This is an optimization exercise on Yosys and OpenROAD, whose aim is small area, not a production implementation.
Only simulation tests tie the RTL to the original design; equivalence was not proved.

===== flow/constraint.sdc =====
create_clock -name core_clock -period 5.0 [get_ports {clk}]
set_input_delay 1.0000 -clock core_clock [delete_from_list [all_inputs] [get_ports {clk}]]
set_output_delay 1.0000 -clock core_clock [all_outputs]
set_load 0.01 [all_outputs]

===== flow/design.v =====
parameter           IN_WIDTH                          = 16;          
parameter           GAIN_EXT_BITS                     = 2;
parameter           OUT_WIDTH                         = IN_WIDTH+GAIN_EXT_BITS;  
parameter           XY_WIDTH                          = IN_WIDTH+GAIN_EXT_BITS;  
parameter           Z_WIDTH                           = IN_WIDTH+GAIN_EXT_BITS;
parameter           ITER                              = IN_WIDTH;   
parameter           CORE_DELAY                        = ITER+3;
parameter           GAIN_CORR_DELAY                   = 6;
parameter           CORDIC_DELAY                      = CORE_DELAY+GAIN_CORR_DELAY;
parameter [33:0]       ATAN_0                             = 34'h080000000;		
parameter [33:0]       ATAN_1                             = 34'h04B901476;		
parameter [33:0]       ATAN_2                             = 34'h027ECE16D;		
parameter [33:0]       ATAN_3                             = 34'h014444750;		
parameter [33:0]       ATAN_4                             = 34'h00A2C350C;		
parameter [33:0]       ATAN_5                             = 34'h005175F85;		
parameter [33:0]       ATAN_6                             = 34'h0028BD879;		
parameter [33:0]       ATAN_7                             = 34'h00145F154;		
parameter [33:0]       ATAN_8                             = 34'h000A2F94D;		
parameter [33:0]       ATAN_9                             = 34'h000517CBB;		
parameter [33:0]       ATAN_10                            = 34'h00028BE60;	
parameter [33:0]       ATAN_11                            = 34'h000145F30;	
parameter [33:0]       ATAN_12                            = 34'h0000A2F98;	
parameter [33:0]       ATAN_13                            = 34'h0000517CC;	
parameter [33:0]       ATAN_14                            = 34'h000028BE6;	
parameter [33:0]       ATAN_15                            = 34'h0000145F3;	
parameter [33:0]       ATAN_16                            = 34'h00000A2FA;	
parameter [33:0]       ATAN_17                            = 34'h00000517D;	
parameter [33:0]       ATAN_18                            = 34'h0000028BE;	
parameter [33:0]       ATAN_19                            = 34'h00000145F;	
parameter [33:0]       ATAN_20                            = 34'h000000A30;	
parameter [33:0]       ATAN_21                            = 34'h000000518;	
parameter [33:0]       ATAN_22                            = 34'h00000028C;	
parameter [33:0]       ATAN_23                            = 34'h000000146;	
parameter [33:0]       ATAN_24                            = 34'h0000000A3;	
parameter [33:0]       ATAN_25                            = 34'h000000051;	
parameter [33:0]       ATAN_26                            = 34'h000000029;	
parameter [33:0]       ATAN_27                            = 34'h000000014;	
parameter [33:0]       ATAN_28                            = 34'h00000000A;	
parameter [33:0]       ATAN_29                            = 34'h000000005;	
parameter [33:0]       ATAN_30                            = 34'h000000003;	
parameter [33:0]       ATAN_31                            = 34'h000000001;
parameter           X_GAIN_EXT_BITS                   = 0;
parameter           GAIN_MODEL                        = 1;  
parameter           RECIP_GAIN                        = 32'h7FFFFFFF;
parameter           Z_ONE                             = { {(Z_WIDTH-1){1'b0}}, 1'b1};
parameter           PI_NEG                            = (Z_ONE << (Z_WIDTH-1));
parameter           PI_POS                            = PI_NEG;
parameter           PI2_POS                           = PI_POS >> 1;
parameter           PI2_NEG                           = ~PI2_POS + 1'b1;
parameter           QUAD1                             = 2'b00;
parameter           QUAD2                             = 2'b01;
parameter           QUAD3                             = 2'b10;
parameter           QUAD4                             = 2'b11;
function  [(XY_WIDTH-1):0] add_sub_xy;
  input   [(XY_WIDTH-1):0]                            ip_a;
  input   [(XY_WIDTH-1):0]                            ip_b;
  input                                               addnsub;
  reg     [(XY_WIDTH-1):0]                            operand_b;
  reg                                                 carry_in;
  begin
    if (addnsub)
      add_sub_xy                                      = ip_a + ip_b;
    else
      add_sub_xy                                      = ip_a - ip_b;
  end
endfunction
function  [(Z_WIDTH-1):0] add_sub_z1;
  input   [(Z_WIDTH-1):0]                             ip_a;
  input   [(Z_WIDTH-1):0]                             ip_b;
  input                                               addnsub;
  reg     [(Z_WIDTH-1):0]                             operand_b;
  reg                                                 carry_in;
  begin
    if (addnsub)
      add_sub_z1                                      = ip_a + ip_b;
    else
      add_sub_z1                                      = ip_a - ip_b;
  end
endfunction
parameter           GAIN_COMP1_LAT                    = 6;
parameter           GAIN_COMP2_LAT                    = 3;
`timescale 1ns/100ps
module ip_quad_info
  (
    rotnvec_mode,
    x_neg,
    y_neg,
    z_in,
    quadrant_c
  );
parameter           IN_WIDTH                          = 16;          
parameter           GAIN_EXT_BITS                     = 2;
parameter           OUT_WIDTH                         = IN_WIDTH+GAIN_EXT_BITS;  
parameter           XY_WIDTH                          = IN_WIDTH+GAIN_EXT_BITS;  
parameter           Z_WIDTH                           = IN_WIDTH+GAIN_EXT_BITS;
parameter           ITER                              = IN_WIDTH;   
parameter           CORE_DELAY                        = ITER+3;
parameter           GAIN_CORR_DELAY                   = 6;
parameter           CORDIC_DELAY                      = CORE_DELAY+GAIN_CORR_DELAY;
parameter [33:0]       ATAN_0                             = 34'h080000000;		
parameter [33:0]       ATAN_1                             = 34'h04B901476;		
parameter [33:0]       ATAN_2                             = 34'h027ECE16D;		
parameter [33:0]       ATAN_3                             = 34'h014444750;		
parameter [33:0]       ATAN_4                             = 34'h00A2C350C;		
parameter [33:0]       ATAN_5                             = 34'h005175F85;		
parameter [33:0]       ATAN_6                             = 34'h0028BD879;		
parameter [33:0]       ATAN_7                             = 34'h00145F154;		
parameter [33:0]       ATAN_8                             = 34'h000A2F94D;		
parameter [33:0]       ATAN_9                             = 34'h000517CBB;		
parameter [33:0]       ATAN_10                            = 34'h00028BE60;	
parameter [33:0]       ATAN_11                            = 34'h000145F30;	
parameter [33:0]       ATAN_12                            = 34'h0000A2F98;	
parameter [33:0]       ATAN_13                            = 34'h0000517CC;	
parameter [33:0]       ATAN_14                            = 34'h000028BE6;	
parameter [33:0]       ATAN_15                            = 34'h0000145F3;	
parameter [33:0]       ATAN_16                            = 34'h00000A2FA;	
parameter [33:0]       ATAN_17                            = 34'h00000517D;	
parameter [33:0]       ATAN_18                            = 34'h0000028BE;	
parameter [33:0]       ATAN_19                            = 34'h00000145F;	
parameter [33:0]       ATAN_20                            = 34'h000000A30;	
parameter [33:0]       ATAN_21                            = 34'h000000518;	
parameter [33:0]       ATAN_22                            = 34'h00000028C;	
parameter [33:0]       ATAN_23                            = 34'h000000146;	
parameter [33:0]       ATAN_24                            = 34'h0000000A3;	
parameter [33:0]       ATAN_25                            = 34'h000000051;	
parameter [33:0]       ATAN_26                            = 34'h000000029;	
parameter [33:0]       ATAN_27                            = 34'h000000014;	
parameter [33:0]       ATAN_28                            = 34'h00000000A;	
parameter [33:0]       ATAN_29                            = 34'h000000005;	
parameter [33:0]       ATAN_30                            = 34'h000000003;	
parameter [33:0]       ATAN_31                            = 34'h000000001;
parameter           X_GAIN_EXT_BITS                   = 0;
parameter           GAIN_MODEL                        = 1;  
parameter           RECIP_GAIN                        = 32'h7FFFFFFF;
parameter           Z_ONE                             = { {(Z_WIDTH-1){1'b0}}, 1'b1};
parameter           PI_NEG                            = (Z_ONE << (Z_WIDTH-1));
parameter           PI_POS                            = PI_NEG;
parameter           PI2_POS                           = PI_POS >> 1;
parameter           PI2_NEG                           = ~PI2_POS + 1'b1;
parameter           QUAD1                             = 2'b00;
parameter           QUAD2                             = 2'b01;
parameter           QUAD3                             = 2'b10;
parameter           QUAD4                             = 2'b11;
function  [(XY_WIDTH-1):0] add_sub_xy;
  input   [(XY_WIDTH-1):0]                            ip_a;
  input   [(XY_WIDTH-1):0]                            ip_b;
  input                                               addnsub;
  reg     [(XY_WIDTH-1):0]                            operand_b;
  reg                                                 carry_in;
  begin
    if (addnsub)
      add_sub_xy                                      = ip_a + ip_b;
    else
      add_sub_xy                                      = ip_a - ip_b;
  end
endfunction
function  [(Z_WIDTH-1):0] add_sub_z1;
  input   [(Z_WIDTH-1):0]                             ip_a;
  input   [(Z_WIDTH-1):0]                             ip_b;
  input                                               addnsub;
  reg     [(Z_WIDTH-1):0]                             operand_b;
  reg                                                 carry_in;
  begin
    if (addnsub)
      add_sub_z1                                      = ip_a + ip_b;
    else
      add_sub_z1                                      = ip_a - ip_b;
  end
endfunction
parameter           GAIN_COMP1_LAT                    = 6;
parameter           GAIN_COMP2_LAT                    = 3;
input                                                 rotnvec_mode;
input                                                 x_neg;
input                                                 y_neg;
input   [(Z_WIDTH-1):0]                               z_in;
output  [1:0]                                         quadrant_c;
wire    [1:0]                                         quadrant_c;
reg     [1:0]                                         rot_quad_c;
reg     [1:0]                                         vec_quad_c;
always  @(z_in)
  begin
    if (z_in <= PI2_POS)
      begin
        rot_quad_c                                    = QUAD1;
      end
    else if (z_in < PI_POS)
      begin
        rot_quad_c                                    = QUAD2;
      end
    else if (z_in < PI2_NEG)
      begin
        rot_quad_c                                    = QUAD3;
      end
    else 
      begin
        rot_quad_c                                    = QUAD4;
      end
  end
always  @(x_neg or y_neg)
  begin
    if (x_neg==1'b1) 
      begin
        if (y_neg==1'b1)
          begin
            vec_quad_c                                = QUAD3;
          end
        else
          begin
            vec_quad_c                                = QUAD2;
          end
      end
    else
      begin
        if (y_neg==1'b1)
          begin
            vec_quad_c                                = QUAD4;
          end
        else
          begin
            vec_quad_c                                = QUAD1;
          end
      end
  end
assign  quadrant_c                                    = rotnvec_mode ? rot_quad_c : vec_quad_c;
endmodule
`timescale 1ns/100ps
module ip_quad_adj
  (
    rotnvec_mode,
    x_in,
    y_in,
    z_in,
    quadrant,
    x_in_neg,
    x_qadj_c,
    y_qadj_c,
    z_qadj_c
  );
parameter           IN_WIDTH                          = 16;          
parameter           GAIN_EXT_BITS                     = 2;
parameter           OUT_WIDTH                         = IN_WIDTH+GAIN_EXT_BITS;  
parameter           XY_WIDTH                          = IN_WIDTH+GAIN_EXT_BITS;  
parameter           Z_WIDTH                           = IN_WIDTH+GAIN_EXT_BITS;
parameter           ITER                              = IN_WIDTH;   
parameter           CORE_DELAY                        = ITER+3;
parameter           GAIN_CORR_DELAY                   = 6;
parameter           CORDIC_DELAY                      = CORE_DELAY+GAIN_CORR_DELAY;
parameter [33:0]       ATAN_0                             = 34'h080000000;		
parameter [33:0]       ATAN_1                             = 34'h04B901476;		
parameter [33:0]       ATAN_2                             = 34'h027ECE16D;		
parameter [33:0]       ATAN_3                             = 34'h014444750;		
parameter [33:0]       ATAN_4                             = 34'h00A2C350C;		
parameter [33:0]       ATAN_5                             = 34'h005175F85;		
parameter [33:0]       ATAN_6                             = 34'h0028BD879;		
parameter [33:0]       ATAN_7                             = 34'h00145F154;		
parameter [33:0]       ATAN_8                             = 34'h000A2F94D;		
parameter [33:0]       ATAN_9                             = 34'h000517CBB;		
parameter [33:0]       ATAN_10                            = 34'h00028BE60;	
parameter [33:0]       ATAN_11                            = 34'h000145F30;	
parameter [33:0]       ATAN_12                            = 34'h0000A2F98;	
parameter [33:0]       ATAN_13                            = 34'h0000517CC;	
parameter [33:0]       ATAN_14                            = 34'h000028BE6;	
parameter [33:0]       ATAN_15                            = 34'h0000145F3;	
parameter [33:0]       ATAN_16                            = 34'h00000A2FA;	
parameter [33:0]       ATAN_17                            = 34'h00000517D;	
parameter [33:0]       ATAN_18                            = 34'h0000028BE;	
parameter [33:0]       ATAN_19                            = 34'h00000145F;	
parameter [33:0]       ATAN_20                            = 34'h000000A30;	
parameter [33:0]       ATAN_21                            = 34'h000000518;	
parameter [33:0]       ATAN_22                            = 34'h00000028C;	
parameter [33:0]       ATAN_23                            = 34'h000000146;	
parameter [33:0]       ATAN_24                            = 34'h0000000A3;	
parameter [33:0]       ATAN_25                            = 34'h000000051;	
parameter [33:0]       ATAN_26                            = 34'h000000029;	
parameter [33:0]       ATAN_27                            = 34'h000000014;	
parameter [33:0]       ATAN_28                            = 34'h00000000A;	
parameter [33:0]       ATAN_29                            = 34'h000000005;	
parameter [33:0]       ATAN_30                            = 34'h000000003;	
parameter [33:0]       ATAN_31                            = 34'h000000001;
parameter           X_GAIN_EXT_BITS                   = 0;
parameter           GAIN_MODEL                        = 1;  
parameter           RECIP_GAIN                        = 32'h7FFFFFFF;
parameter           Z_ONE                             = { {(Z_WIDTH-1){1'b0}}, 1'b1};
parameter           PI_NEG                            = (Z_ONE << (Z_WIDTH-1));
parameter           PI_POS                            = PI_NEG;
parameter           PI2_POS                           = PI_POS >> 1;
parameter           PI2_NEG                           = ~PI2_POS + 1'b1;
parameter           QUAD1                             = 2'b00;
parameter           QUAD2                             = 2'b01;
parameter           QUAD3                             = 2'b10;
parameter           QUAD4                             = 2'b11;
function  [(XY_WIDTH-1):0] add_sub_xy;
  input   [(XY_WIDTH-1):0]                            ip_a;
  input   [(XY_WIDTH-1):0]                            ip_b;
  input                                               addnsub;
  reg     [(XY_WIDTH-1):0]                            operand_b;
  reg                                                 carry_in;
  begin
    if (addnsub)
      add_sub_xy                                      = ip_a + ip_b;
    else
      add_sub_xy                                      = ip_a - ip_b;
  end
endfunction
function  [(Z_WIDTH-1):0] add_sub_z1;
  input   [(Z_WIDTH-1):0]                             ip_a;
  input   [(Z_WIDTH-1):0]                             ip_b;
  input                                               addnsub;
  reg     [(Z_WIDTH-1):0]                             operand_b;
  reg                                                 carry_in;
  begin
    if (addnsub)
      add_sub_z1                                      = ip_a + ip_b;
    else
      add_sub_z1                                      = ip_a - ip_b;
  end
endfunction
parameter           GAIN_COMP1_LAT                    = 6;
parameter           GAIN_COMP2_LAT                    = 3;
input                                                 rotnvec_mode;
input   [(XY_WIDTH-1):0]                              x_in;
input   [(XY_WIDTH-1):0]                              y_in;
input   [(Z_WIDTH-1):0]                               z_in;
input   [1:0]                                         quadrant;
input                                                 x_in_neg;
output  [(XY_WIDTH-1):0]                              x_qadj_c;
output  [(XY_WIDTH-1):0]                              y_qadj_c;
output  [(Z_WIDTH-1):0]                               z_qadj_c;
reg     [(XY_WIDTH-1):0]                              x_qadj_c;
wire    [(XY_WIDTH-1):0]                              y_qadj_c;
reg     [(Z_WIDTH-1):0]                               z_qadj_c;
always @(x_in or rotnvec_mode or x_in_neg)
  begin
    if ( (rotnvec_mode==1'b0) && (x_in_neg==1'b1)  )
      begin
        x_qadj_c                                      =  ~x_in + 1'b1;   
      end
    else
      begin
        x_qadj_c                                      =  x_in;
      end
  end
 assign  y_qadj_c                                     = y_in;
 always @(z_in  or rotnvec_mode or quadrant)
  begin
    if ((rotnvec_mode==1'b1) && ((quadrant!=QUAD1) && (quadrant!=QUAD4)) )
      begin
        z_qadj_c                                      = add_sub_z1(PI_POS, z_in, 1'b1);  
      end
    else
      begin
        z_qadj_c                                      = z_in;
      end
  end
endmodule
`timescale 1ns/100ps
module op_quad_adj
  (
    rotnvec_mode,
    quadrant,
    x_out,
    y_out,
    z_out,
    x_out_qadj_c,
    y_out_qadj_c,
    z_out_qadj_c
  );
parameter           IN_WIDTH                          = 16;          
parameter           GAIN_EXT_BITS                     = 2;
parameter           OUT_WIDTH                         = IN_WIDTH+GAIN_EXT_BITS;  
parameter           XY_WIDTH                          = IN_WIDTH+GAIN_EXT_BITS;  
parameter           Z_WIDTH                           = IN_WIDTH+GAIN_EXT_BITS;
parameter           ITER                              = IN_WIDTH;   
parameter           CORE_DELAY                        = ITER+3;
parameter           GAIN_CORR_DELAY                   = 6;
parameter           CORDIC_DELAY                      = CORE_DELAY+GAIN_CORR_DELAY;
parameter [33:0]       ATAN_0                             = 34'h080000000;		
parameter [33:0]       ATAN_1                             = 34'h04B901476;		
parameter [33:0]       ATAN_2                             = 34'h027ECE16D;		
parameter [33:0]       ATAN_3                             = 34'h014444750;		
parameter [33:0]       ATAN_4                             = 34'h00A2C350C;		
parameter [33:0]       ATAN_5                             = 34'h005175F85;		
parameter [33:0]       ATAN_6                             = 34'h0028BD879;		
parameter [33:0]       ATAN_7                             = 34'h00145F154;		
parameter [33:0]       ATAN_8                             = 34'h000A2F94D;		
parameter [33:0]       ATAN_9                             = 34'h000517CBB;		
parameter [33:0]       ATAN_10                            = 34'h00028BE60;	
parameter [33:0]       ATAN_11                            = 34'h000145F30;	
parameter [33:0]       ATAN_12                            = 34'h0000A2F98;	
parameter [33:0]       ATAN_13                            = 34'h0000517CC;	
parameter [33:0]       ATAN_14                            = 34'h000028BE6;	
parameter [33:0]       ATAN_15                            = 34'h0000145F3;	
parameter [33:0]       ATAN_16                            = 34'h00000A2FA;	
parameter [33:0]       ATAN_17                            = 34'h00000517D;	
parameter [33:0]       ATAN_18                            = 34'h0000028BE;	
parameter [33:0]       ATAN_19                            = 34'h00000145F;	
parameter [33:0]       ATAN_20                            = 34'h000000A30;	
parameter [33:0]       ATAN_21                            = 34'h000000518;	
parameter [33:0]       ATAN_22                            = 34'h00000028C;	
parameter [33:0]       ATAN_23                            = 34'h000000146;	
parameter [33:0]       ATAN_24                            = 34'h0000000A3;	
parameter [33:0]       ATAN_25                            = 34'h000000051;	
parameter [33:0]       ATAN_26                            = 34'h000000029;	
parameter [33:0]       ATAN_27                            = 34'h000000014;	
parameter [33:0]       ATAN_28                            = 34'h00000000A;	
parameter [33:0]       ATAN_29                            = 34'h000000005;	
parameter [33:0]       ATAN_30                            = 34'h000000003;	
parameter [33:0]       ATAN_31                            = 34'h000000001;
parameter           X_GAIN_EXT_BITS                   = 0;
parameter           GAIN_MODEL                        = 1;  
parameter           RECIP_GAIN                        = 32'h7FFFFFFF;
parameter           Z_ONE                             = { {(Z_WIDTH-1){1'b0}}, 1'b1};
parameter           PI_NEG                            = (Z_ONE << (Z_WIDTH-1));
parameter           PI_POS                            = PI_NEG;
parameter           PI2_POS                           = PI_POS >> 1;
parameter           PI2_NEG                           = ~PI2_POS + 1'b1;
parameter           QUAD1                             = 2'b00;
parameter           QUAD2                             = 2'b01;
parameter           QUAD3                             = 2'b10;
parameter           QUAD4                             = 2'b11;
function  [(XY_WIDTH-1):0] add_sub_xy;
  input   [(XY_WIDTH-1):0]                            ip_a;
  input   [(XY_WIDTH-1):0]                            ip_b;
  input                                               addnsub;
  reg     [(XY_WIDTH-1):0]                            operand_b;
  reg                                                 carry_in;
  begin
    if (addnsub)
      add_sub_xy                                      = ip_a + ip_b;
    else
      add_sub_xy                                      = ip_a - ip_b;
  end
endfunction
function  [(Z_WIDTH-1):0] add_sub_z1;
  input   [(Z_WIDTH-1):0]                             ip_a;
  input   [(Z_WIDTH-1):0]                             ip_b;
  input                                               addnsub;
  reg     [(Z_WIDTH-1):0]                             operand_b;
  reg                                                 carry_in;
  begin
    if (addnsub)
      add_sub_z1                                      = ip_a + ip_b;
    else
      add_sub_z1                                      = ip_a - ip_b;
  end
endfunction
parameter           GAIN_COMP1_LAT                    = 6;
parameter           GAIN_COMP2_LAT                    = 3;
input                                                 rotnvec_mode;
input   [1:0]                                         quadrant;
input   [(XY_WIDTH-1):0]                              x_out;
input   [(XY_WIDTH-1):0]                              y_out;
input   [(Z_WIDTH-1):0]                               z_out;
output  [(XY_WIDTH-1):0]                              x_out_qadj_c;
output  [(XY_WIDTH-1):0]                              y_out_qadj_c;
output  [(Z_WIDTH-1):0]                               z_out_qadj_c;
reg     [(XY_WIDTH-1):0]                              x_out_qadj_c;
reg     [(XY_WIDTH-1):0]                              y_out_qadj_c;
reg     [(Z_WIDTH-1):0]                               z_out_qadj_c;
reg     [(Z_WIDTH-1):0]                               z_out_temp_c;
always @(x_out or y_out or rotnvec_mode or quadrant)
  begin
    if ( (rotnvec_mode==1'b1) && ( (quadrant==QUAD2) || (quadrant==QUAD3) ) )
      begin
        x_out_qadj_c                                  =  ~x_out + 1'b1;   
        y_out_qadj_c                                  =  ~y_out + 1'b1;   
      end
    else
      begin
        x_out_qadj_c                                  =  x_out;
        y_out_qadj_c                                  = y_out;
      end
  end
 always @(z_out  or rotnvec_mode or quadrant)
  begin
    z_out_temp_c                                      = z_out;
    if ( (rotnvec_mode==1'b0) && (quadrant!=QUAD1) && (quadrant!=QUAD4) )
      begin
        z_out_qadj_c                                  = add_sub_z1(PI_POS, z_out_temp_c, 1'b0);  
      end
    else
      begin
        z_out_qadj_c                                  = z_out_temp_c;
      end
  end
endmodule
`timescale 1ns/100ps
module cordic_core
  (
    clk,
    rst_n,
    rotnvec_mode,
    quadrant,
    x_in,
    y_in,
    z_in,
    rotnvec_mode_out,
    quadrant_out,
    x_out,
    y_out,
    z_out
  );
parameter           IN_WIDTH                          = 16;          
parameter           GAIN_EXT_BITS                     = 2;
parameter           OUT_WIDTH                         = IN_WIDTH+GAIN_EXT_BITS;  
parameter           XY_WIDTH                          = IN_WIDTH+GAIN_EXT_BITS;  
parameter           Z_WIDTH                           = IN_WIDTH+GAIN_EXT_BITS;
parameter           ITER                              = IN_WIDTH;   
parameter           CORE_DELAY                        = ITER+3;
parameter           GAIN_CORR_DELAY                   = 6;
parameter           CORDIC_DELAY                      = CORE_DELAY+GAIN_CORR_DELAY;
parameter [33:0]       ATAN_0                             = 34'h080000000;		
parameter [33:0]       ATAN_1                             = 34'h04B901476;		
parameter [33:0]       ATAN_2                             = 34'h027ECE16D;		
parameter [33:0]       ATAN_3                             = 34'h014444750;		
parameter [33:0]       ATAN_4                             = 34'h00A2C350C;		
parameter [33:0]       ATAN_5                             = 34'h005175F85;		
parameter [33:0]       ATAN_6                             = 34'h0028BD879;		
parameter [33:0]       ATAN_7                             = 34'h00145F154;		
parameter [33:0]       ATAN_8                             = 34'h000A2F94D;		
parameter [33:0]       ATAN_9                             = 34'h000517CBB;		
parameter [33:0]       ATAN_10                            = 34'h00028BE60;	
parameter [33:0]       ATAN_11                            = 34'h000145F30;	
parameter [33:0]       ATAN_12                            = 34'h0000A2F98;	
parameter [33:0]       ATAN_13                            = 34'h0000517CC;	
parameter [33:0]       ATAN_14                            = 34'h000028BE6;	
parameter [33:0]       ATAN_15                            = 34'h0000145F3;	
parameter [33:0]       ATAN_16                            = 34'h00000A2FA;	
parameter [33:0]       ATAN_17                            = 34'h00000517D;	
parameter [33:0]       ATAN_18                            = 34'h0000028BE;	
parameter [33:0]       ATAN_19                            = 34'h00000145F;	
parameter [33:0]       ATAN_20                            = 34'h000000A30;	
parameter [33:0]       ATAN_21                            = 34'h000000518;	
parameter [33:0]       ATAN_22                            = 34'h00000028C;	
parameter [33:0]       ATAN_23                            = 34'h000000146;	
parameter [33:0]       ATAN_24                            = 34'h0000000A3;	
parameter [33:0]       ATAN_25                            = 34'h000000051;	
parameter [33:0]       ATAN_26                            = 34'h000000029;	
parameter [33:0]       ATAN_27                            = 34'h000000014;	
parameter [33:0]       ATAN_28                            = 34'h00000000A;	
parameter [33:0]       ATAN_29                            = 34'h000000005;	
parameter [33:0]       ATAN_30                            = 34'h000000003;	
parameter [33:0]       ATAN_31                            = 34'h000000001;
parameter           X_GAIN_EXT_BITS                   = 0;
parameter           GAIN_MODEL                        = 1;  
parameter           RECIP_GAIN                        = 32'h7FFFFFFF;
parameter           Z_ONE                             = { {(Z_WIDTH-1){1'b0}}, 1'b1};
parameter           PI_NEG                            = (Z_ONE << (Z_WIDTH-1));
parameter           PI_POS                            = PI_NEG;
parameter           PI2_POS                           = PI_POS >> 1;
parameter           PI2_NEG                           = ~PI2_POS + 1'b1;
parameter           QUAD1                             = 2'b00;
parameter           QUAD2                             = 2'b01;
parameter           QUAD3                             = 2'b10;
parameter           QUAD4                             = 2'b11;
function  [(XY_WIDTH-1):0] add_sub_xy;
  input   [(XY_WIDTH-1):0]                            ip_a;
  input   [(XY_WIDTH-1):0]                            ip_b;
  input                                               addnsub;
  reg     [(XY_WIDTH-1):0]                            operand_b;
  reg                                                 carry_in;
  begin
    if (addnsub)
      add_sub_xy                                      = ip_a + ip_b;
    else
      add_sub_xy                                      = ip_a - ip_b;
  end
endfunction
function  [(Z_WIDTH-1):0] add_sub_z1;
  input   [(Z_WIDTH-1):0]                             ip_a;
  input   [(Z_WIDTH-1):0]                             ip_b;
  input                                               addnsub;
  reg     [(Z_WIDTH-1):0]                             operand_b;
  reg                                                 carry_in;
  begin
    if (addnsub)
      add_sub_z1                                      = ip_a + ip_b;
    else
      add_sub_z1                                      = ip_a - ip_b;
  end
endfunction
parameter           GAIN_COMP1_LAT                    = 6;
parameter           GAIN_COMP2_LAT                    = 3;
input                                                 clk;
input                                                 rst_n;
input                                                 rotnvec_mode;
input   [1:0]                                         quadrant;
input   [(XY_WIDTH-1):0]                              x_in;
input   [(XY_WIDTH-1):0]                              y_in;
input   [(Z_WIDTH-1):0]                               z_in;
output                                                rotnvec_mode_out;
output  [1:0]                                         quadrant_out;
output  [(XY_WIDTH-1):0]                              x_out;
output  [(XY_WIDTH-1):0]                              y_out;
output  [(Z_WIDTH-1):0]                               z_out;
wire                                                  rotnvec_mode_out;
wire    [1:0]                                         quadrant_out;
wire    [(XY_WIDTH-1):0]                              x_out;
wire    [(XY_WIDTH-1):0]                              y_out;
wire    [(Z_WIDTH-1):0]                               z_out;
reg     [ITER:0]                                      rotnvec_mode_pipe;
reg     [1:0]                                         quadrant_pipe[0:ITER];
reg                                                   direction;
reg     [(XY_WIDTH-1):0]                              x_in_pipe[0:ITER];
reg     [(XY_WIDTH-1):0]                              y_in_pipe[0:ITER];
reg     [(Z_WIDTH-1):0]                               z_in_pipe[0:ITER];
reg     [(XY_WIDTH-1):0]                              x_wire;
reg     [(XY_WIDTH-1):0]                              y_wire;
reg     [(Z_WIDTH-1):0]                               z_wire;
reg     [(XY_WIDTH-1):0]                              x_shift_wire;
reg     [(XY_WIDTH-1):0]                              y_shift_wire;
reg     [(Z_WIDTH-1):0]                               z_shift_wire;
reg     [(XY_WIDTH-1):0]                              x_shift_wire_use;
reg     [(XY_WIDTH-1):0]                              y_shift_wire_use;
integer                                               stage;
integer                                               signext;
reg                                                   z_neg_wire;
reg                                                   y_neg_wire;
reg                                                   y_addnsub;
reg                                                   x_addnsub;
reg                                                   z_addnsub;
always  @(posedge clk or negedge rst_n)
  if (~rst_n)
    begin
      for (stage=0; stage <= ITER; stage=stage+1)
        begin
          rotnvec_mode_pipe[stage]                        <= 1'b0;
          quadrant_pipe[stage]                            <= 2'b00;
          x_in_pipe[stage]                                <= {XY_WIDTH{1'b0}};
          y_in_pipe[stage]                                <= {XY_WIDTH{1'b0}};
          z_in_pipe[stage]                                <= {(Z_WIDTH){1'b0}}; 
        end
    end
  else
    begin
      rotnvec_mode_pipe[0]                                <= rotnvec_mode;
      quadrant_pipe[0]                                    <= quadrant;
      x_in_pipe[0]                                        <= x_in;
      y_in_pipe[0]                                        <= y_in;
      z_in_pipe[0]                                        <= z_in; 
      for (stage=1; stage <= ITER; stage=stage+1)
        begin
          rotnvec_mode_pipe[stage]                        <= rotnvec_mode_pipe[stage-1];
          quadrant_pipe[stage]                            <= quadrant_pipe[stage-1];
          x_wire                                          = x_in_pipe[stage-1];
          y_wire                                          = y_in_pipe[stage-1];
          z_wire                                          = z_in_pipe[stage-1];
          z_neg_wire                                      = z_wire[(Z_WIDTH-1)];
          y_neg_wire                                      = y_wire[(XY_WIDTH-1)];
          if ( ((rotnvec_mode_pipe[stage-1]==1'b1) && (z_neg_wire==1'b0)) ||
               ((rotnvec_mode_pipe[stage-1]==1'b0) && (y_neg_wire==1'b1)) )
            begin
              direction                           = 1'b1;
            end
          else
            begin
              direction                           = 1'b0;
            end
          x_shift_wire                                    = x_wire >> (stage-1);
          y_shift_wire                                    = y_wire >> (stage-1);
          for (signext=(XY_WIDTH-stage); signext < XY_WIDTH; signext=signext + 1)
            begin
              x_shift_wire[signext]                       = x_wire[(XY_WIDTH-1)];  
              y_shift_wire[signext]                       = y_wire[(XY_WIDTH-1)];  
            end
          case (stage-1)
            0:  z_shift_wire                              = ATAN_0 [33:34-Z_WIDTH];
            1:  z_shift_wire                              = ATAN_1 [33:34-Z_WIDTH];
            2:  z_shift_wire                              = ATAN_2 [33:34-Z_WIDTH];
            3:  z_shift_wire                              = ATAN_3 [33:34-Z_WIDTH];
            4:  z_shift_wire                              = ATAN_4 [33:34-Z_WIDTH];
            5:  z_shift_wire                              = ATAN_5 [33:34-Z_WIDTH];
            6:  z_shift_wire                              = ATAN_6 [33:34-Z_WIDTH];
            7:  z_shift_wire                              = ATAN_7 [33:34-Z_WIDTH];
            8:  z_shift_wire                              = ATAN_8 [33:34-Z_WIDTH];
            9:  z_shift_wire                              = ATAN_9 [33:34-Z_WIDTH];
            10: z_shift_wire                              = ATAN_10[33:34-Z_WIDTH];
            11: z_shift_wire                              = ATAN_11[33:34-Z_WIDTH];
            12: z_shift_wire                              = ATAN_12[33:34-Z_WIDTH];
            13: z_shift_wire                              = ATAN_13[33:34-Z_WIDTH];
            14: z_shift_wire                              = ATAN_14[33:34-Z_WIDTH];
            15: z_shift_wire                              = ATAN_15[33:34-Z_WIDTH];
            16: z_shift_wire                              = ATAN_16[33:34-Z_WIDTH];
            17: z_shift_wire                              = ATAN_17[33:34-Z_WIDTH];
            18: z_shift_wire                              = ATAN_18[33:34-Z_WIDTH];
            19: z_shift_wire                              = ATAN_19[33:34-Z_WIDTH];
            20: z_shift_wire                              = ATAN_20[33:34-Z_WIDTH];
            21: z_shift_wire                              = ATAN_21[33:34-Z_WIDTH];
            22: z_shift_wire                              = ATAN_22[33:34-Z_WIDTH];
            23: z_shift_wire                              = ATAN_23[33:34-Z_WIDTH];
            24: z_shift_wire                              = ATAN_24[33:34-Z_WIDTH];
            25: z_shift_wire                              = ATAN_25[33:34-Z_WIDTH];
            26: z_shift_wire                              = ATAN_26[33:34-Z_WIDTH];
            27: z_shift_wire                              = ATAN_27[33:34-Z_WIDTH];
            28: z_shift_wire                              = ATAN_28[33:34-Z_WIDTH];
            29: z_shift_wire                              = ATAN_29[33:34-Z_WIDTH];
            30: z_shift_wire                              = ATAN_30[33:34-Z_WIDTH];
            31: z_shift_wire                              = ATAN_31[33:34-Z_WIDTH];
            default: z_shift_wire                         = {(Z_WIDTH){1'b0}};
          endcase
          if (direction==1'b1)
            begin
              x_addnsub                               = 1'b0;
              y_addnsub                               = 1'b1;
              z_addnsub                               = 1'b0;
            end
          else
            begin
              x_addnsub                               = 1'b1;
              y_addnsub                               = 1'b0;
              z_addnsub                               = 1'b1;
            end        
          x_in_pipe[stage]                            <= add_sub_xy(x_in_pipe[stage-1], y_shift_wire,
                                                                        x_addnsub);
          y_in_pipe[stage]                            <= add_sub_xy(y_in_pipe[stage-1], x_shift_wire,
                                                                        y_addnsub);
          z_in_pipe[stage]                            <= add_sub_z1(z_in_pipe[stage-1], z_shift_wire,
                                                                        z_addnsub);  
        end
    end
assign rotnvec_mode_out                                   = rotnvec_mode_pipe[ITER];
assign quadrant_out                                       = quadrant_pipe[ITER];
assign x_out                                              = x_in_pipe[ITER];
assign y_out                                              = y_in_pipe[ITER];
assign z_out                                              = z_in_pipe[ITER];
endmodule
`timescale 1ns/100ps
module cordic_gain_corr
  (
    clk,
    rst_n,
    rotnvec_mode_in,
    comp_mode,
    x_in,
    y_in,
    z_in,
    rotnvec_mode_out,
    x_out,
    y_out,
    z_out
  );
parameter           IN_WIDTH                          = 16;          
parameter           GAIN_EXT_BITS                     = 2;
parameter           OUT_WIDTH                         = IN_WIDTH+GAIN_EXT_BITS;  
parameter           XY_WIDTH                          = IN_WIDTH+GAIN_EXT_BITS;  
parameter           Z_WIDTH                           = IN_WIDTH+GAIN_EXT_BITS;
parameter           ITER                              = IN_WIDTH;   
parameter           CORE_DELAY                        = ITER+3;
parameter           GAIN_CORR_DELAY                   = 6;
parameter           CORDIC_DELAY                      = CORE_DELAY+GAIN_CORR_DELAY;
parameter [33:0]       ATAN_0                             = 34'h080000000;		
parameter [33:0]       ATAN_1                             = 34'h04B901476;		
parameter [33:0]       ATAN_2                             = 34'h027ECE16D;		
parameter [33:0]       ATAN_3                             = 34'h014444750;		
parameter [33:0]       ATAN_4                             = 34'h00A2C350C;		
parameter [33:0]       ATAN_5                             = 34'h005175F85;		
parameter [33:0]       ATAN_6                             = 34'h0028BD879;		
parameter [33:0]       ATAN_7                             = 34'h00145F154;		
parameter [33:0]       ATAN_8                             = 34'h000A2F94D;		
parameter [33:0]       ATAN_9                             = 34'h000517CBB;		
parameter [33:0]       ATAN_10                            = 34'h00028BE60;	
parameter [33:0]       ATAN_11                            = 34'h000145F30;	
parameter [33:0]       ATAN_12                            = 34'h0000A2F98;	
parameter [33:0]       ATAN_13                            = 34'h0000517CC;	
parameter [33:0]       ATAN_14                            = 34'h000028BE6;	
parameter [33:0]       ATAN_15                            = 34'h0000145F3;	
parameter [33:0]       ATAN_16                            = 34'h00000A2FA;	
parameter [33:0]       ATAN_17                            = 34'h00000517D;	
parameter [33:0]       ATAN_18                            = 34'h0000028BE;	
parameter [33:0]       ATAN_19                            = 34'h00000145F;	
parameter [33:0]       ATAN_20                            = 34'h000000A30;	
parameter [33:0]       ATAN_21                            = 34'h000000518;	
parameter [33:0]       ATAN_22                            = 34'h00000028C;	
parameter [33:0]       ATAN_23                            = 34'h000000146;	
parameter [33:0]       ATAN_24                            = 34'h0000000A3;	
parameter [33:0]       ATAN_25                            = 34'h000000051;	
parameter [33:0]       ATAN_26                            = 34'h000000029;	
parameter [33:0]       ATAN_27                            = 34'h000000014;	
parameter [33:0]       ATAN_28                            = 34'h00000000A;	
parameter [33:0]       ATAN_29                            = 34'h000000005;	
parameter [33:0]       ATAN_30                            = 34'h000000003;	
parameter [33:0]       ATAN_31                            = 34'h000000001;
parameter           X_GAIN_EXT_BITS                   = 0;
parameter           GAIN_MODEL                        = 1;  
parameter           RECIP_GAIN                        = 32'h7FFFFFFF;
parameter           Z_ONE                             = { {(Z_WIDTH-1){1'b0}}, 1'b1};
parameter           PI_NEG                            = (Z_ONE << (Z_WIDTH-1));
parameter           PI_POS                            = PI_NEG;
parameter           PI2_POS                           = PI_POS >> 1;
parameter           PI2_NEG                           = ~PI2_POS + 1'b1;
parameter           QUAD1                             = 2'b00;
parameter           QUAD2                             = 2'b01;
parameter           QUAD3                             = 2'b10;
parameter           QUAD4                             = 2'b11;
function  [(XY_WIDTH-1):0] add_sub_xy;
  input   [(XY_WIDTH-1):0]                            ip_a;
  input   [(XY_WIDTH-1):0]                            ip_b;
  input                                               addnsub;
  reg     [(XY_WIDTH-1):0]                            operand_b;
  reg                                                 carry_in;
  begin
    if (addnsub)
      add_sub_xy                                      = ip_a + ip_b;
    else
      add_sub_xy                                      = ip_a - ip_b;
  end
endfunction
function  [(Z_WIDTH-1):0] add_sub_z1;
  input   [(Z_WIDTH-1):0]                             ip_a;
  input   [(Z_WIDTH-1):0]                             ip_b;
  input                                               addnsub;
  reg     [(Z_WIDTH-1):0]                             operand_b;
  reg                                                 carry_in;
  begin
    if (addnsub)
      add_sub_z1                                      = ip_a + ip_b;
    else
      add_sub_z1                                      = ip_a - ip_b;
  end
endfunction
parameter           GAIN_COMP1_LAT                    = 6;
parameter           GAIN_COMP2_LAT                    = 3;
parameter           MULT_WIDTH                        = 2 * XY_WIDTH;
input                                                 clk;
input                                                 rst_n;
input                                                 rotnvec_mode_in;
input                                                 comp_mode;
input   [(XY_WIDTH-1):0]                              x_in;
input   [(XY_WIDTH-1):0]                              y_in;
input   [(Z_WIDTH-1):0]                               z_in;
output                                                rotnvec_mode_out;
output  [(XY_WIDTH-1):0]                              x_out;
output  [(XY_WIDTH-1):0]                              y_out;
output  [(Z_WIDTH-1):0]                               z_out;
wire                                                  rotnvec_mode_out;
wire    [(XY_WIDTH-1):0]                              x_out;
wire    [(XY_WIDTH-1):0]                              y_out;
wire    [(Z_WIDTH-1):0]                               z_out;
reg     [(XY_WIDTH-1):0]                              x_in_shift[ 0 : (GAIN_COMP1_LAT-2)];
reg     [(XY_WIDTH-1):0]                              y_in_shift[ 0 : (GAIN_COMP1_LAT-2)];
reg     [(Z_WIDTH-1):0]                               z_in_shift[ 0 : (GAIN_COMP1_LAT-2)];
reg     [(GAIN_COMP1_LAT-2) : 0]                      rotnvec_in_shift;
reg     [(GAIN_COMP1_LAT-2) : 0]                      comp_mode_shift;
reg     [(XY_WIDTH-1):0]                              x_in_r  ;
reg     [(XY_WIDTH-1):0]                              y_in_r;
reg     [(Z_WIDTH-1):0]                               z_in_r;
reg                                                   rotnvec_in_r;
reg                                                   comp_mode_r;
reg     [(XY_WIDTH-1):0]                              x_in_r2;
reg     [(XY_WIDTH-1):0]                              y_in_r2;
reg     [(Z_WIDTH-1):0]                               z_in_r2;
reg                                                   rotnvec_in_r2;
reg                                                   comp_mode_r2;
integer                                               stage;
reg                                                   rotnvec_out_mod1;
reg     [(XY_WIDTH-1):0]                              x_out_mod1;
reg     [(XY_WIDTH-1):0]                              y_out_mod1;
reg     [(Z_WIDTH-1):0]                               z_out_mod1;
reg                                                   rotnvec_out_mod2;
reg     [(XY_WIDTH-1):0]                              x_out_mod2;
reg     [(XY_WIDTH-1):0]                              y_out_mod2;
reg     [(Z_WIDTH-1):0]                               z_out_mod2;
wire                                                  rotnvec_mode_out_use;
wire    [(XY_WIDTH-1):0]                              x_out_use;
wire    [(XY_WIDTH-1):0]                              y_out_use;
wire    [(Z_WIDTH-1):0]                               z_out_use;
wire    [(XY_WIDTH-1):0]                              shift_add_res_c;
wire    [(XY_WIDTH-1):0]                              yshift_add_res_c;
wire    [(XY_WIDTH-1):0]                              x_in_shift0_c;
reg     [(XY_WIDTH+X_GAIN_EXT_BITS-1):0]              x_in_ext_c;
reg     [(XY_WIDTH+X_GAIN_EXT_BITS-1):0]              x_rshift1_c;
reg     [(XY_WIDTH+X_GAIN_EXT_BITS-1):0]              x_rshift3_c;
reg     [(XY_WIDTH+X_GAIN_EXT_BITS-1):0]              x_rshift6_c;
reg     [(XY_WIDTH+X_GAIN_EXT_BITS-1):0]              x_rshift9_c;
reg     [(XY_WIDTH+X_GAIN_EXT_BITS-1):0]              x_rshift15_c;
reg     [(XY_WIDTH+X_GAIN_EXT_BITS-1):0]              x_rshift17_c;
reg     [(XY_WIDTH+X_GAIN_EXT_BITS-1):0]              x_rshift19_c;
reg     [(XY_WIDTH+X_GAIN_EXT_BITS-1):0]              x_rshift22_c;
reg     [(XY_WIDTH+X_GAIN_EXT_BITS-1):0]              x_rshift24_c;
reg     [(XY_WIDTH+X_GAIN_EXT_BITS-1):0]              x_rshift30_c;
reg     [(XY_WIDTH+X_GAIN_EXT_BITS-1):0]              x_rshift32_c;
reg     [(XY_WIDTH+X_GAIN_EXT_BITS-1):0]              sum1_3_rshift24_c;
reg     [(XY_WIDTH+X_GAIN_EXT_BITS-1):0]              sum1_3_n6_n9_r12_c;
wire    [(XY_WIDTH+X_GAIN_EXT_BITS-1):0]              sum_final;
reg     [(XY_WIDTH+X_GAIN_EXT_BITS-1):0]              x_rshift9_r;
reg     [(XY_WIDTH+X_GAIN_EXT_BITS-1):0]              x_rshift19_r;
reg     [(XY_WIDTH+X_GAIN_EXT_BITS-1):0]              sum1_3_pipe1;
reg     [(XY_WIDTH+X_GAIN_EXT_BITS-1):0]              sum6_9_pipe1;
reg     [(XY_WIDTH+X_GAIN_EXT_BITS-1):0]              sum17_n15_pipe2;
reg     [(XY_WIDTH+X_GAIN_EXT_BITS-1):0]              sum19_m1_3_pipe2;
reg     [(XY_WIDTH+X_GAIN_EXT_BITS-1):0]              sum1_3_n6_n9_pipe2;
reg     [(XY_WIDTH+X_GAIN_EXT_BITS-1):0]              sum17_n15_19_m_pipe3;
reg     [(XY_WIDTH+X_GAIN_EXT_BITS-1):0]              sum22_24_pipe3;
reg     [(XY_WIDTH+X_GAIN_EXT_BITS-1):0]              sum30_32_pipe3;
reg     [(XY_WIDTH+X_GAIN_EXT_BITS-1):0]              sum_int1_pipe3;
reg     [(XY_WIDTH+X_GAIN_EXT_BITS-1):0]              sum_int1_pipe4;
reg     [(XY_WIDTH+X_GAIN_EXT_BITS-1):0]              sum_int2_pipe4;
wire    [(XY_WIDTH-1):0]                              operanda_c;
reg     [(XY_WIDTH-1):0]                              operanda_r  ;
reg     [(XY_WIDTH-1):0]                              operandb_r  ;
wire    [(XY_WIDTH-1):0]                              operandb_c;
wire    [(2*XY_WIDTH-1):0]                            mult_result_c;
wire    [(XY_WIDTH-1):0]                              scaled_mult_res_c;
wire    [(2*XY_WIDTH-1):0]                            mult_result_r;
wire    [(XY_WIDTH-1):0]                              y_in_shift0_c;
reg     [(XY_WIDTH+X_GAIN_EXT_BITS-1):0]              y_in_ext_c;
reg     [(XY_WIDTH+X_GAIN_EXT_BITS-1):0]              y_rshift1_c;
reg     [(XY_WIDTH+X_GAIN_EXT_BITS-1):0]              y_rshift3_c;
reg     [(XY_WIDTH+X_GAIN_EXT_BITS-1):0]              y_rshift6_c;
reg     [(XY_WIDTH+X_GAIN_EXT_BITS-1):0]              y_rshift9_c;
reg     [(XY_WIDTH+X_GAIN_EXT_BITS-1):0]              y_rshift15_c;
reg     [(XY_WIDTH+X_GAIN_EXT_BITS-1):0]              y_rshift17_c;
reg     [(XY_WIDTH+X_GAIN_EXT_BITS-1):0]              y_rshift19_c;
reg     [(XY_WIDTH+X_GAIN_EXT_BITS-1):0]              y_rshift22_c;
reg     [(XY_WIDTH+X_GAIN_EXT_BITS-1):0]              y_rshift24_c;
reg     [(XY_WIDTH+X_GAIN_EXT_BITS-1):0]              y_rshift30_c;
reg     [(XY_WIDTH+X_GAIN_EXT_BITS-1):0]              y_rshift32_c;
reg     [(XY_WIDTH+X_GAIN_EXT_BITS-1):0]              ysum1_3_rshift24_c;
reg     [(XY_WIDTH+X_GAIN_EXT_BITS-1):0]              ysum1_3_n6_n9_r12_c;
wire    [(XY_WIDTH+X_GAIN_EXT_BITS-1):0]              ysum_final;
reg     [(XY_WIDTH+X_GAIN_EXT_BITS-1):0]              y_rshift9_r;
reg     [(XY_WIDTH+X_GAIN_EXT_BITS-1):0]              y_rshift19_r;
reg     [(XY_WIDTH+X_GAIN_EXT_BITS-1):0]              ysum1_3_pipe1;
reg     [(XY_WIDTH+X_GAIN_EXT_BITS-1):0]              ysum6_9_pipe1;
reg     [(XY_WIDTH+X_GAIN_EXT_BITS-1):0]              ysum17_n15_pipe2;
reg     [(XY_WIDTH+X_GAIN_EXT_BITS-1):0]              ysum19_m1_3_pipe2;
reg     [(XY_WIDTH+X_GAIN_EXT_BITS-1):0]              ysum1_3_n6_n9_pipe2;
reg     [(XY_WIDTH+X_GAIN_EXT_BITS-1):0]              ysum17_n15_19_m_pipe3;
reg     [(XY_WIDTH+X_GAIN_EXT_BITS-1):0]              ysum22_24_pipe3;
reg     [(XY_WIDTH+X_GAIN_EXT_BITS-1):0]              ysum30_32_pipe3;
reg     [(XY_WIDTH+X_GAIN_EXT_BITS-1):0]              ysum_int1_pipe3;
reg     [(XY_WIDTH+X_GAIN_EXT_BITS-1):0]              ysum_int1_pipe4;
reg     [(XY_WIDTH+X_GAIN_EXT_BITS-1):0]              ysum_int2_pipe4;
wire    [(XY_WIDTH-1):0]                              yscaled_mult_res_c;
wire    [(2*XY_WIDTH-1):0]                            ymult_result_r;
always  @(posedge clk or negedge rst_n)
  if (~rst_n)
    begin
      for (stage=0;stage <= (GAIN_COMP1_LAT-2); stage = stage + 1)
        begin
          x_in_shift[stage]                           <= {XY_WIDTH{1'b0}};
          y_in_shift[stage]                           <= {XY_WIDTH{1'b0}};
          z_in_shift[stage]                           <= {Z_WIDTH{1'b0}};
          rotnvec_in_shift[stage]                     <= 1'b0;
          comp_mode_shift[stage]                      <= 1'b0;
        end
    end
  else
    begin
      for (stage=1;stage <= (GAIN_COMP1_LAT-2); stage = stage + 1)
        begin
          x_in_shift[stage]                         <= x_in_shift[stage-1];
          y_in_shift[stage]                         <= y_in_shift[stage-1];
          z_in_shift[stage]                         <= z_in_shift[stage-1];
          rotnvec_in_shift[stage]                   <= rotnvec_in_shift[stage-1];
          comp_mode_shift[stage]                    <= comp_mode_shift[stage-1];
        end
        x_in_shift[0]                               <= x_in;
        y_in_shift[0]                               <= y_in;
        z_in_shift[0]                               <= z_in;
        rotnvec_in_shift[0]                         <= rotnvec_mode_in;
        comp_mode_shift[0]                          <= comp_mode;
      end
always  @(posedge clk or negedge rst_n)
  if (~rst_n)
    begin
      x_out_mod1                                      <= {XY_WIDTH{1'b0}};
      y_out_mod1                                      <= {XY_WIDTH{1'b0}};
      z_out_mod1                                      <= {Z_WIDTH{1'b0}};
      rotnvec_out_mod1                                <= 1'b0;  
    end
  else
    begin
      if (rotnvec_in_shift[(GAIN_COMP1_LAT-2)]==comp_mode_shift[(GAIN_COMP1_LAT-2)])
        begin
          x_out_mod1                                  <= shift_add_res_c;
          if (rotnvec_in_shift[(GAIN_COMP1_LAT-2)]== 1'b1)
          begin
            y_out_mod1                                <= yshift_add_res_c; 
          end
          else
          begin
            y_out_mod1                                <= y_in_shift[(GAIN_COMP1_LAT-2)];
          end
        end
      else
        begin
          x_out_mod1                                  <= x_in_shift[(GAIN_COMP1_LAT-2)];
          y_out_mod1                                  <= y_in_shift[(GAIN_COMP1_LAT-2)];
        end
      z_out_mod1                                      <= z_in_shift[(GAIN_COMP1_LAT-2)];
      rotnvec_out_mod1                                <= rotnvec_in_shift[(GAIN_COMP1_LAT-2)];  
    end
assign  x_in_shift0_c                                 = x_in_shift[0];
always  @(x_in_shift0_c)
  begin
    x_in_ext_c                                        = {(XY_WIDTH+X_GAIN_EXT_BITS){1'b0}};
    x_in_ext_c[(XY_WIDTH+X_GAIN_EXT_BITS-1): X_GAIN_EXT_BITS] = x_in_shift0_c;
  end
assign  y_in_shift0_c                                 = y_in_shift[0];
always  @(y_in_shift0_c)
  begin
    y_in_ext_c                                        = {(XY_WIDTH+X_GAIN_EXT_BITS){1'b0}};
    y_in_ext_c[(XY_WIDTH+X_GAIN_EXT_BITS-1): X_GAIN_EXT_BITS] = y_in_shift0_c;
  end
always @(x_in_ext_c or XY_WIDTH or X_GAIN_EXT_BITS)
begin
  x_rshift1_c                                         = x_in_ext_c >> 1;
  x_rshift1_c[(XY_WIDTH+X_GAIN_EXT_BITS-1)]           = x_in_ext_c[(XY_WIDTH+X_GAIN_EXT_BITS-1)];
end
always @(x_in_ext_c or XY_WIDTH or X_GAIN_EXT_BITS)
begin
  x_rshift3_c                                         = x_in_ext_c >> 3;
  if (XY_WIDTH+X_GAIN_EXT_BITS > 3)
  begin
    x_rshift3_c[(XY_WIDTH+X_GAIN_EXT_BITS-1): (XY_WIDTH+X_GAIN_EXT_BITS-3)]  =
                                                      {3{x_in_ext_c[(XY_WIDTH+X_GAIN_EXT_BITS-1)]}};
  end
  else
  begin
    x_rshift3_c                                        = {(XY_WIDTH+X_GAIN_EXT_BITS){x_in_ext_c[(XY_WIDTH+X_GAIN_EXT_BITS-1)]}};
  end
end
always @(x_in_ext_c or XY_WIDTH or X_GAIN_EXT_BITS)
begin
  x_rshift6_c                                         = x_in_ext_c >> 6;
  if (XY_WIDTH+X_GAIN_EXT_BITS > 6)
  begin
    x_rshift6_c[(XY_WIDTH+X_GAIN_EXT_BITS-1): (XY_WIDTH+X_GAIN_EXT_BITS-6)]  =
                                                      {6{x_in_ext_c[(XY_WIDTH+X_GAIN_EXT_BITS-1)]}};
  end
  else
  begin
    x_rshift6_c                                        = {(XY_WIDTH+X_GAIN_EXT_BITS){x_in_ext_c[(XY_WIDTH+X_GAIN_EXT_BITS-1)]}};
  end
end
always @(x_in_ext_c or XY_WIDTH or X_GAIN_EXT_BITS)
begin
  x_rshift9_c                                         = x_in_ext_c >> 9;
  if (XY_WIDTH+X_GAIN_EXT_BITS > 9)
  begin
    x_rshift9_c[(XY_WIDTH+X_GAIN_EXT_BITS-1): (XY_WIDTH+X_GAIN_EXT_BITS-9)]  =
                                                      {9{x_in_ext_c[(XY_WIDTH+X_GAIN_EXT_BITS-1)]}};
  end
  else
  begin
    x_rshift9_c                                        = {(XY_WIDTH+X_GAIN_EXT_BITS){x_in_ext_c[(XY_WIDTH+X_GAIN_EXT_BITS-1)]}};
  end
end
always  @(posedge clk or negedge rst_n)
  if (~rst_n)
    begin
      sum1_3_pipe1                                    <= {(XY_WIDTH+X_GAIN_EXT_BITS){1'b0}};
      sum6_9_pipe1                                    <= {(XY_WIDTH+X_GAIN_EXT_BITS){1'b0}};
      x_rshift9_r                                     <= {(XY_WIDTH+X_GAIN_EXT_BITS){1'b0}};
    end
  else
    begin
      if (GAIN_MODEL==1)
        begin
          sum1_3_pipe1                                <= x_rshift1_c + x_rshift3_c;
          sum6_9_pipe1                                <= x_rshift6_c + x_rshift9_c;
          x_rshift9_r                                 <= x_rshift9_c;
        end
    end
always @(sum1_3_pipe1 or XY_WIDTH or X_GAIN_EXT_BITS)
begin
  sum1_3_rshift24_c                                     = sum1_3_pipe1 >> 24;
  if (XY_WIDTH+X_GAIN_EXT_BITS > 24)
  begin
    sum1_3_rshift24_c[(XY_WIDTH+X_GAIN_EXT_BITS-1): (XY_WIDTH+X_GAIN_EXT_BITS-24)]  =
                                                      {24{sum1_3_pipe1[(XY_WIDTH+X_GAIN_EXT_BITS-1)]}};
  end
  else
  begin
    sum1_3_rshift24_c                                 = {(XY_WIDTH+X_GAIN_EXT_BITS){sum1_3_pipe1[(XY_WIDTH+X_GAIN_EXT_BITS-1)]}};
  end
end
always @(x_rshift9_r or XY_WIDTH or X_GAIN_EXT_BITS)
begin
  x_rshift15_c                                        = x_rshift9_r >> 6;
  if (XY_WIDTH+X_GAIN_EXT_BITS > 6)
  begin
    x_rshift15_c[(XY_WIDTH+X_GAIN_EXT_BITS-1): (XY_WIDTH+X_GAIN_EXT_BITS-6)]  =
                                                      {6{x_rshift9_r[(XY_WIDTH+X_GAIN_EXT_BITS-1)]}};
  end
  else
  begin
    x_rshift15_c                                      = {(XY_WIDTH+X_GAIN_EXT_BITS){x_rshift9_r[(XY_WIDTH+X_GAIN_EXT_BITS-1)]}};
  end
end
always @(x_rshift9_r or XY_WIDTH or X_GAIN_EXT_BITS)
begin
  x_rshift17_c                                        = x_rshift9_r >> 8;
  if (XY_WIDTH+X_GAIN_EXT_BITS > 8)
  begin
    x_rshift17_c[(XY_WIDTH+X_GAIN_EXT_BITS-1): (XY_WIDTH+X_GAIN_EXT_BITS-8)]  =
                                                      {8{x_rshift9_r[(XY_WIDTH+X_GAIN_EXT_BITS-1)]}};
  end
  else
  begin
    x_rshift17_c                                      = {(XY_WIDTH+X_GAIN_EXT_BITS){x_rshift9_r[(XY_WIDTH+X_GAIN_EXT_BITS-1)]}};
  end
end
always @(x_rshift9_r or XY_WIDTH or X_GAIN_EXT_BITS)
begin
  x_rshift19_c                                        = x_rshift9_r >> 10;
  if (XY_WIDTH+X_GAIN_EXT_BITS > 10)
  begin
    x_rshift19_c[(XY_WIDTH+X_GAIN_EXT_BITS-1): (XY_WIDTH+X_GAIN_EXT_BITS-10)]  =
                                                      {10{x_rshift9_r[(XY_WIDTH+X_GAIN_EXT_BITS-1)]}};
  end
  else
  begin
    x_rshift19_c                                      = {(XY_WIDTH+X_GAIN_EXT_BITS){x_rshift9_r[(XY_WIDTH+X_GAIN_EXT_BITS-1)]}};
  end
end
always  @(posedge clk or negedge rst_n)
  if (~rst_n)
    begin
      sum17_n15_pipe2                                 <= {(XY_WIDTH+X_GAIN_EXT_BITS){1'b0}};
      sum19_m1_3_pipe2                                <= {(XY_WIDTH+X_GAIN_EXT_BITS){1'b0}};
      sum1_3_n6_n9_pipe2                              <= {(XY_WIDTH+X_GAIN_EXT_BITS){1'b0}};
      x_rshift19_r                                    <= {(XY_WIDTH+X_GAIN_EXT_BITS){1'b0}};
    end
  else
    begin
      if (GAIN_MODEL==1)
        begin
          sum17_n15_pipe2                             <= x_rshift17_c - x_rshift15_c;
          sum19_m1_3_pipe2                            <= x_rshift19_c + sum1_3_rshift24_c;
          sum1_3_n6_n9_pipe2                          <= sum1_3_pipe1 - sum6_9_pipe1;
          x_rshift19_r                                <= x_rshift19_c;
        end
    end
always @(sum1_3_n6_n9_pipe2 or XY_WIDTH or X_GAIN_EXT_BITS)
begin
  sum1_3_n6_n9_r12_c                                  = sum1_3_n6_n9_pipe2 >> 12;
  if (XY_WIDTH+X_GAIN_EXT_BITS > 12)
  begin
    sum1_3_n6_n9_r12_c[(XY_WIDTH+X_GAIN_EXT_BITS-1): (XY_WIDTH+X_GAIN_EXT_BITS-12)]  =
                                                      {12{sum1_3_n6_n9_pipe2[(XY_WIDTH+X_GAIN_EXT_BITS-1)]}};
  end
  else
  begin
    sum1_3_n6_n9_r12_c                                = {(XY_WIDTH+X_GAIN_EXT_BITS){sum1_3_n6_n9_pipe2[(XY_WIDTH+X_GAIN_EXT_BITS-1)]}};
  end
end
always @(x_rshift19_r or XY_WIDTH or X_GAIN_EXT_BITS)
begin
  x_rshift22_c                                        = x_rshift19_r >> 3;
  if (XY_WIDTH+X_GAIN_EXT_BITS > 3)
  begin
    x_rshift22_c[(XY_WIDTH+X_GAIN_EXT_BITS-1): (XY_WIDTH+X_GAIN_EXT_BITS-3)]  =
                                                      {3{x_rshift19_r[(XY_WIDTH+X_GAIN_EXT_BITS-1)]}};
  end
  else
  begin
    x_rshift22_c                                      = {(XY_WIDTH+X_GAIN_EXT_BITS){x_rshift19_r[(XY_WIDTH+X_GAIN_EXT_BITS-1)]}};
  end
end
always @(x_rshift19_r or XY_WIDTH or X_GAIN_EXT_BITS)
begin
  x_rshift24_c                                        = x_rshift19_r >> 5;
  if (XY_WIDTH+X_GAIN_EXT_BITS > 5)
  begin
    x_rshift24_c[(XY_WIDTH+X_GAIN_EXT_BITS-1): (XY_WIDTH+X_GAIN_EXT_BITS-5)]  =
                                                      {5{x_rshift19_r[(XY_WIDTH+X_GAIN_EXT_BITS-1)]}};
  end
  else
  begin
    x_rshift24_c                                      = {(XY_WIDTH+X_GAIN_EXT_BITS){x_rshift19_r[(XY_WIDTH+X_GAIN_EXT_BITS-1)]}};
  end
end
always @(x_rshift19_r or XY_WIDTH or X_GAIN_EXT_BITS)
begin
  x_rshift30_c                                        = x_rshift19_r >> 11;
  if (XY_WIDTH+X_GAIN_EXT_BITS > 11)
  begin
    x_rshift30_c[(XY_WIDTH+X_GAIN_EXT_BITS-1): (XY_WIDTH+X_GAIN_EXT_BITS-11)]  =
                                                      {11{x_rshift19_r[(XY_WIDTH+X_GAIN_EXT_BITS-1)]}};
  end
  else
  begin
    x_rshift30_c                                      = {(XY_WIDTH+X_GAIN_EXT_BITS){x_rshift19_r[(XY_WIDTH+X_GAIN_EXT_BITS-1)]}};
  end
end
always @(x_rshift19_r or XY_WIDTH or X_GAIN_EXT_BITS)
begin
  x_rshift32_c                                        = x_rshift19_r >> 13;
  if (XY_WIDTH+X_GAIN_EXT_BITS > 13)
  begin
    x_rshift32_c[(XY_WIDTH+X_GAIN_EXT_BITS-1): (XY_WIDTH+X_GAIN_EXT_BITS-13)]  =
                                                      {13{x_rshift19_r[(XY_WIDTH+X_GAIN_EXT_BITS-1)]}};
  end
  else
  begin
    x_rshift32_c                                      = {(XY_WIDTH+X_GAIN_EXT_BITS){x_rshift19_r[(XY_WIDTH+X_GAIN_EXT_BITS-1)]}};
  end
end
always  @(posedge clk or negedge rst_n)
  if (~rst_n)
    begin
      sum_int1_pipe3                                  <= {(XY_WIDTH+X_GAIN_EXT_BITS){1'b0}};
      sum17_n15_19_m_pipe3                            <= {(XY_WIDTH+X_GAIN_EXT_BITS){1'b0}};
      sum22_24_pipe3                                  <= {(XY_WIDTH+X_GAIN_EXT_BITS){1'b0}};
      sum30_32_pipe3                                  <= {(XY_WIDTH+X_GAIN_EXT_BITS){1'b0}};
    end
  else
    begin
      if (GAIN_MODEL==1)
        begin
          sum_int1_pipe3                              <= sum1_3_n6_n9_pipe2 - sum1_3_n6_n9_r12_c;
          sum17_n15_19_m_pipe3                        <= sum17_n15_pipe2 + sum19_m1_3_pipe2;
          sum22_24_pipe3                              <= x_rshift22_c + x_rshift24_c;
          sum30_32_pipe3                              <= x_rshift30_c + x_rshift32_c;
        end
    end
always  @(posedge clk or negedge rst_n)
  if (~rst_n)
    begin
      sum_int1_pipe4                                  <= {(XY_WIDTH+X_GAIN_EXT_BITS){1'b0}};
      sum_int2_pipe4                                  <= {(XY_WIDTH+X_GAIN_EXT_BITS){1'b0}};
    end
  else
    begin
      if (GAIN_MODEL==1)
        begin
          sum_int1_pipe4                              <= sum_int1_pipe3 + sum17_n15_19_m_pipe3;
          sum_int2_pipe4                              <= sum22_24_pipe3 + sum30_32_pipe3;
        end
    end
assign  sum_final                                     = sum_int1_pipe4 + sum_int2_pipe4;
assign  shift_add_res_c                               = sum_final[(XY_WIDTH+X_GAIN_EXT_BITS-1): X_GAIN_EXT_BITS];
always @(y_in_ext_c or XY_WIDTH or X_GAIN_EXT_BITS)
begin
  y_rshift1_c                                         = y_in_ext_c >> 1;
  y_rshift1_c[(XY_WIDTH+X_GAIN_EXT_BITS-1)]           = y_in_ext_c[(XY_WIDTH+X_GAIN_EXT_BITS-1)];
end
always @(y_in_ext_c or XY_WIDTH or X_GAIN_EXT_BITS)
begin
  y_rshift3_c                                         = y_in_ext_c >> 3;
  if (XY_WIDTH+X_GAIN_EXT_BITS > 3)
  begin
    y_rshift3_c[(XY_WIDTH+X_GAIN_EXT_BITS-1): (XY_WIDTH+X_GAIN_EXT_BITS-3)]  =
                                                      {3{y_in_ext_c[(XY_WIDTH+X_GAIN_EXT_BITS-1)]}};
  end
  else
  begin
    y_rshift3_c                                      = {(XY_WIDTH+X_GAIN_EXT_BITS){y_in_ext_c[(XY_WIDTH+X_GAIN_EXT_BITS-1)]}};
  end
end
always @(y_in_ext_c or XY_WIDTH or X_GAIN_EXT_BITS)
begin
  y_rshift6_c                                         = y_in_ext_c >> 6;
  if (XY_WIDTH+X_GAIN_EXT_BITS > 6)
  begin
    y_rshift6_c[(XY_WIDTH+X_GAIN_EXT_BITS-1): (XY_WIDTH+X_GAIN_EXT_BITS-6)]  =
                                                      {6{y_in_ext_c[(XY_WIDTH+X_GAIN_EXT_BITS-1)]}};
  end
  else
  begin
    y_rshift6_c                                      = {(XY_WIDTH+X_GAIN_EXT_BITS){y_in_ext_c[(XY_WIDTH+X_GAIN_EXT_BITS-1)]}};
  end
end
always @(y_in_ext_c or XY_WIDTH or X_GAIN_EXT_BITS)
begin
  y_rshift9_c                                         = y_in_ext_c >> 9;
  if (XY_WIDTH+X_GAIN_EXT_BITS > 9)
  begin
    y_rshift9_c[(XY_WIDTH+X_GAIN_EXT_BITS-1): (XY_WIDTH+X_GAIN_EXT_BITS-9)]  =
                                                      {9{y_in_ext_c[(XY_WIDTH+X_GAIN_EXT_BITS-1)]}};
  end
  else
  begin
    y_rshift9_c                                      = {(XY_WIDTH+X_GAIN_EXT_BITS){y_in_ext_c[(XY_WIDTH+X_GAIN_EXT_BITS-1)]}};
  end
end
always  @(posedge clk or negedge rst_n)
  if (~rst_n)
    begin
      ysum1_3_pipe1                                    <= {(XY_WIDTH+X_GAIN_EXT_BITS){1'b0}};
      ysum6_9_pipe1                                    <= {(XY_WIDTH+X_GAIN_EXT_BITS){1'b0}};
      y_rshift9_r                                     <= {(XY_WIDTH+X_GAIN_EXT_BITS){1'b0}};
    end
  else
    begin
      if (GAIN_MODEL==1)
        begin
          ysum1_3_pipe1                                <= y_rshift1_c + y_rshift3_c;
          ysum6_9_pipe1                                <= y_rshift6_c + y_rshift9_c;
          y_rshift9_r                                 <= y_rshift9_c;
        end
    end
always @(ysum1_3_pipe1 or XY_WIDTH or X_GAIN_EXT_BITS)
begin
  ysum1_3_rshift24_c                                  = ysum1_3_pipe1 >> 24;
  if (XY_WIDTH+X_GAIN_EXT_BITS > 24)
  begin
    ysum1_3_rshift24_c[(XY_WIDTH+X_GAIN_EXT_BITS-1): (XY_WIDTH+X_GAIN_EXT_BITS-24)]  =
                                                      {24{ysum1_3_pipe1[(XY_WIDTH+X_GAIN_EXT_BITS-1)]}};
  end
  else
  begin
    ysum1_3_rshift24_c                                = {(XY_WIDTH+X_GAIN_EXT_BITS){ysum1_3_pipe1[(XY_WIDTH+X_GAIN_EXT_BITS-1)]}};
  end
end
always @(y_rshift9_r or XY_WIDTH or X_GAIN_EXT_BITS)
begin
  y_rshift15_c                                        = y_rshift9_r >> 6;
  if (XY_WIDTH+X_GAIN_EXT_BITS > 6)
  begin
    y_rshift15_c[(XY_WIDTH+X_GAIN_EXT_BITS-1): (XY_WIDTH+X_GAIN_EXT_BITS-6)]  =
                                                      {6{y_rshift9_r[(XY_WIDTH+X_GAIN_EXT_BITS-1)]}};
  end
  else
  begin
    y_rshift15_c                                      = {(XY_WIDTH+X_GAIN_EXT_BITS){y_rshift9_r[(XY_WIDTH+X_GAIN_EXT_BITS-1)]}};
  end
end
always @(y_rshift9_r or XY_WIDTH or X_GAIN_EXT_BITS)
begin
  y_rshift17_c                                        = y_rshift9_r >> 8;
  if (XY_WIDTH+X_GAIN_EXT_BITS > 8)
  begin
    y_rshift17_c[(XY_WIDTH+X_GAIN_EXT_BITS-1): (XY_WIDTH+X_GAIN_EXT_BITS-8)]  =
                                                      {8{y_rshift9_r[(XY_WIDTH+X_GAIN_EXT_BITS-1)]}};
  end
  else
  begin
    y_rshift17_c                                      = {(XY_WIDTH+X_GAIN_EXT_BITS){y_rshift9_r[(XY_WIDTH+X_GAIN_EXT_BITS-1)]}};
  end
end
always @(y_rshift9_r or XY_WIDTH or X_GAIN_EXT_BITS)
begin
  y_rshift19_c                                        = y_rshift9_r >> 10;
  if (XY_WIDTH+X_GAIN_EXT_BITS > 10)
  begin
    y_rshift19_c[(XY_WIDTH+X_GAIN_EXT_BITS-1): (XY_WIDTH+X_GAIN_EXT_BITS-10)]  =
                                                      {10{y_rshift9_r[(XY_WIDTH+X_GAIN_EXT_BITS-1)]}};
  end
  else
  begin
    y_rshift19_c                                      = {(XY_WIDTH+X_GAIN_EXT_BITS){y_rshift9_r[(XY_WIDTH+X_GAIN_EXT_BITS-1)]}};
  end
end
always  @(posedge clk or negedge rst_n)
  if (~rst_n)
    begin
      ysum17_n15_pipe2                                 <= {(XY_WIDTH+X_GAIN_EXT_BITS){1'b0}};
      ysum19_m1_3_pipe2                                <= {(XY_WIDTH+X_GAIN_EXT_BITS){1'b0}};
      ysum1_3_n6_n9_pipe2                              <= {(XY_WIDTH+X_GAIN_EXT_BITS){1'b0}};
      y_rshift19_r                                    <= {(XY_WIDTH+X_GAIN_EXT_BITS){1'b0}};
    end
  else
    begin
      if (GAIN_MODEL==1)
        begin
          ysum17_n15_pipe2                             <= y_rshift17_c - y_rshift15_c;
          ysum19_m1_3_pipe2                            <= y_rshift19_c + ysum1_3_rshift24_c;
          ysum1_3_n6_n9_pipe2                          <= ysum1_3_pipe1 - ysum6_9_pipe1;
          y_rshift19_r                                <= y_rshift19_c;
        end
    end
always @(ysum1_3_n6_n9_pipe2 or XY_WIDTH or X_GAIN_EXT_BITS)
begin
  ysum1_3_n6_n9_r12_c                                        = ysum1_3_n6_n9_pipe2 >> 12;
  if (XY_WIDTH+X_GAIN_EXT_BITS > 12)
  begin
    ysum1_3_n6_n9_r12_c[(XY_WIDTH+X_GAIN_EXT_BITS-1): (XY_WIDTH+X_GAIN_EXT_BITS-12)]  =
                                                      {12{ysum1_3_n6_n9_pipe2[(XY_WIDTH+X_GAIN_EXT_BITS-1)]}};
  end
  else
  begin
    ysum1_3_n6_n9_r12_c                               = {(XY_WIDTH+X_GAIN_EXT_BITS){ysum1_3_n6_n9_pipe2[(XY_WIDTH+X_GAIN_EXT_BITS-1)]}};
  end
end
always @(y_rshift19_r or XY_WIDTH or X_GAIN_EXT_BITS)
begin
  y_rshift22_c                                        = y_rshift19_r >> 3;
  if (XY_WIDTH+X_GAIN_EXT_BITS > 3)
  begin
    y_rshift22_c[(XY_WIDTH+X_GAIN_EXT_BITS-1): (XY_WIDTH+X_GAIN_EXT_BITS-3)]  =
                                                      {3{y_rshift19_r[(XY_WIDTH+X_GAIN_EXT_BITS-1)]}};
  end
  else
  begin
    y_rshift22_c                                      = {(XY_WIDTH+X_GAIN_EXT_BITS){y_rshift19_r[(XY_WIDTH+X_GAIN_EXT_BITS-1)]}};
  end
end
always @(y_rshift19_r or XY_WIDTH or X_GAIN_EXT_BITS)
begin
  y_rshift24_c                                        = y_rshift19_r >> 5;
  if (XY_WIDTH+X_GAIN_EXT_BITS > 5)
  begin
    y_rshift24_c[(XY_WIDTH+X_GAIN_EXT_BITS-1): (XY_WIDTH+X_GAIN_EXT_BITS-5)]  =
                                                      {5{y_rshift19_r[(XY_WIDTH+X_GAIN_EXT_BITS-1)]}};
  end
  else
  begin
    y_rshift24_c                                      = {(XY_WIDTH+X_GAIN_EXT_BITS){y_rshift19_r[(XY_WIDTH+X_GAIN_EXT_BITS-1)]}};
  end
end
always @(y_rshift19_r or XY_WIDTH or X_GAIN_EXT_BITS)
begin
  y_rshift30_c                                        = y_rshift19_r >> 11;
  if (XY_WIDTH+X_GAIN_EXT_BITS > 11)
  begin
    y_rshift30_c[(XY_WIDTH+X_GAIN_EXT_BITS-1): (XY_WIDTH+X_GAIN_EXT_BITS-11)]  =
                                                      {11{y_rshift19_r[(XY_WIDTH+X_GAIN_EXT_BITS-1)]}};
  end
  else
  begin
    y_rshift30_c                                      = {(XY_WIDTH+X_GAIN_EXT_BITS){y_rshift19_r[(XY_WIDTH+X_GAIN_EXT_BITS-1)]}};
  end
end
always @(y_rshift19_r or XY_WIDTH or X_GAIN_EXT_BITS)
begin
  y_rshift32_c                                        = y_rshift19_r >> 13;
  if (XY_WIDTH+X_GAIN_EXT_BITS > 13)
  begin
    y_rshift32_c[(XY_WIDTH+X_GAIN_EXT_BITS-1): (XY_WIDTH+X_GAIN_EXT_BITS-13)]  =
                                                      {13{y_rshift19_r[(XY_WIDTH+X_GAIN_EXT_BITS-1)]}};
  end
  else
  begin
    y_rshift32_c                                      = {(XY_WIDTH+X_GAIN_EXT_BITS){y_rshift19_r[(XY_WIDTH+X_GAIN_EXT_BITS-1)]}};
  end
end
always  @(posedge clk or negedge rst_n)
  if (~rst_n)
    begin
      ysum_int1_pipe3                                  <= {(XY_WIDTH+X_GAIN_EXT_BITS){1'b0}};
      ysum17_n15_19_m_pipe3                            <= {(XY_WIDTH+X_GAIN_EXT_BITS){1'b0}};
      ysum22_24_pipe3                                  <= {(XY_WIDTH+X_GAIN_EXT_BITS){1'b0}};
      ysum30_32_pipe3                                  <= {(XY_WIDTH+X_GAIN_EXT_BITS){1'b0}};
    end
  else
    begin
      if (GAIN_MODEL==1)
        begin
          ysum_int1_pipe3                              <= ysum1_3_n6_n9_pipe2 - ysum1_3_n6_n9_r12_c;
          ysum17_n15_19_m_pipe3                        <= ysum17_n15_pipe2 + ysum19_m1_3_pipe2;
          ysum22_24_pipe3                              <= y_rshift22_c + y_rshift24_c;
          ysum30_32_pipe3                              <= y_rshift30_c + y_rshift32_c;
        end
    end
always  @(posedge clk or negedge rst_n)
  if (~rst_n)
    begin
      ysum_int1_pipe4                                  <= {(XY_WIDTH+X_GAIN_EXT_BITS){1'b0}};
      ysum_int2_pipe4                                  <= {(XY_WIDTH+X_GAIN_EXT_BITS){1'b0}};
    end
  else
    begin
      if (GAIN_MODEL==1)
        begin
          ysum_int1_pipe4                              <= ysum_int1_pipe3 + ysum17_n15_19_m_pipe3;
          ysum_int2_pipe4                              <= ysum22_24_pipe3 + ysum30_32_pipe3;
        end
    end
assign  ysum_final                                     = ysum_int1_pipe4 + ysum_int2_pipe4;
assign  yshift_add_res_c                               = ysum_final[(XY_WIDTH+X_GAIN_EXT_BITS-1): X_GAIN_EXT_BITS];
always  @(posedge clk or negedge rst_n)
  if (~rst_n)
    begin
        x_in_r                                        <= {XY_WIDTH{1'b0}};
        y_in_r                                        <= {XY_WIDTH{1'b0}};
        z_in_r                                        <= {Z_WIDTH{1'b0}};
        rotnvec_in_r                                  <= 1'b0;
        comp_mode_r                                   <= 1'b0;
    end
  else
    begin
      x_in_r                                          <= x_in;
      y_in_r                                          <= y_in;
      z_in_r                                          <= z_in;
      rotnvec_in_r                                    <= rotnvec_mode_in;
      comp_mode_r                                     <= comp_mode;
    end
always  @(posedge clk or negedge rst_n)
  if (~rst_n)
    begin
      x_in_r2                                         <= {XY_WIDTH{1'b0}};
      y_in_r2                                         <= {XY_WIDTH{1'b0}};
      z_in_r2                                         <= {Z_WIDTH{1'b0}};
      rotnvec_in_r2                                   <= 1'b0; 
      comp_mode_r2                                    <= 1'b0; 
    end
  else
    begin
      x_in_r2                                         <= x_in_r;
      y_in_r2                                         <= y_in_r;
      z_in_r2                                         <= z_in_r;
      rotnvec_in_r2                                   <= rotnvec_in_r; 
      comp_mode_r2                                    <= comp_mode_r;
    end
always  @(posedge clk or negedge rst_n)
  if (~rst_n)
    begin
      x_out_mod2                                      <= {XY_WIDTH{1'b0}};
      y_out_mod2                                      <= {XY_WIDTH{1'b0}};
      z_out_mod2                                      <= {Z_WIDTH{1'b0}};
      rotnvec_out_mod2                                <= 1'b0;  
    end
  else
    begin
      if (rotnvec_in_r2==comp_mode_r2)
        begin
          if (rotnvec_in_r2 == 1'b1)
          begin
          end
          else
          begin
            y_out_mod2                                <= y_in_r2;
          end
        end
      else
        begin
          x_out_mod2                                  <= x_in_r2;
          y_out_mod2                                  <= y_in_r2;
        end
      z_out_mod2                                      <= z_in_r2;
      rotnvec_out_mod2                                <= rotnvec_in_r2;  
    end
assign  x_out                                     = (GAIN_MODEL==2) ? x_out_mod2       : x_out_mod1;
assign  y_out                                     = (GAIN_MODEL==2) ? y_out_mod2       : y_out_mod1;
assign  z_out                                     = (GAIN_MODEL==2) ? z_out_mod2       : z_out_mod1;
assign  rotnvec_mode_out                          = (GAIN_MODEL==2) ? rotnvec_out_mod2 : rotnvec_out_mod1; 
endmodule
`timescale 1ns/100ps
module cordic
  (
    clk,
    rst_n,
    rotnvec_mode,
    x_in,
    y_in,
    z_in,
    x_out,
    y_out,
    z_out
  );
parameter           IN_WIDTH                          = 16;          
parameter           GAIN_EXT_BITS                     = 2;
parameter           OUT_WIDTH                         = IN_WIDTH+GAIN_EXT_BITS;  
parameter           XY_WIDTH                          = IN_WIDTH+GAIN_EXT_BITS;  
parameter           Z_WIDTH                           = IN_WIDTH+GAIN_EXT_BITS;
parameter           ITER                              = IN_WIDTH;   
parameter           CORE_DELAY                        = ITER+3;
parameter           GAIN_CORR_DELAY                   = 6;
parameter           CORDIC_DELAY                      = CORE_DELAY+GAIN_CORR_DELAY;
parameter [33:0]       ATAN_0                             = 34'h080000000;		
parameter [33:0]       ATAN_1                             = 34'h04B901476;		
parameter [33:0]       ATAN_2                             = 34'h027ECE16D;		
parameter [33:0]       ATAN_3                             = 34'h014444750;		
parameter [33:0]       ATAN_4                             = 34'h00A2C350C;		
parameter [33:0]       ATAN_5                             = 34'h005175F85;		
parameter [33:0]       ATAN_6                             = 34'h0028BD879;		
parameter [33:0]       ATAN_7                             = 34'h00145F154;		
parameter [33:0]       ATAN_8                             = 34'h000A2F94D;		
parameter [33:0]       ATAN_9                             = 34'h000517CBB;		
parameter [33:0]       ATAN_10                            = 34'h00028BE60;	
parameter [33:0]       ATAN_11                            = 34'h000145F30;	
parameter [33:0]       ATAN_12                            = 34'h0000A2F98;	
parameter [33:0]       ATAN_13                            = 34'h0000517CC;	
parameter [33:0]       ATAN_14                            = 34'h000028BE6;	
parameter [33:0]       ATAN_15                            = 34'h0000145F3;	
parameter [33:0]       ATAN_16                            = 34'h00000A2FA;	
parameter [33:0]       ATAN_17                            = 34'h00000517D;	
parameter [33:0]       ATAN_18                            = 34'h0000028BE;	
parameter [33:0]       ATAN_19                            = 34'h00000145F;	
parameter [33:0]       ATAN_20                            = 34'h000000A30;	
parameter [33:0]       ATAN_21                            = 34'h000000518;	
parameter [33:0]       ATAN_22                            = 34'h00000028C;	
parameter [33:0]       ATAN_23                            = 34'h000000146;	
parameter [33:0]       ATAN_24                            = 34'h0000000A3;	
parameter [33:0]       ATAN_25                            = 34'h000000051;	
parameter [33:0]       ATAN_26                            = 34'h000000029;	
parameter [33:0]       ATAN_27                            = 34'h000000014;	
parameter [33:0]       ATAN_28                            = 34'h00000000A;	
parameter [33:0]       ATAN_29                            = 34'h000000005;	
parameter [33:0]       ATAN_30                            = 34'h000000003;	
parameter [33:0]       ATAN_31                            = 34'h000000001;
parameter           X_GAIN_EXT_BITS                   = 0;
parameter           GAIN_MODEL                        = 1;  
parameter           RECIP_GAIN                        = 32'h7FFFFFFF;
parameter           Z_ONE                             = { {(Z_WIDTH-1){1'b0}}, 1'b1};
parameter           PI_NEG                            = (Z_ONE << (Z_WIDTH-1));
parameter           PI_POS                            = PI_NEG;
parameter           PI2_POS                           = PI_POS >> 1;
parameter           PI2_NEG                           = ~PI2_POS + 1'b1;
parameter           QUAD1                             = 2'b00;
parameter           QUAD2                             = 2'b01;
parameter           QUAD3                             = 2'b10;
parameter           QUAD4                             = 2'b11;
function  [(XY_WIDTH-1):0] add_sub_xy;
  input   [(XY_WIDTH-1):0]                            ip_a;
  input   [(XY_WIDTH-1):0]                            ip_b;
  input                                               addnsub;
  reg     [(XY_WIDTH-1):0]                            operand_b;
  reg                                                 carry_in;
  begin
    if (addnsub)
      add_sub_xy                                      = ip_a + ip_b;
    else
      add_sub_xy                                      = ip_a - ip_b;
  end
endfunction
function  [(Z_WIDTH-1):0] add_sub_z1;
  input   [(Z_WIDTH-1):0]                             ip_a;
  input   [(Z_WIDTH-1):0]                             ip_b;
  input                                               addnsub;
  reg     [(Z_WIDTH-1):0]                             operand_b;
  reg                                                 carry_in;
  begin
    if (addnsub)
      add_sub_z1                                      = ip_a + ip_b;
    else
      add_sub_z1                                      = ip_a - ip_b;
  end
endfunction
parameter           GAIN_COMP1_LAT                    = 6;
parameter           GAIN_COMP2_LAT                    = 3;
input                                                 clk;
input                                                 rst_n;
input                                                 rotnvec_mode;
input   [(XY_WIDTH-1):0]                              x_in;
input   [(XY_WIDTH-1):0]                              y_in;
input   [(Z_WIDTH-1):0]                               z_in;
output  [(XY_WIDTH-1):0]                              x_out;
output  [(XY_WIDTH-1):0]                              y_out;
output  [(Z_WIDTH-1):0]                               z_out;
reg     [(XY_WIDTH-1):0]                              x_out;
reg     [(XY_WIDTH-1):0]                              y_out;
reg     [(Z_WIDTH-1):0]                               z_out;
reg                                                   rotnvec_mode_r;
reg     [(XY_WIDTH-1):0]                              x_in_r;
reg     [(XY_WIDTH-1):0]                              y_in_r;
reg     [(Z_WIDTH-1):0]                               z_in_r;
wire    [31:0]                                        ppi2;
wire    [31:0]                                        npi2;
wire    [1:0]                                         quadrant_c;
wire    [(XY_WIDTH-1):0]                              x_in_cd_c;
wire    [(XY_WIDTH-1):0]                              y_in_cd_c;
wire    [(Z_WIDTH-1):0]                               z_in_cd_c;
integer                                               cnt;
wire    [(XY_WIDTH-1):0]                              x_out_c;
wire    [(XY_WIDTH-1):0]                              y_out_c;
wire    [(Z_WIDTH-1):0]                               z_out_c;
wire    [(XY_WIDTH-1):0]                              x_out_pipe;
wire    [(XY_WIDTH-1):0]                              y_out_pipe;
wire    [(Z_WIDTH-1):0]                               z_out_pipe;
wire    [1:0]                                         quad_out_pipe;
wire                                                  rotnvec_mode_pipe;
wire                                                  x_in_neg;
wire                                                  y_in_neg;
always  @(posedge clk or negedge rst_n)
  if (~rst_n)
    begin
      rotnvec_mode_r                                  <= 1'b0;
      x_in_r                                          <= {XY_WIDTH{1'b0}};
      y_in_r                                          <= {XY_WIDTH{1'b0}};
      z_in_r                                          <= {Z_WIDTH{1'b0}};  
    end
  else
    begin
      rotnvec_mode_r                                  <= rotnvec_mode;
      x_in_r                                          <= x_in;
      y_in_r                                          <= y_in;
      z_in_r                                          <= z_in;  
    end
assign x_in_neg                                       = x_in_r[(XY_WIDTH-1)];
assign y_in_neg                                       = y_in_r[(XY_WIDTH-1)];
ip_quad_info #(IN_WIDTH)                              u_ip_quad_info 
(
    .rotnvec_mode                                     (rotnvec_mode_r),
    .x_neg                                            (x_in_neg),
    .y_neg                                            (y_in_neg),
    .z_in                                             (z_in_r),
    .quadrant_c                                       (quadrant_c)
);
ip_quad_adj #(IN_WIDTH)                               u_ip_quad_adj
  (
    .rotnvec_mode                                     (rotnvec_mode_r),
    .x_in                                             (x_in_r),
    .y_in                                             (y_in_r),
    .z_in                                             (z_in_r),
    .quadrant                                         (quadrant_c),
    .x_in_neg                                         (x_in_neg),
    .x_qadj_c                                         (x_in_cd_c),
    .y_qadj_c                                         (y_in_cd_c),
    .z_qadj_c                                         (z_in_cd_c)
  );
cordic_core #(IN_WIDTH)                               u_cordic_core
  (
    .clk                                              (clk),
    .rst_n                                            (rst_n),
    .rotnvec_mode                                     (rotnvec_mode_r),
    .quadrant                                         (quadrant_c),
    .x_in                                             (x_in_cd_c),
    .y_in                                             (y_in_cd_c),
    .z_in                                             (z_in_cd_c),
    .rotnvec_mode_out                                 (rotnvec_mode_pipe),
    .quadrant_out                                     (quad_out_pipe),
    .x_out                                            (x_out_pipe),
    .y_out                                            (y_out_pipe),
    .z_out                                            (z_out_pipe)
  );
op_quad_adj #(IN_WIDTH)                               u_op_quad_adj
  (
    .rotnvec_mode                                     (rotnvec_mode_pipe),
    .quadrant                                         (quad_out_pipe),
    .x_out                                            (x_out_pipe),
    .y_out                                            (y_out_pipe),
    .z_out                                            (z_out_pipe),
    .x_out_qadj_c                                     (x_out_c),
    .y_out_qadj_c                                     (y_out_c),
    .z_out_qadj_c                                     (z_out_c)
  );
always  @(posedge clk or negedge rst_n)
  if (~rst_n)
    begin
      x_out                                           <= {XY_WIDTH{1'b0}};
      y_out                                           <= {XY_WIDTH{1'b0}};
      z_out                                           <= {Z_WIDTH{1'b0}};  
    end
  else
    begin
      x_out                                           <= x_out_c;
      y_out                                           <= y_out_c;
      z_out                                           <= z_out_c;  
    end
endmodule
`timescale 1ns/1ps 
module cordic_top(
    clk,
    rst_n,
    en_in,
    mode_in,
    x_in,
    y_in,
    z_in,
    ready_out,
    r_out,
    a_out
  );
parameter           IN_WIDTH                          = 16;          
parameter           GAIN_EXT_BITS                     = 2;
parameter           OUT_WIDTH                         = IN_WIDTH+GAIN_EXT_BITS;  
parameter           XY_WIDTH                          = IN_WIDTH+GAIN_EXT_BITS;  
parameter           Z_WIDTH                           = IN_WIDTH+GAIN_EXT_BITS;
parameter           ITER                              = IN_WIDTH;   
parameter           CORE_DELAY                        = ITER+3;
parameter           GAIN_CORR_DELAY                   = 6;
parameter           CORDIC_DELAY                      = CORE_DELAY+GAIN_CORR_DELAY;
parameter [33:0]       ATAN_0                             = 34'h080000000;		
parameter [33:0]       ATAN_1                             = 34'h04B901476;		
parameter [33:0]       ATAN_2                             = 34'h027ECE16D;		
parameter [33:0]       ATAN_3                             = 34'h014444750;		
parameter [33:0]       ATAN_4                             = 34'h00A2C350C;		
parameter [33:0]       ATAN_5                             = 34'h005175F85;		
parameter [33:0]       ATAN_6                             = 34'h0028BD879;		
parameter [33:0]       ATAN_7                             = 34'h00145F154;		
parameter [33:0]       ATAN_8                             = 34'h000A2F94D;		
parameter [33:0]       ATAN_9                             = 34'h000517CBB;		
parameter [33:0]       ATAN_10                            = 34'h00028BE60;	
parameter [33:0]       ATAN_11                            = 34'h000145F30;	
parameter [33:0]       ATAN_12                            = 34'h0000A2F98;	
parameter [33:0]       ATAN_13                            = 34'h0000517CC;	
parameter [33:0]       ATAN_14                            = 34'h000028BE6;	
parameter [33:0]       ATAN_15                            = 34'h0000145F3;	
parameter [33:0]       ATAN_16                            = 34'h00000A2FA;	
parameter [33:0]       ATAN_17                            = 34'h00000517D;	
parameter [33:0]       ATAN_18                            = 34'h0000028BE;	
parameter [33:0]       ATAN_19                            = 34'h00000145F;	
parameter [33:0]       ATAN_20                            = 34'h000000A30;	
parameter [33:0]       ATAN_21                            = 34'h000000518;	
parameter [33:0]       ATAN_22                            = 34'h00000028C;	
parameter [33:0]       ATAN_23                            = 34'h000000146;	
parameter [33:0]       ATAN_24                            = 34'h0000000A3;	
parameter [33:0]       ATAN_25                            = 34'h000000051;	
parameter [33:0]       ATAN_26                            = 34'h000000029;	
parameter [33:0]       ATAN_27                            = 34'h000000014;	
parameter [33:0]       ATAN_28                            = 34'h00000000A;	
parameter [33:0]       ATAN_29                            = 34'h000000005;	
parameter [33:0]       ATAN_30                            = 34'h000000003;	
parameter [33:0]       ATAN_31                            = 34'h000000001;
parameter           X_GAIN_EXT_BITS                   = 0;
parameter           GAIN_MODEL                        = 1;  
parameter           RECIP_GAIN                        = 32'h7FFFFFFF;
parameter           Z_ONE                             = { {(Z_WIDTH-1){1'b0}}, 1'b1};
parameter           PI_NEG                            = (Z_ONE << (Z_WIDTH-1));
parameter           PI_POS                            = PI_NEG;
parameter           PI2_POS                           = PI_POS >> 1;
parameter           PI2_NEG                           = ~PI2_POS + 1'b1;
parameter           QUAD1                             = 2'b00;
parameter           QUAD2                             = 2'b01;
parameter           QUAD3                             = 2'b10;
parameter           QUAD4                             = 2'b11;
function  [(XY_WIDTH-1):0] add_sub_xy;
  input   [(XY_WIDTH-1):0]                            ip_a;
  input   [(XY_WIDTH-1):0]                            ip_b;
  input                                               addnsub;
  reg     [(XY_WIDTH-1):0]                            operand_b;
  reg                                                 carry_in;
  begin
    if (addnsub)
      add_sub_xy                                      = ip_a + ip_b;
    else
      add_sub_xy                                      = ip_a - ip_b;
  end
endfunction
function  [(Z_WIDTH-1):0] add_sub_z1;
  input   [(Z_WIDTH-1):0]                             ip_a;
  input   [(Z_WIDTH-1):0]                             ip_b;
  input                                               addnsub;
  reg     [(Z_WIDTH-1):0]                             operand_b;
  reg                                                 carry_in;
  begin
    if (addnsub)
      add_sub_z1                                      = ip_a + ip_b;
    else
      add_sub_z1                                      = ip_a - ip_b;
  end
endfunction
parameter           GAIN_COMP1_LAT                    = 6;
parameter           GAIN_COMP2_LAT                    = 3;
   input                      clk;        
   input                      rst_n;      
   input                      en_in;      
   input   [1:0]              mode_in;    
   input   [IN_WIDTH-1:0]     x_in;       
   input   [IN_WIDTH-1:0]     y_in;       
   input   [IN_WIDTH-1:0]     z_in;       
   output  [OUT_WIDTH-1:0]    r_out;      
   output  [OUT_WIDTH-1:0]    a_out;      
   output                     ready_out;  
   reg   [(XY_WIDTH-1):0]     cordic_x_in;
   reg   [(XY_WIDTH-1):0]     cordic_y_in;   
   reg   [(Z_WIDTH-1):0]      cordic_z_in;
   reg                        rotnvec_mode;
   always@* begin
      case(mode_in)
         1: begin 
            cordic_x_in  <= {{GAIN_EXT_BITS{x_in[IN_WIDTH-1]}},x_in};
            cordic_y_in  <= {{GAIN_EXT_BITS{y_in[IN_WIDTH-1]}},y_in};
            cordic_z_in  <= {Z_WIDTH{1'b0}};
            rotnvec_mode <= 1'b0;
         end
         2: begin
            cordic_x_in  <= {{GAIN_EXT_BITS{x_in[IN_WIDTH-1]}},x_in};
            cordic_y_in  <= {{GAIN_EXT_BITS{y_in[IN_WIDTH-1]}},y_in};
            cordic_z_in  <= {z_in,{GAIN_EXT_BITS{1'b0}}};
            rotnvec_mode <= 1'b1;
         end
         default: begin
            cordic_x_in  <= 0;
            cordic_y_in  <= 0;
            cordic_z_in  <= 0;
            rotnvec_mode <= 1'b1;
         end
      endcase
   end      
   wire  [(XY_WIDTH-1):0]    x_out_tmp ;  
   wire  [(XY_WIDTH-1):0]    y_out_tmp ;  
   wire  [(Z_WIDTH-1):0]     z_out_tmp ;  
   cordic #(IN_WIDTH) u_cordic(
       .clk            (clk            ),
       .rst_n          (rst_n          ),
       .rotnvec_mode   (rotnvec_mode   ),
       .x_in           (cordic_x_in    ),
       .y_in           (cordic_y_in    ),
       .z_in           (cordic_z_in    ),
       .x_out          (x_out_tmp      ),
       .y_out          (y_out_tmp      ),
       .z_out          (z_out_tmp      )    
     );
   reg  [1:0]            mode_delay[0:CORDIC_DELAY-1];
   generate
   genvar i;
      for(i=0;i<CORDIC_DELAY;i=i+1)
      begin: MODE_DELAY
         always  @(posedge clk or negedge rst_n) begin
            if(~rst_n) begin
               mode_delay[i] <= 0;
            end
            else begin
               if(i==0) begin
                  mode_delay[i]   <= mode_in;
               end
               else begin
                  mode_delay[i]   <= mode_delay[i-1];
               end
            end
         end
      end
   endgenerate
   reg                   gain_mode;
   always@* begin
      case(mode_delay[CORE_DELAY-1])
         0: gain_mode <= 1'b0;
         default:
            gain_mode <= 1'b1;
      endcase
   end
   wire [(XY_WIDTH-1):0] gain_corr_x ;
   wire [(XY_WIDTH-1):0] gain_corr_y ;
   wire [(Z_WIDTH-1):0]  gain_corr_z ;
   cordic_gain_corr#(IN_WIDTH)
   u_cordic_gain_corr1(
       .clk                (clk        ),
       .rst_n              (rst_n      ),
       .rotnvec_mode_in    (gain_mode  ),
       .comp_mode          (gain_mode  ),
       .x_in               (x_out_tmp  ),
       .y_in               (y_out_tmp  ),
       .z_in               (z_out_tmp  ),
       .rotnvec_mode_out   (),
       .x_out              (gain_corr_x),
       .y_out              (gain_corr_y),
       .z_out              (gain_corr_z)
   );
   reg  [CORDIC_DELAY-1:0] p_en_in;
   reg                     ready_out;
   reg  [OUT_WIDTH-1:0]    r_out;
   reg  [OUT_WIDTH-1:0]    a_out;
   always  @(posedge clk or negedge rst_n) begin
      if (~rst_n) begin
         p_en_in <= 0;
         ready_out <= 1'b0;
         r_out <= 0;
         a_out <= 0;
      end
      else begin
         p_en_in <= {p_en_in[CORDIC_DELAY-2:0],en_in};
         ready_out <= p_en_in[CORDIC_DELAY-1];
         case(mode_delay[CORDIC_DELAY-1])
            1: begin  
               r_out <= gain_corr_x;
               a_out <= gain_corr_z;
            end
            2: begin  
               r_out <= gain_corr_x;
               a_out <= gain_corr_y;
            end
            default: begin
               r_out <= 0;
               a_out <= 0;
            end
         endcase
      end
   end      
endmodule 

===== flow/run.sh =====
#!/bin/bash
# synth_recipe.tcl (not shown) runs the flow's synth.tcl, then flattens the netlist and writes it again
# the make line also repeats each setting of config.mk as NAME=value (left out here)
make -C /OpenROAD-flow-scripts/flow DESIGN_CONFIG=/design/flow/config.mk WORK_HOME=/design/flow/orfs CLKGATE_MAP_FILE= SYNTH_SCRIPT=/design/flow/synth_recipe.tcl finish

===== flow/config.mk =====
export PLATFORM = sky130hd
export DESIGN_NAME = cordic_top
export DESIGN_NICKNAME = cordic_top
export VERILOG_FILES = /design/flow/design.v
export SDC_FILE = /design/flow/constraint.sdc
export NUM_CORES = 4
export LEC_CHECK = 0
export CAP_MARGIN = 20
export CORE_MARGIN = 2
export CORE_UTILIZATION = 40
export SLEW_MARGIN = 20

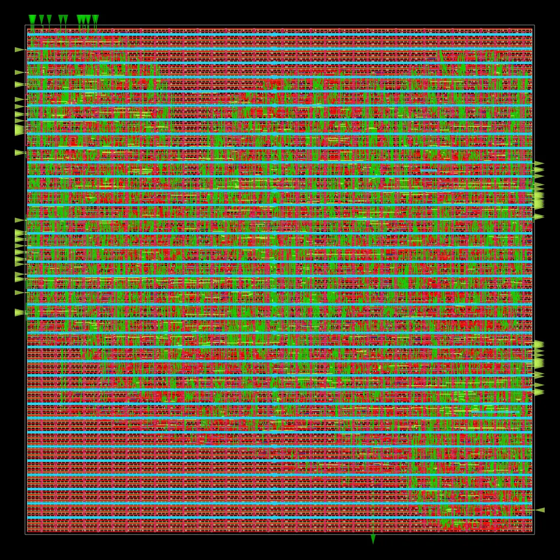
(finished layout with every layer on)
final non-filler cell area: 105000 um2
I/O pin total: 90
die width: 488 um
row cnt: 177
Cell Count, Final, Fillers Out: 12451

==> impl_results.md <==
* Share of cells above drive strength 1 at 5.09%
* Status: complete, no violations
* Sequential element share of the synthesized area at between 40% and 50%
* Clock Tree Root: clkbuf_16
* Syn-to-layout area delta at 12.1%
* Final Cycle Share at 88.4%
* Count leader, synth: dfrtp_1
* Post-CTS Setup Inserts at 0
* Final nets at 10436
* CP endpoint kind: flop
* GRT Overall Usage at between 15 and 20%
* Worst path required time at between 5 and 6 ns
* Cts bufs inserted at 183
* Adder-cell share of the synthesized area at around 16%
* Tmin final at around 4.4 ns
* CP Data Arrival Time at 5.11 ns
* Max Root-Sink Buffers at 3
* Post-synth EDFFs at 0
* Via count at 65779
* Hold Fails Final Rpt at 0
* Largest family of logic cells by synthesized area: compound AO/OA/AOI/OAI gates
* CTS tree: yes
* Port Buffer Count at ~90
* Clk slew on worst S/H paths at 0.06 ns
* Clock Latency Late Sink at 0.86 ns
* Worst r2r src: u_cordic.u_cordic_core.y_in_pipe[4][9]$_DFF_PN0_
* Drt wl/cell at around 17 um
* RR Endpoint: u_cordic.u_cordic_core.x_in_pipe[5][17]$_DFF_PN0_
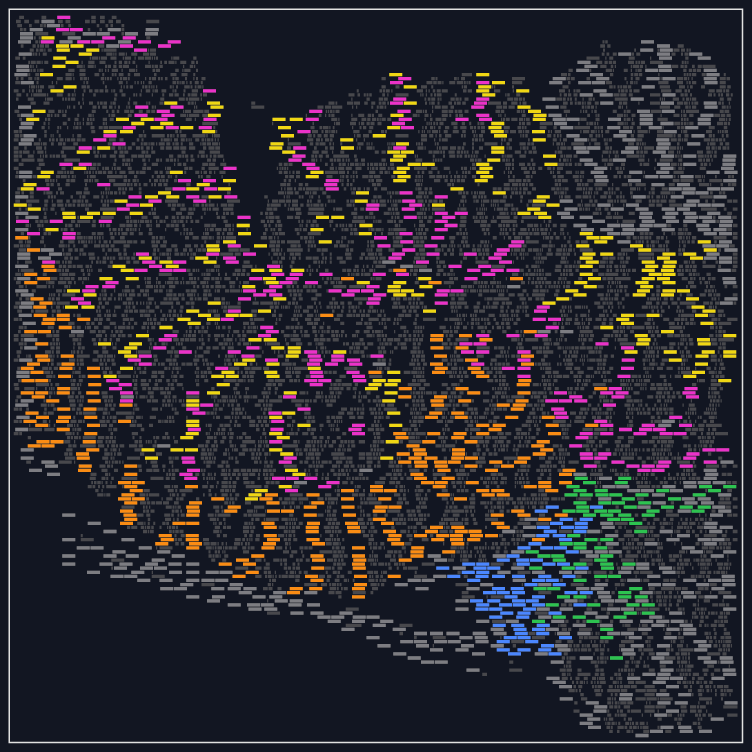
(register map, names as in the netlist)
Drawn at 1.5 px/um. Other sequential cells in the stronger gray, the rest of the logic in the fainter gray.
green -> u_cordic_gain_corr1.y_in_shift  # sequential cells 86, where south-east
orange -> u_cordic.u_cordic_core.z_in_pipe  # sequential cells 294
yellow -> u_cordic.u_cordic_core.x_in_pipe  # sequential cells 306
blue -> u_cordic_gain_corr1.z_in_shift  # sequential cells 90
magenta -> u_cordic.u_cordic_core.y_in_pipe  # sequential cells 303
FF+latch area: 40700 um2
final core occ: 45.1%
sequential share of cell area: 38.7%

## logic make-up (layout without fill, tap and decap cells)
logic type               count (synthesis)  after routing
XOR/XNOR                              1138           1138
adder cells (fa/ha/maj)               1128           1128
AO/OA/AOI/OAI                         2496           2496
buffers and inverters                  604            996
other                                    1              3
flip-flops                            1625           1625
AND/OR/NAND/NOR                       1971           1971
multiplexers                            51             51
## cell usage in the layout (no fill, tap or decap), drive strengths merged, types with 26 or more instances in the layout
cell type,synthesis,routed
a211oi,66,66
a21boi,30,30
a21o,348,348
a21oi,794,794
a31oi,63,63
and2,48,48
and3,38,38
buf,27,71
clkbuf,76,254
clkdlybuf4s50,0,88
clkinv,6,52
dfrtp,1625,1625
fa,82,82
ha,1046,1046
inv,495,502
mux2i,26,26
nand2,439,439
nand2b,123,123
nand3,107,107
nand4,41,41
nor2,615,615
nor2b,183,183
nor3,174,174
nor4,45,45
o211ai,35,35
o21a,187,187
o21ai,487,487
o21bai,110,110
o31a,27,27
o31ai,70,70
o41ai,27,27
or3,62,62
xnor2,722,722
xor2,416,416
## flip-flops by register name (all words and copies together) (netlist names), 25 cells and up
register,count
u_cordic_gain_corr1.z_in_shift,90
u_cordic.u_cordic_core.x_in_pipe,306
mode_delay,50
u_cordic.u_cordic_core.y_in_pipe,303
p_en_in,25
u_cordic.u_cordic_core.quadrant_pipe,34
u_cordic_gain_corr1.y_in_shift,86
u_cordic.u_cordic_core.z_in_pipe,294
## area by class of cell
type | instances | area, um2
Antenna cell | 2 | 5.00
Tap cell | 3043 | 3810
Inverter | 501 | 1880
Fill cell | 21510 | 128000
Timing Repair Buffer | 159 | 1560
Clock buffer | 254 | 5200
Multi-Input combinational cell | 6785 | 50700
Sequential cell | 1625 | 40700
Clock inverter | 82 | 1180
## routing by layer
metal  vias up  global-route usage, %  share of wire, %
li1      32340                      -                 -
met1     32032                   22.6                44
met2      1066                   31.7                50
met3       337                   2.39               3.2
met4         4                   5.23               2.7
met5         -                      0             0.027
## through the flow
| stage | instance area (um2) |
|---|---|
| after floorplan | 93600 |
| after detailed placement | 98600 |
| after global routing | 105000 |
| after CTS | 105000 |
| final | 105000 |
| after global placement | 98600 |
## how the worst max path moves through the flow
stage / endpoint / from / depth (start not counted) / slack [ns]
2_1_floorplan: u_cordic.u_cordic_core.x_in_pipe[13][17]$_DFF_PN0_ / u_cordic.u_cordic_core.rotnvec_mode_pipe[12]$_DFF_PN0_ / 15 / 0.60
3_3_place_gp: u_cordic.u_cordic_core.x_in_pipe[5][17]$_DFF_PN0_ / u_cordic.u_cordic_core.y_in_pipe[4][9]$_DFF_PN0_ / 15 / 0.66
3_5_place_dp: u_cordic.u_cordic_core.x_in_pipe[5][17]$_DFF_PN0_ / u_cordic.u_cordic_core.y_in_pipe[4][9]$_DFF_PN0_ / 15 / 0.69
4_1_cts: u_cordic.u_cordic_core.x_in_pipe[5][17]$_DFF_PN0_ / u_cordic.u_cordic_core.y_in_pipe[4][9]$_DFF_PN0_ / 15 / 0.62
5_1_grt: u_cordic.u_cordic_core.x_in_pipe[5][17]$_DFF_PN0_ / u_cordic.u_cordic_core.y_in_pipe[4][9]$_DFF_PN0_ / 15 / 0.33
6_report: u_cordic.u_cordic_core.x_in_pipe[5][17]$_DFF_PN0_ / u_cordic.u_cordic_core.y_in_pipe[4][9]$_DFF_PN0_ / 15 / 0.58

==> static timing again, ports no longer ideal <==
The results above use ideal ports. As a check the final layout listed here was re-extracted and re-timed, cells and wires unchanged.
Step 1 assumes that a clkbuf_16 drives the clock port and a buf_2 every other input.
Step 2 moves the port delays by t, midway between the first and last clock arrival at a register: inputs arrive t later, outputs are due t later. That takes back most of the time a late clock gives input paths.
a / b / c = ideal ports / drivers / drivers and shift; a / b = the first two.
t (ns): 0.908
slack for setup (ns): 0.579 / 0.579 / 0.579
slew at the worst register clock pin (ns): 0.07 / 0.07
worst data-port slew with drivers (ns): 0.08
After both steps setup and hold are still met in this run. For this run, drivers alone change the setup slack by 0.000 ns; drivers and shift together by 0.000 ns.
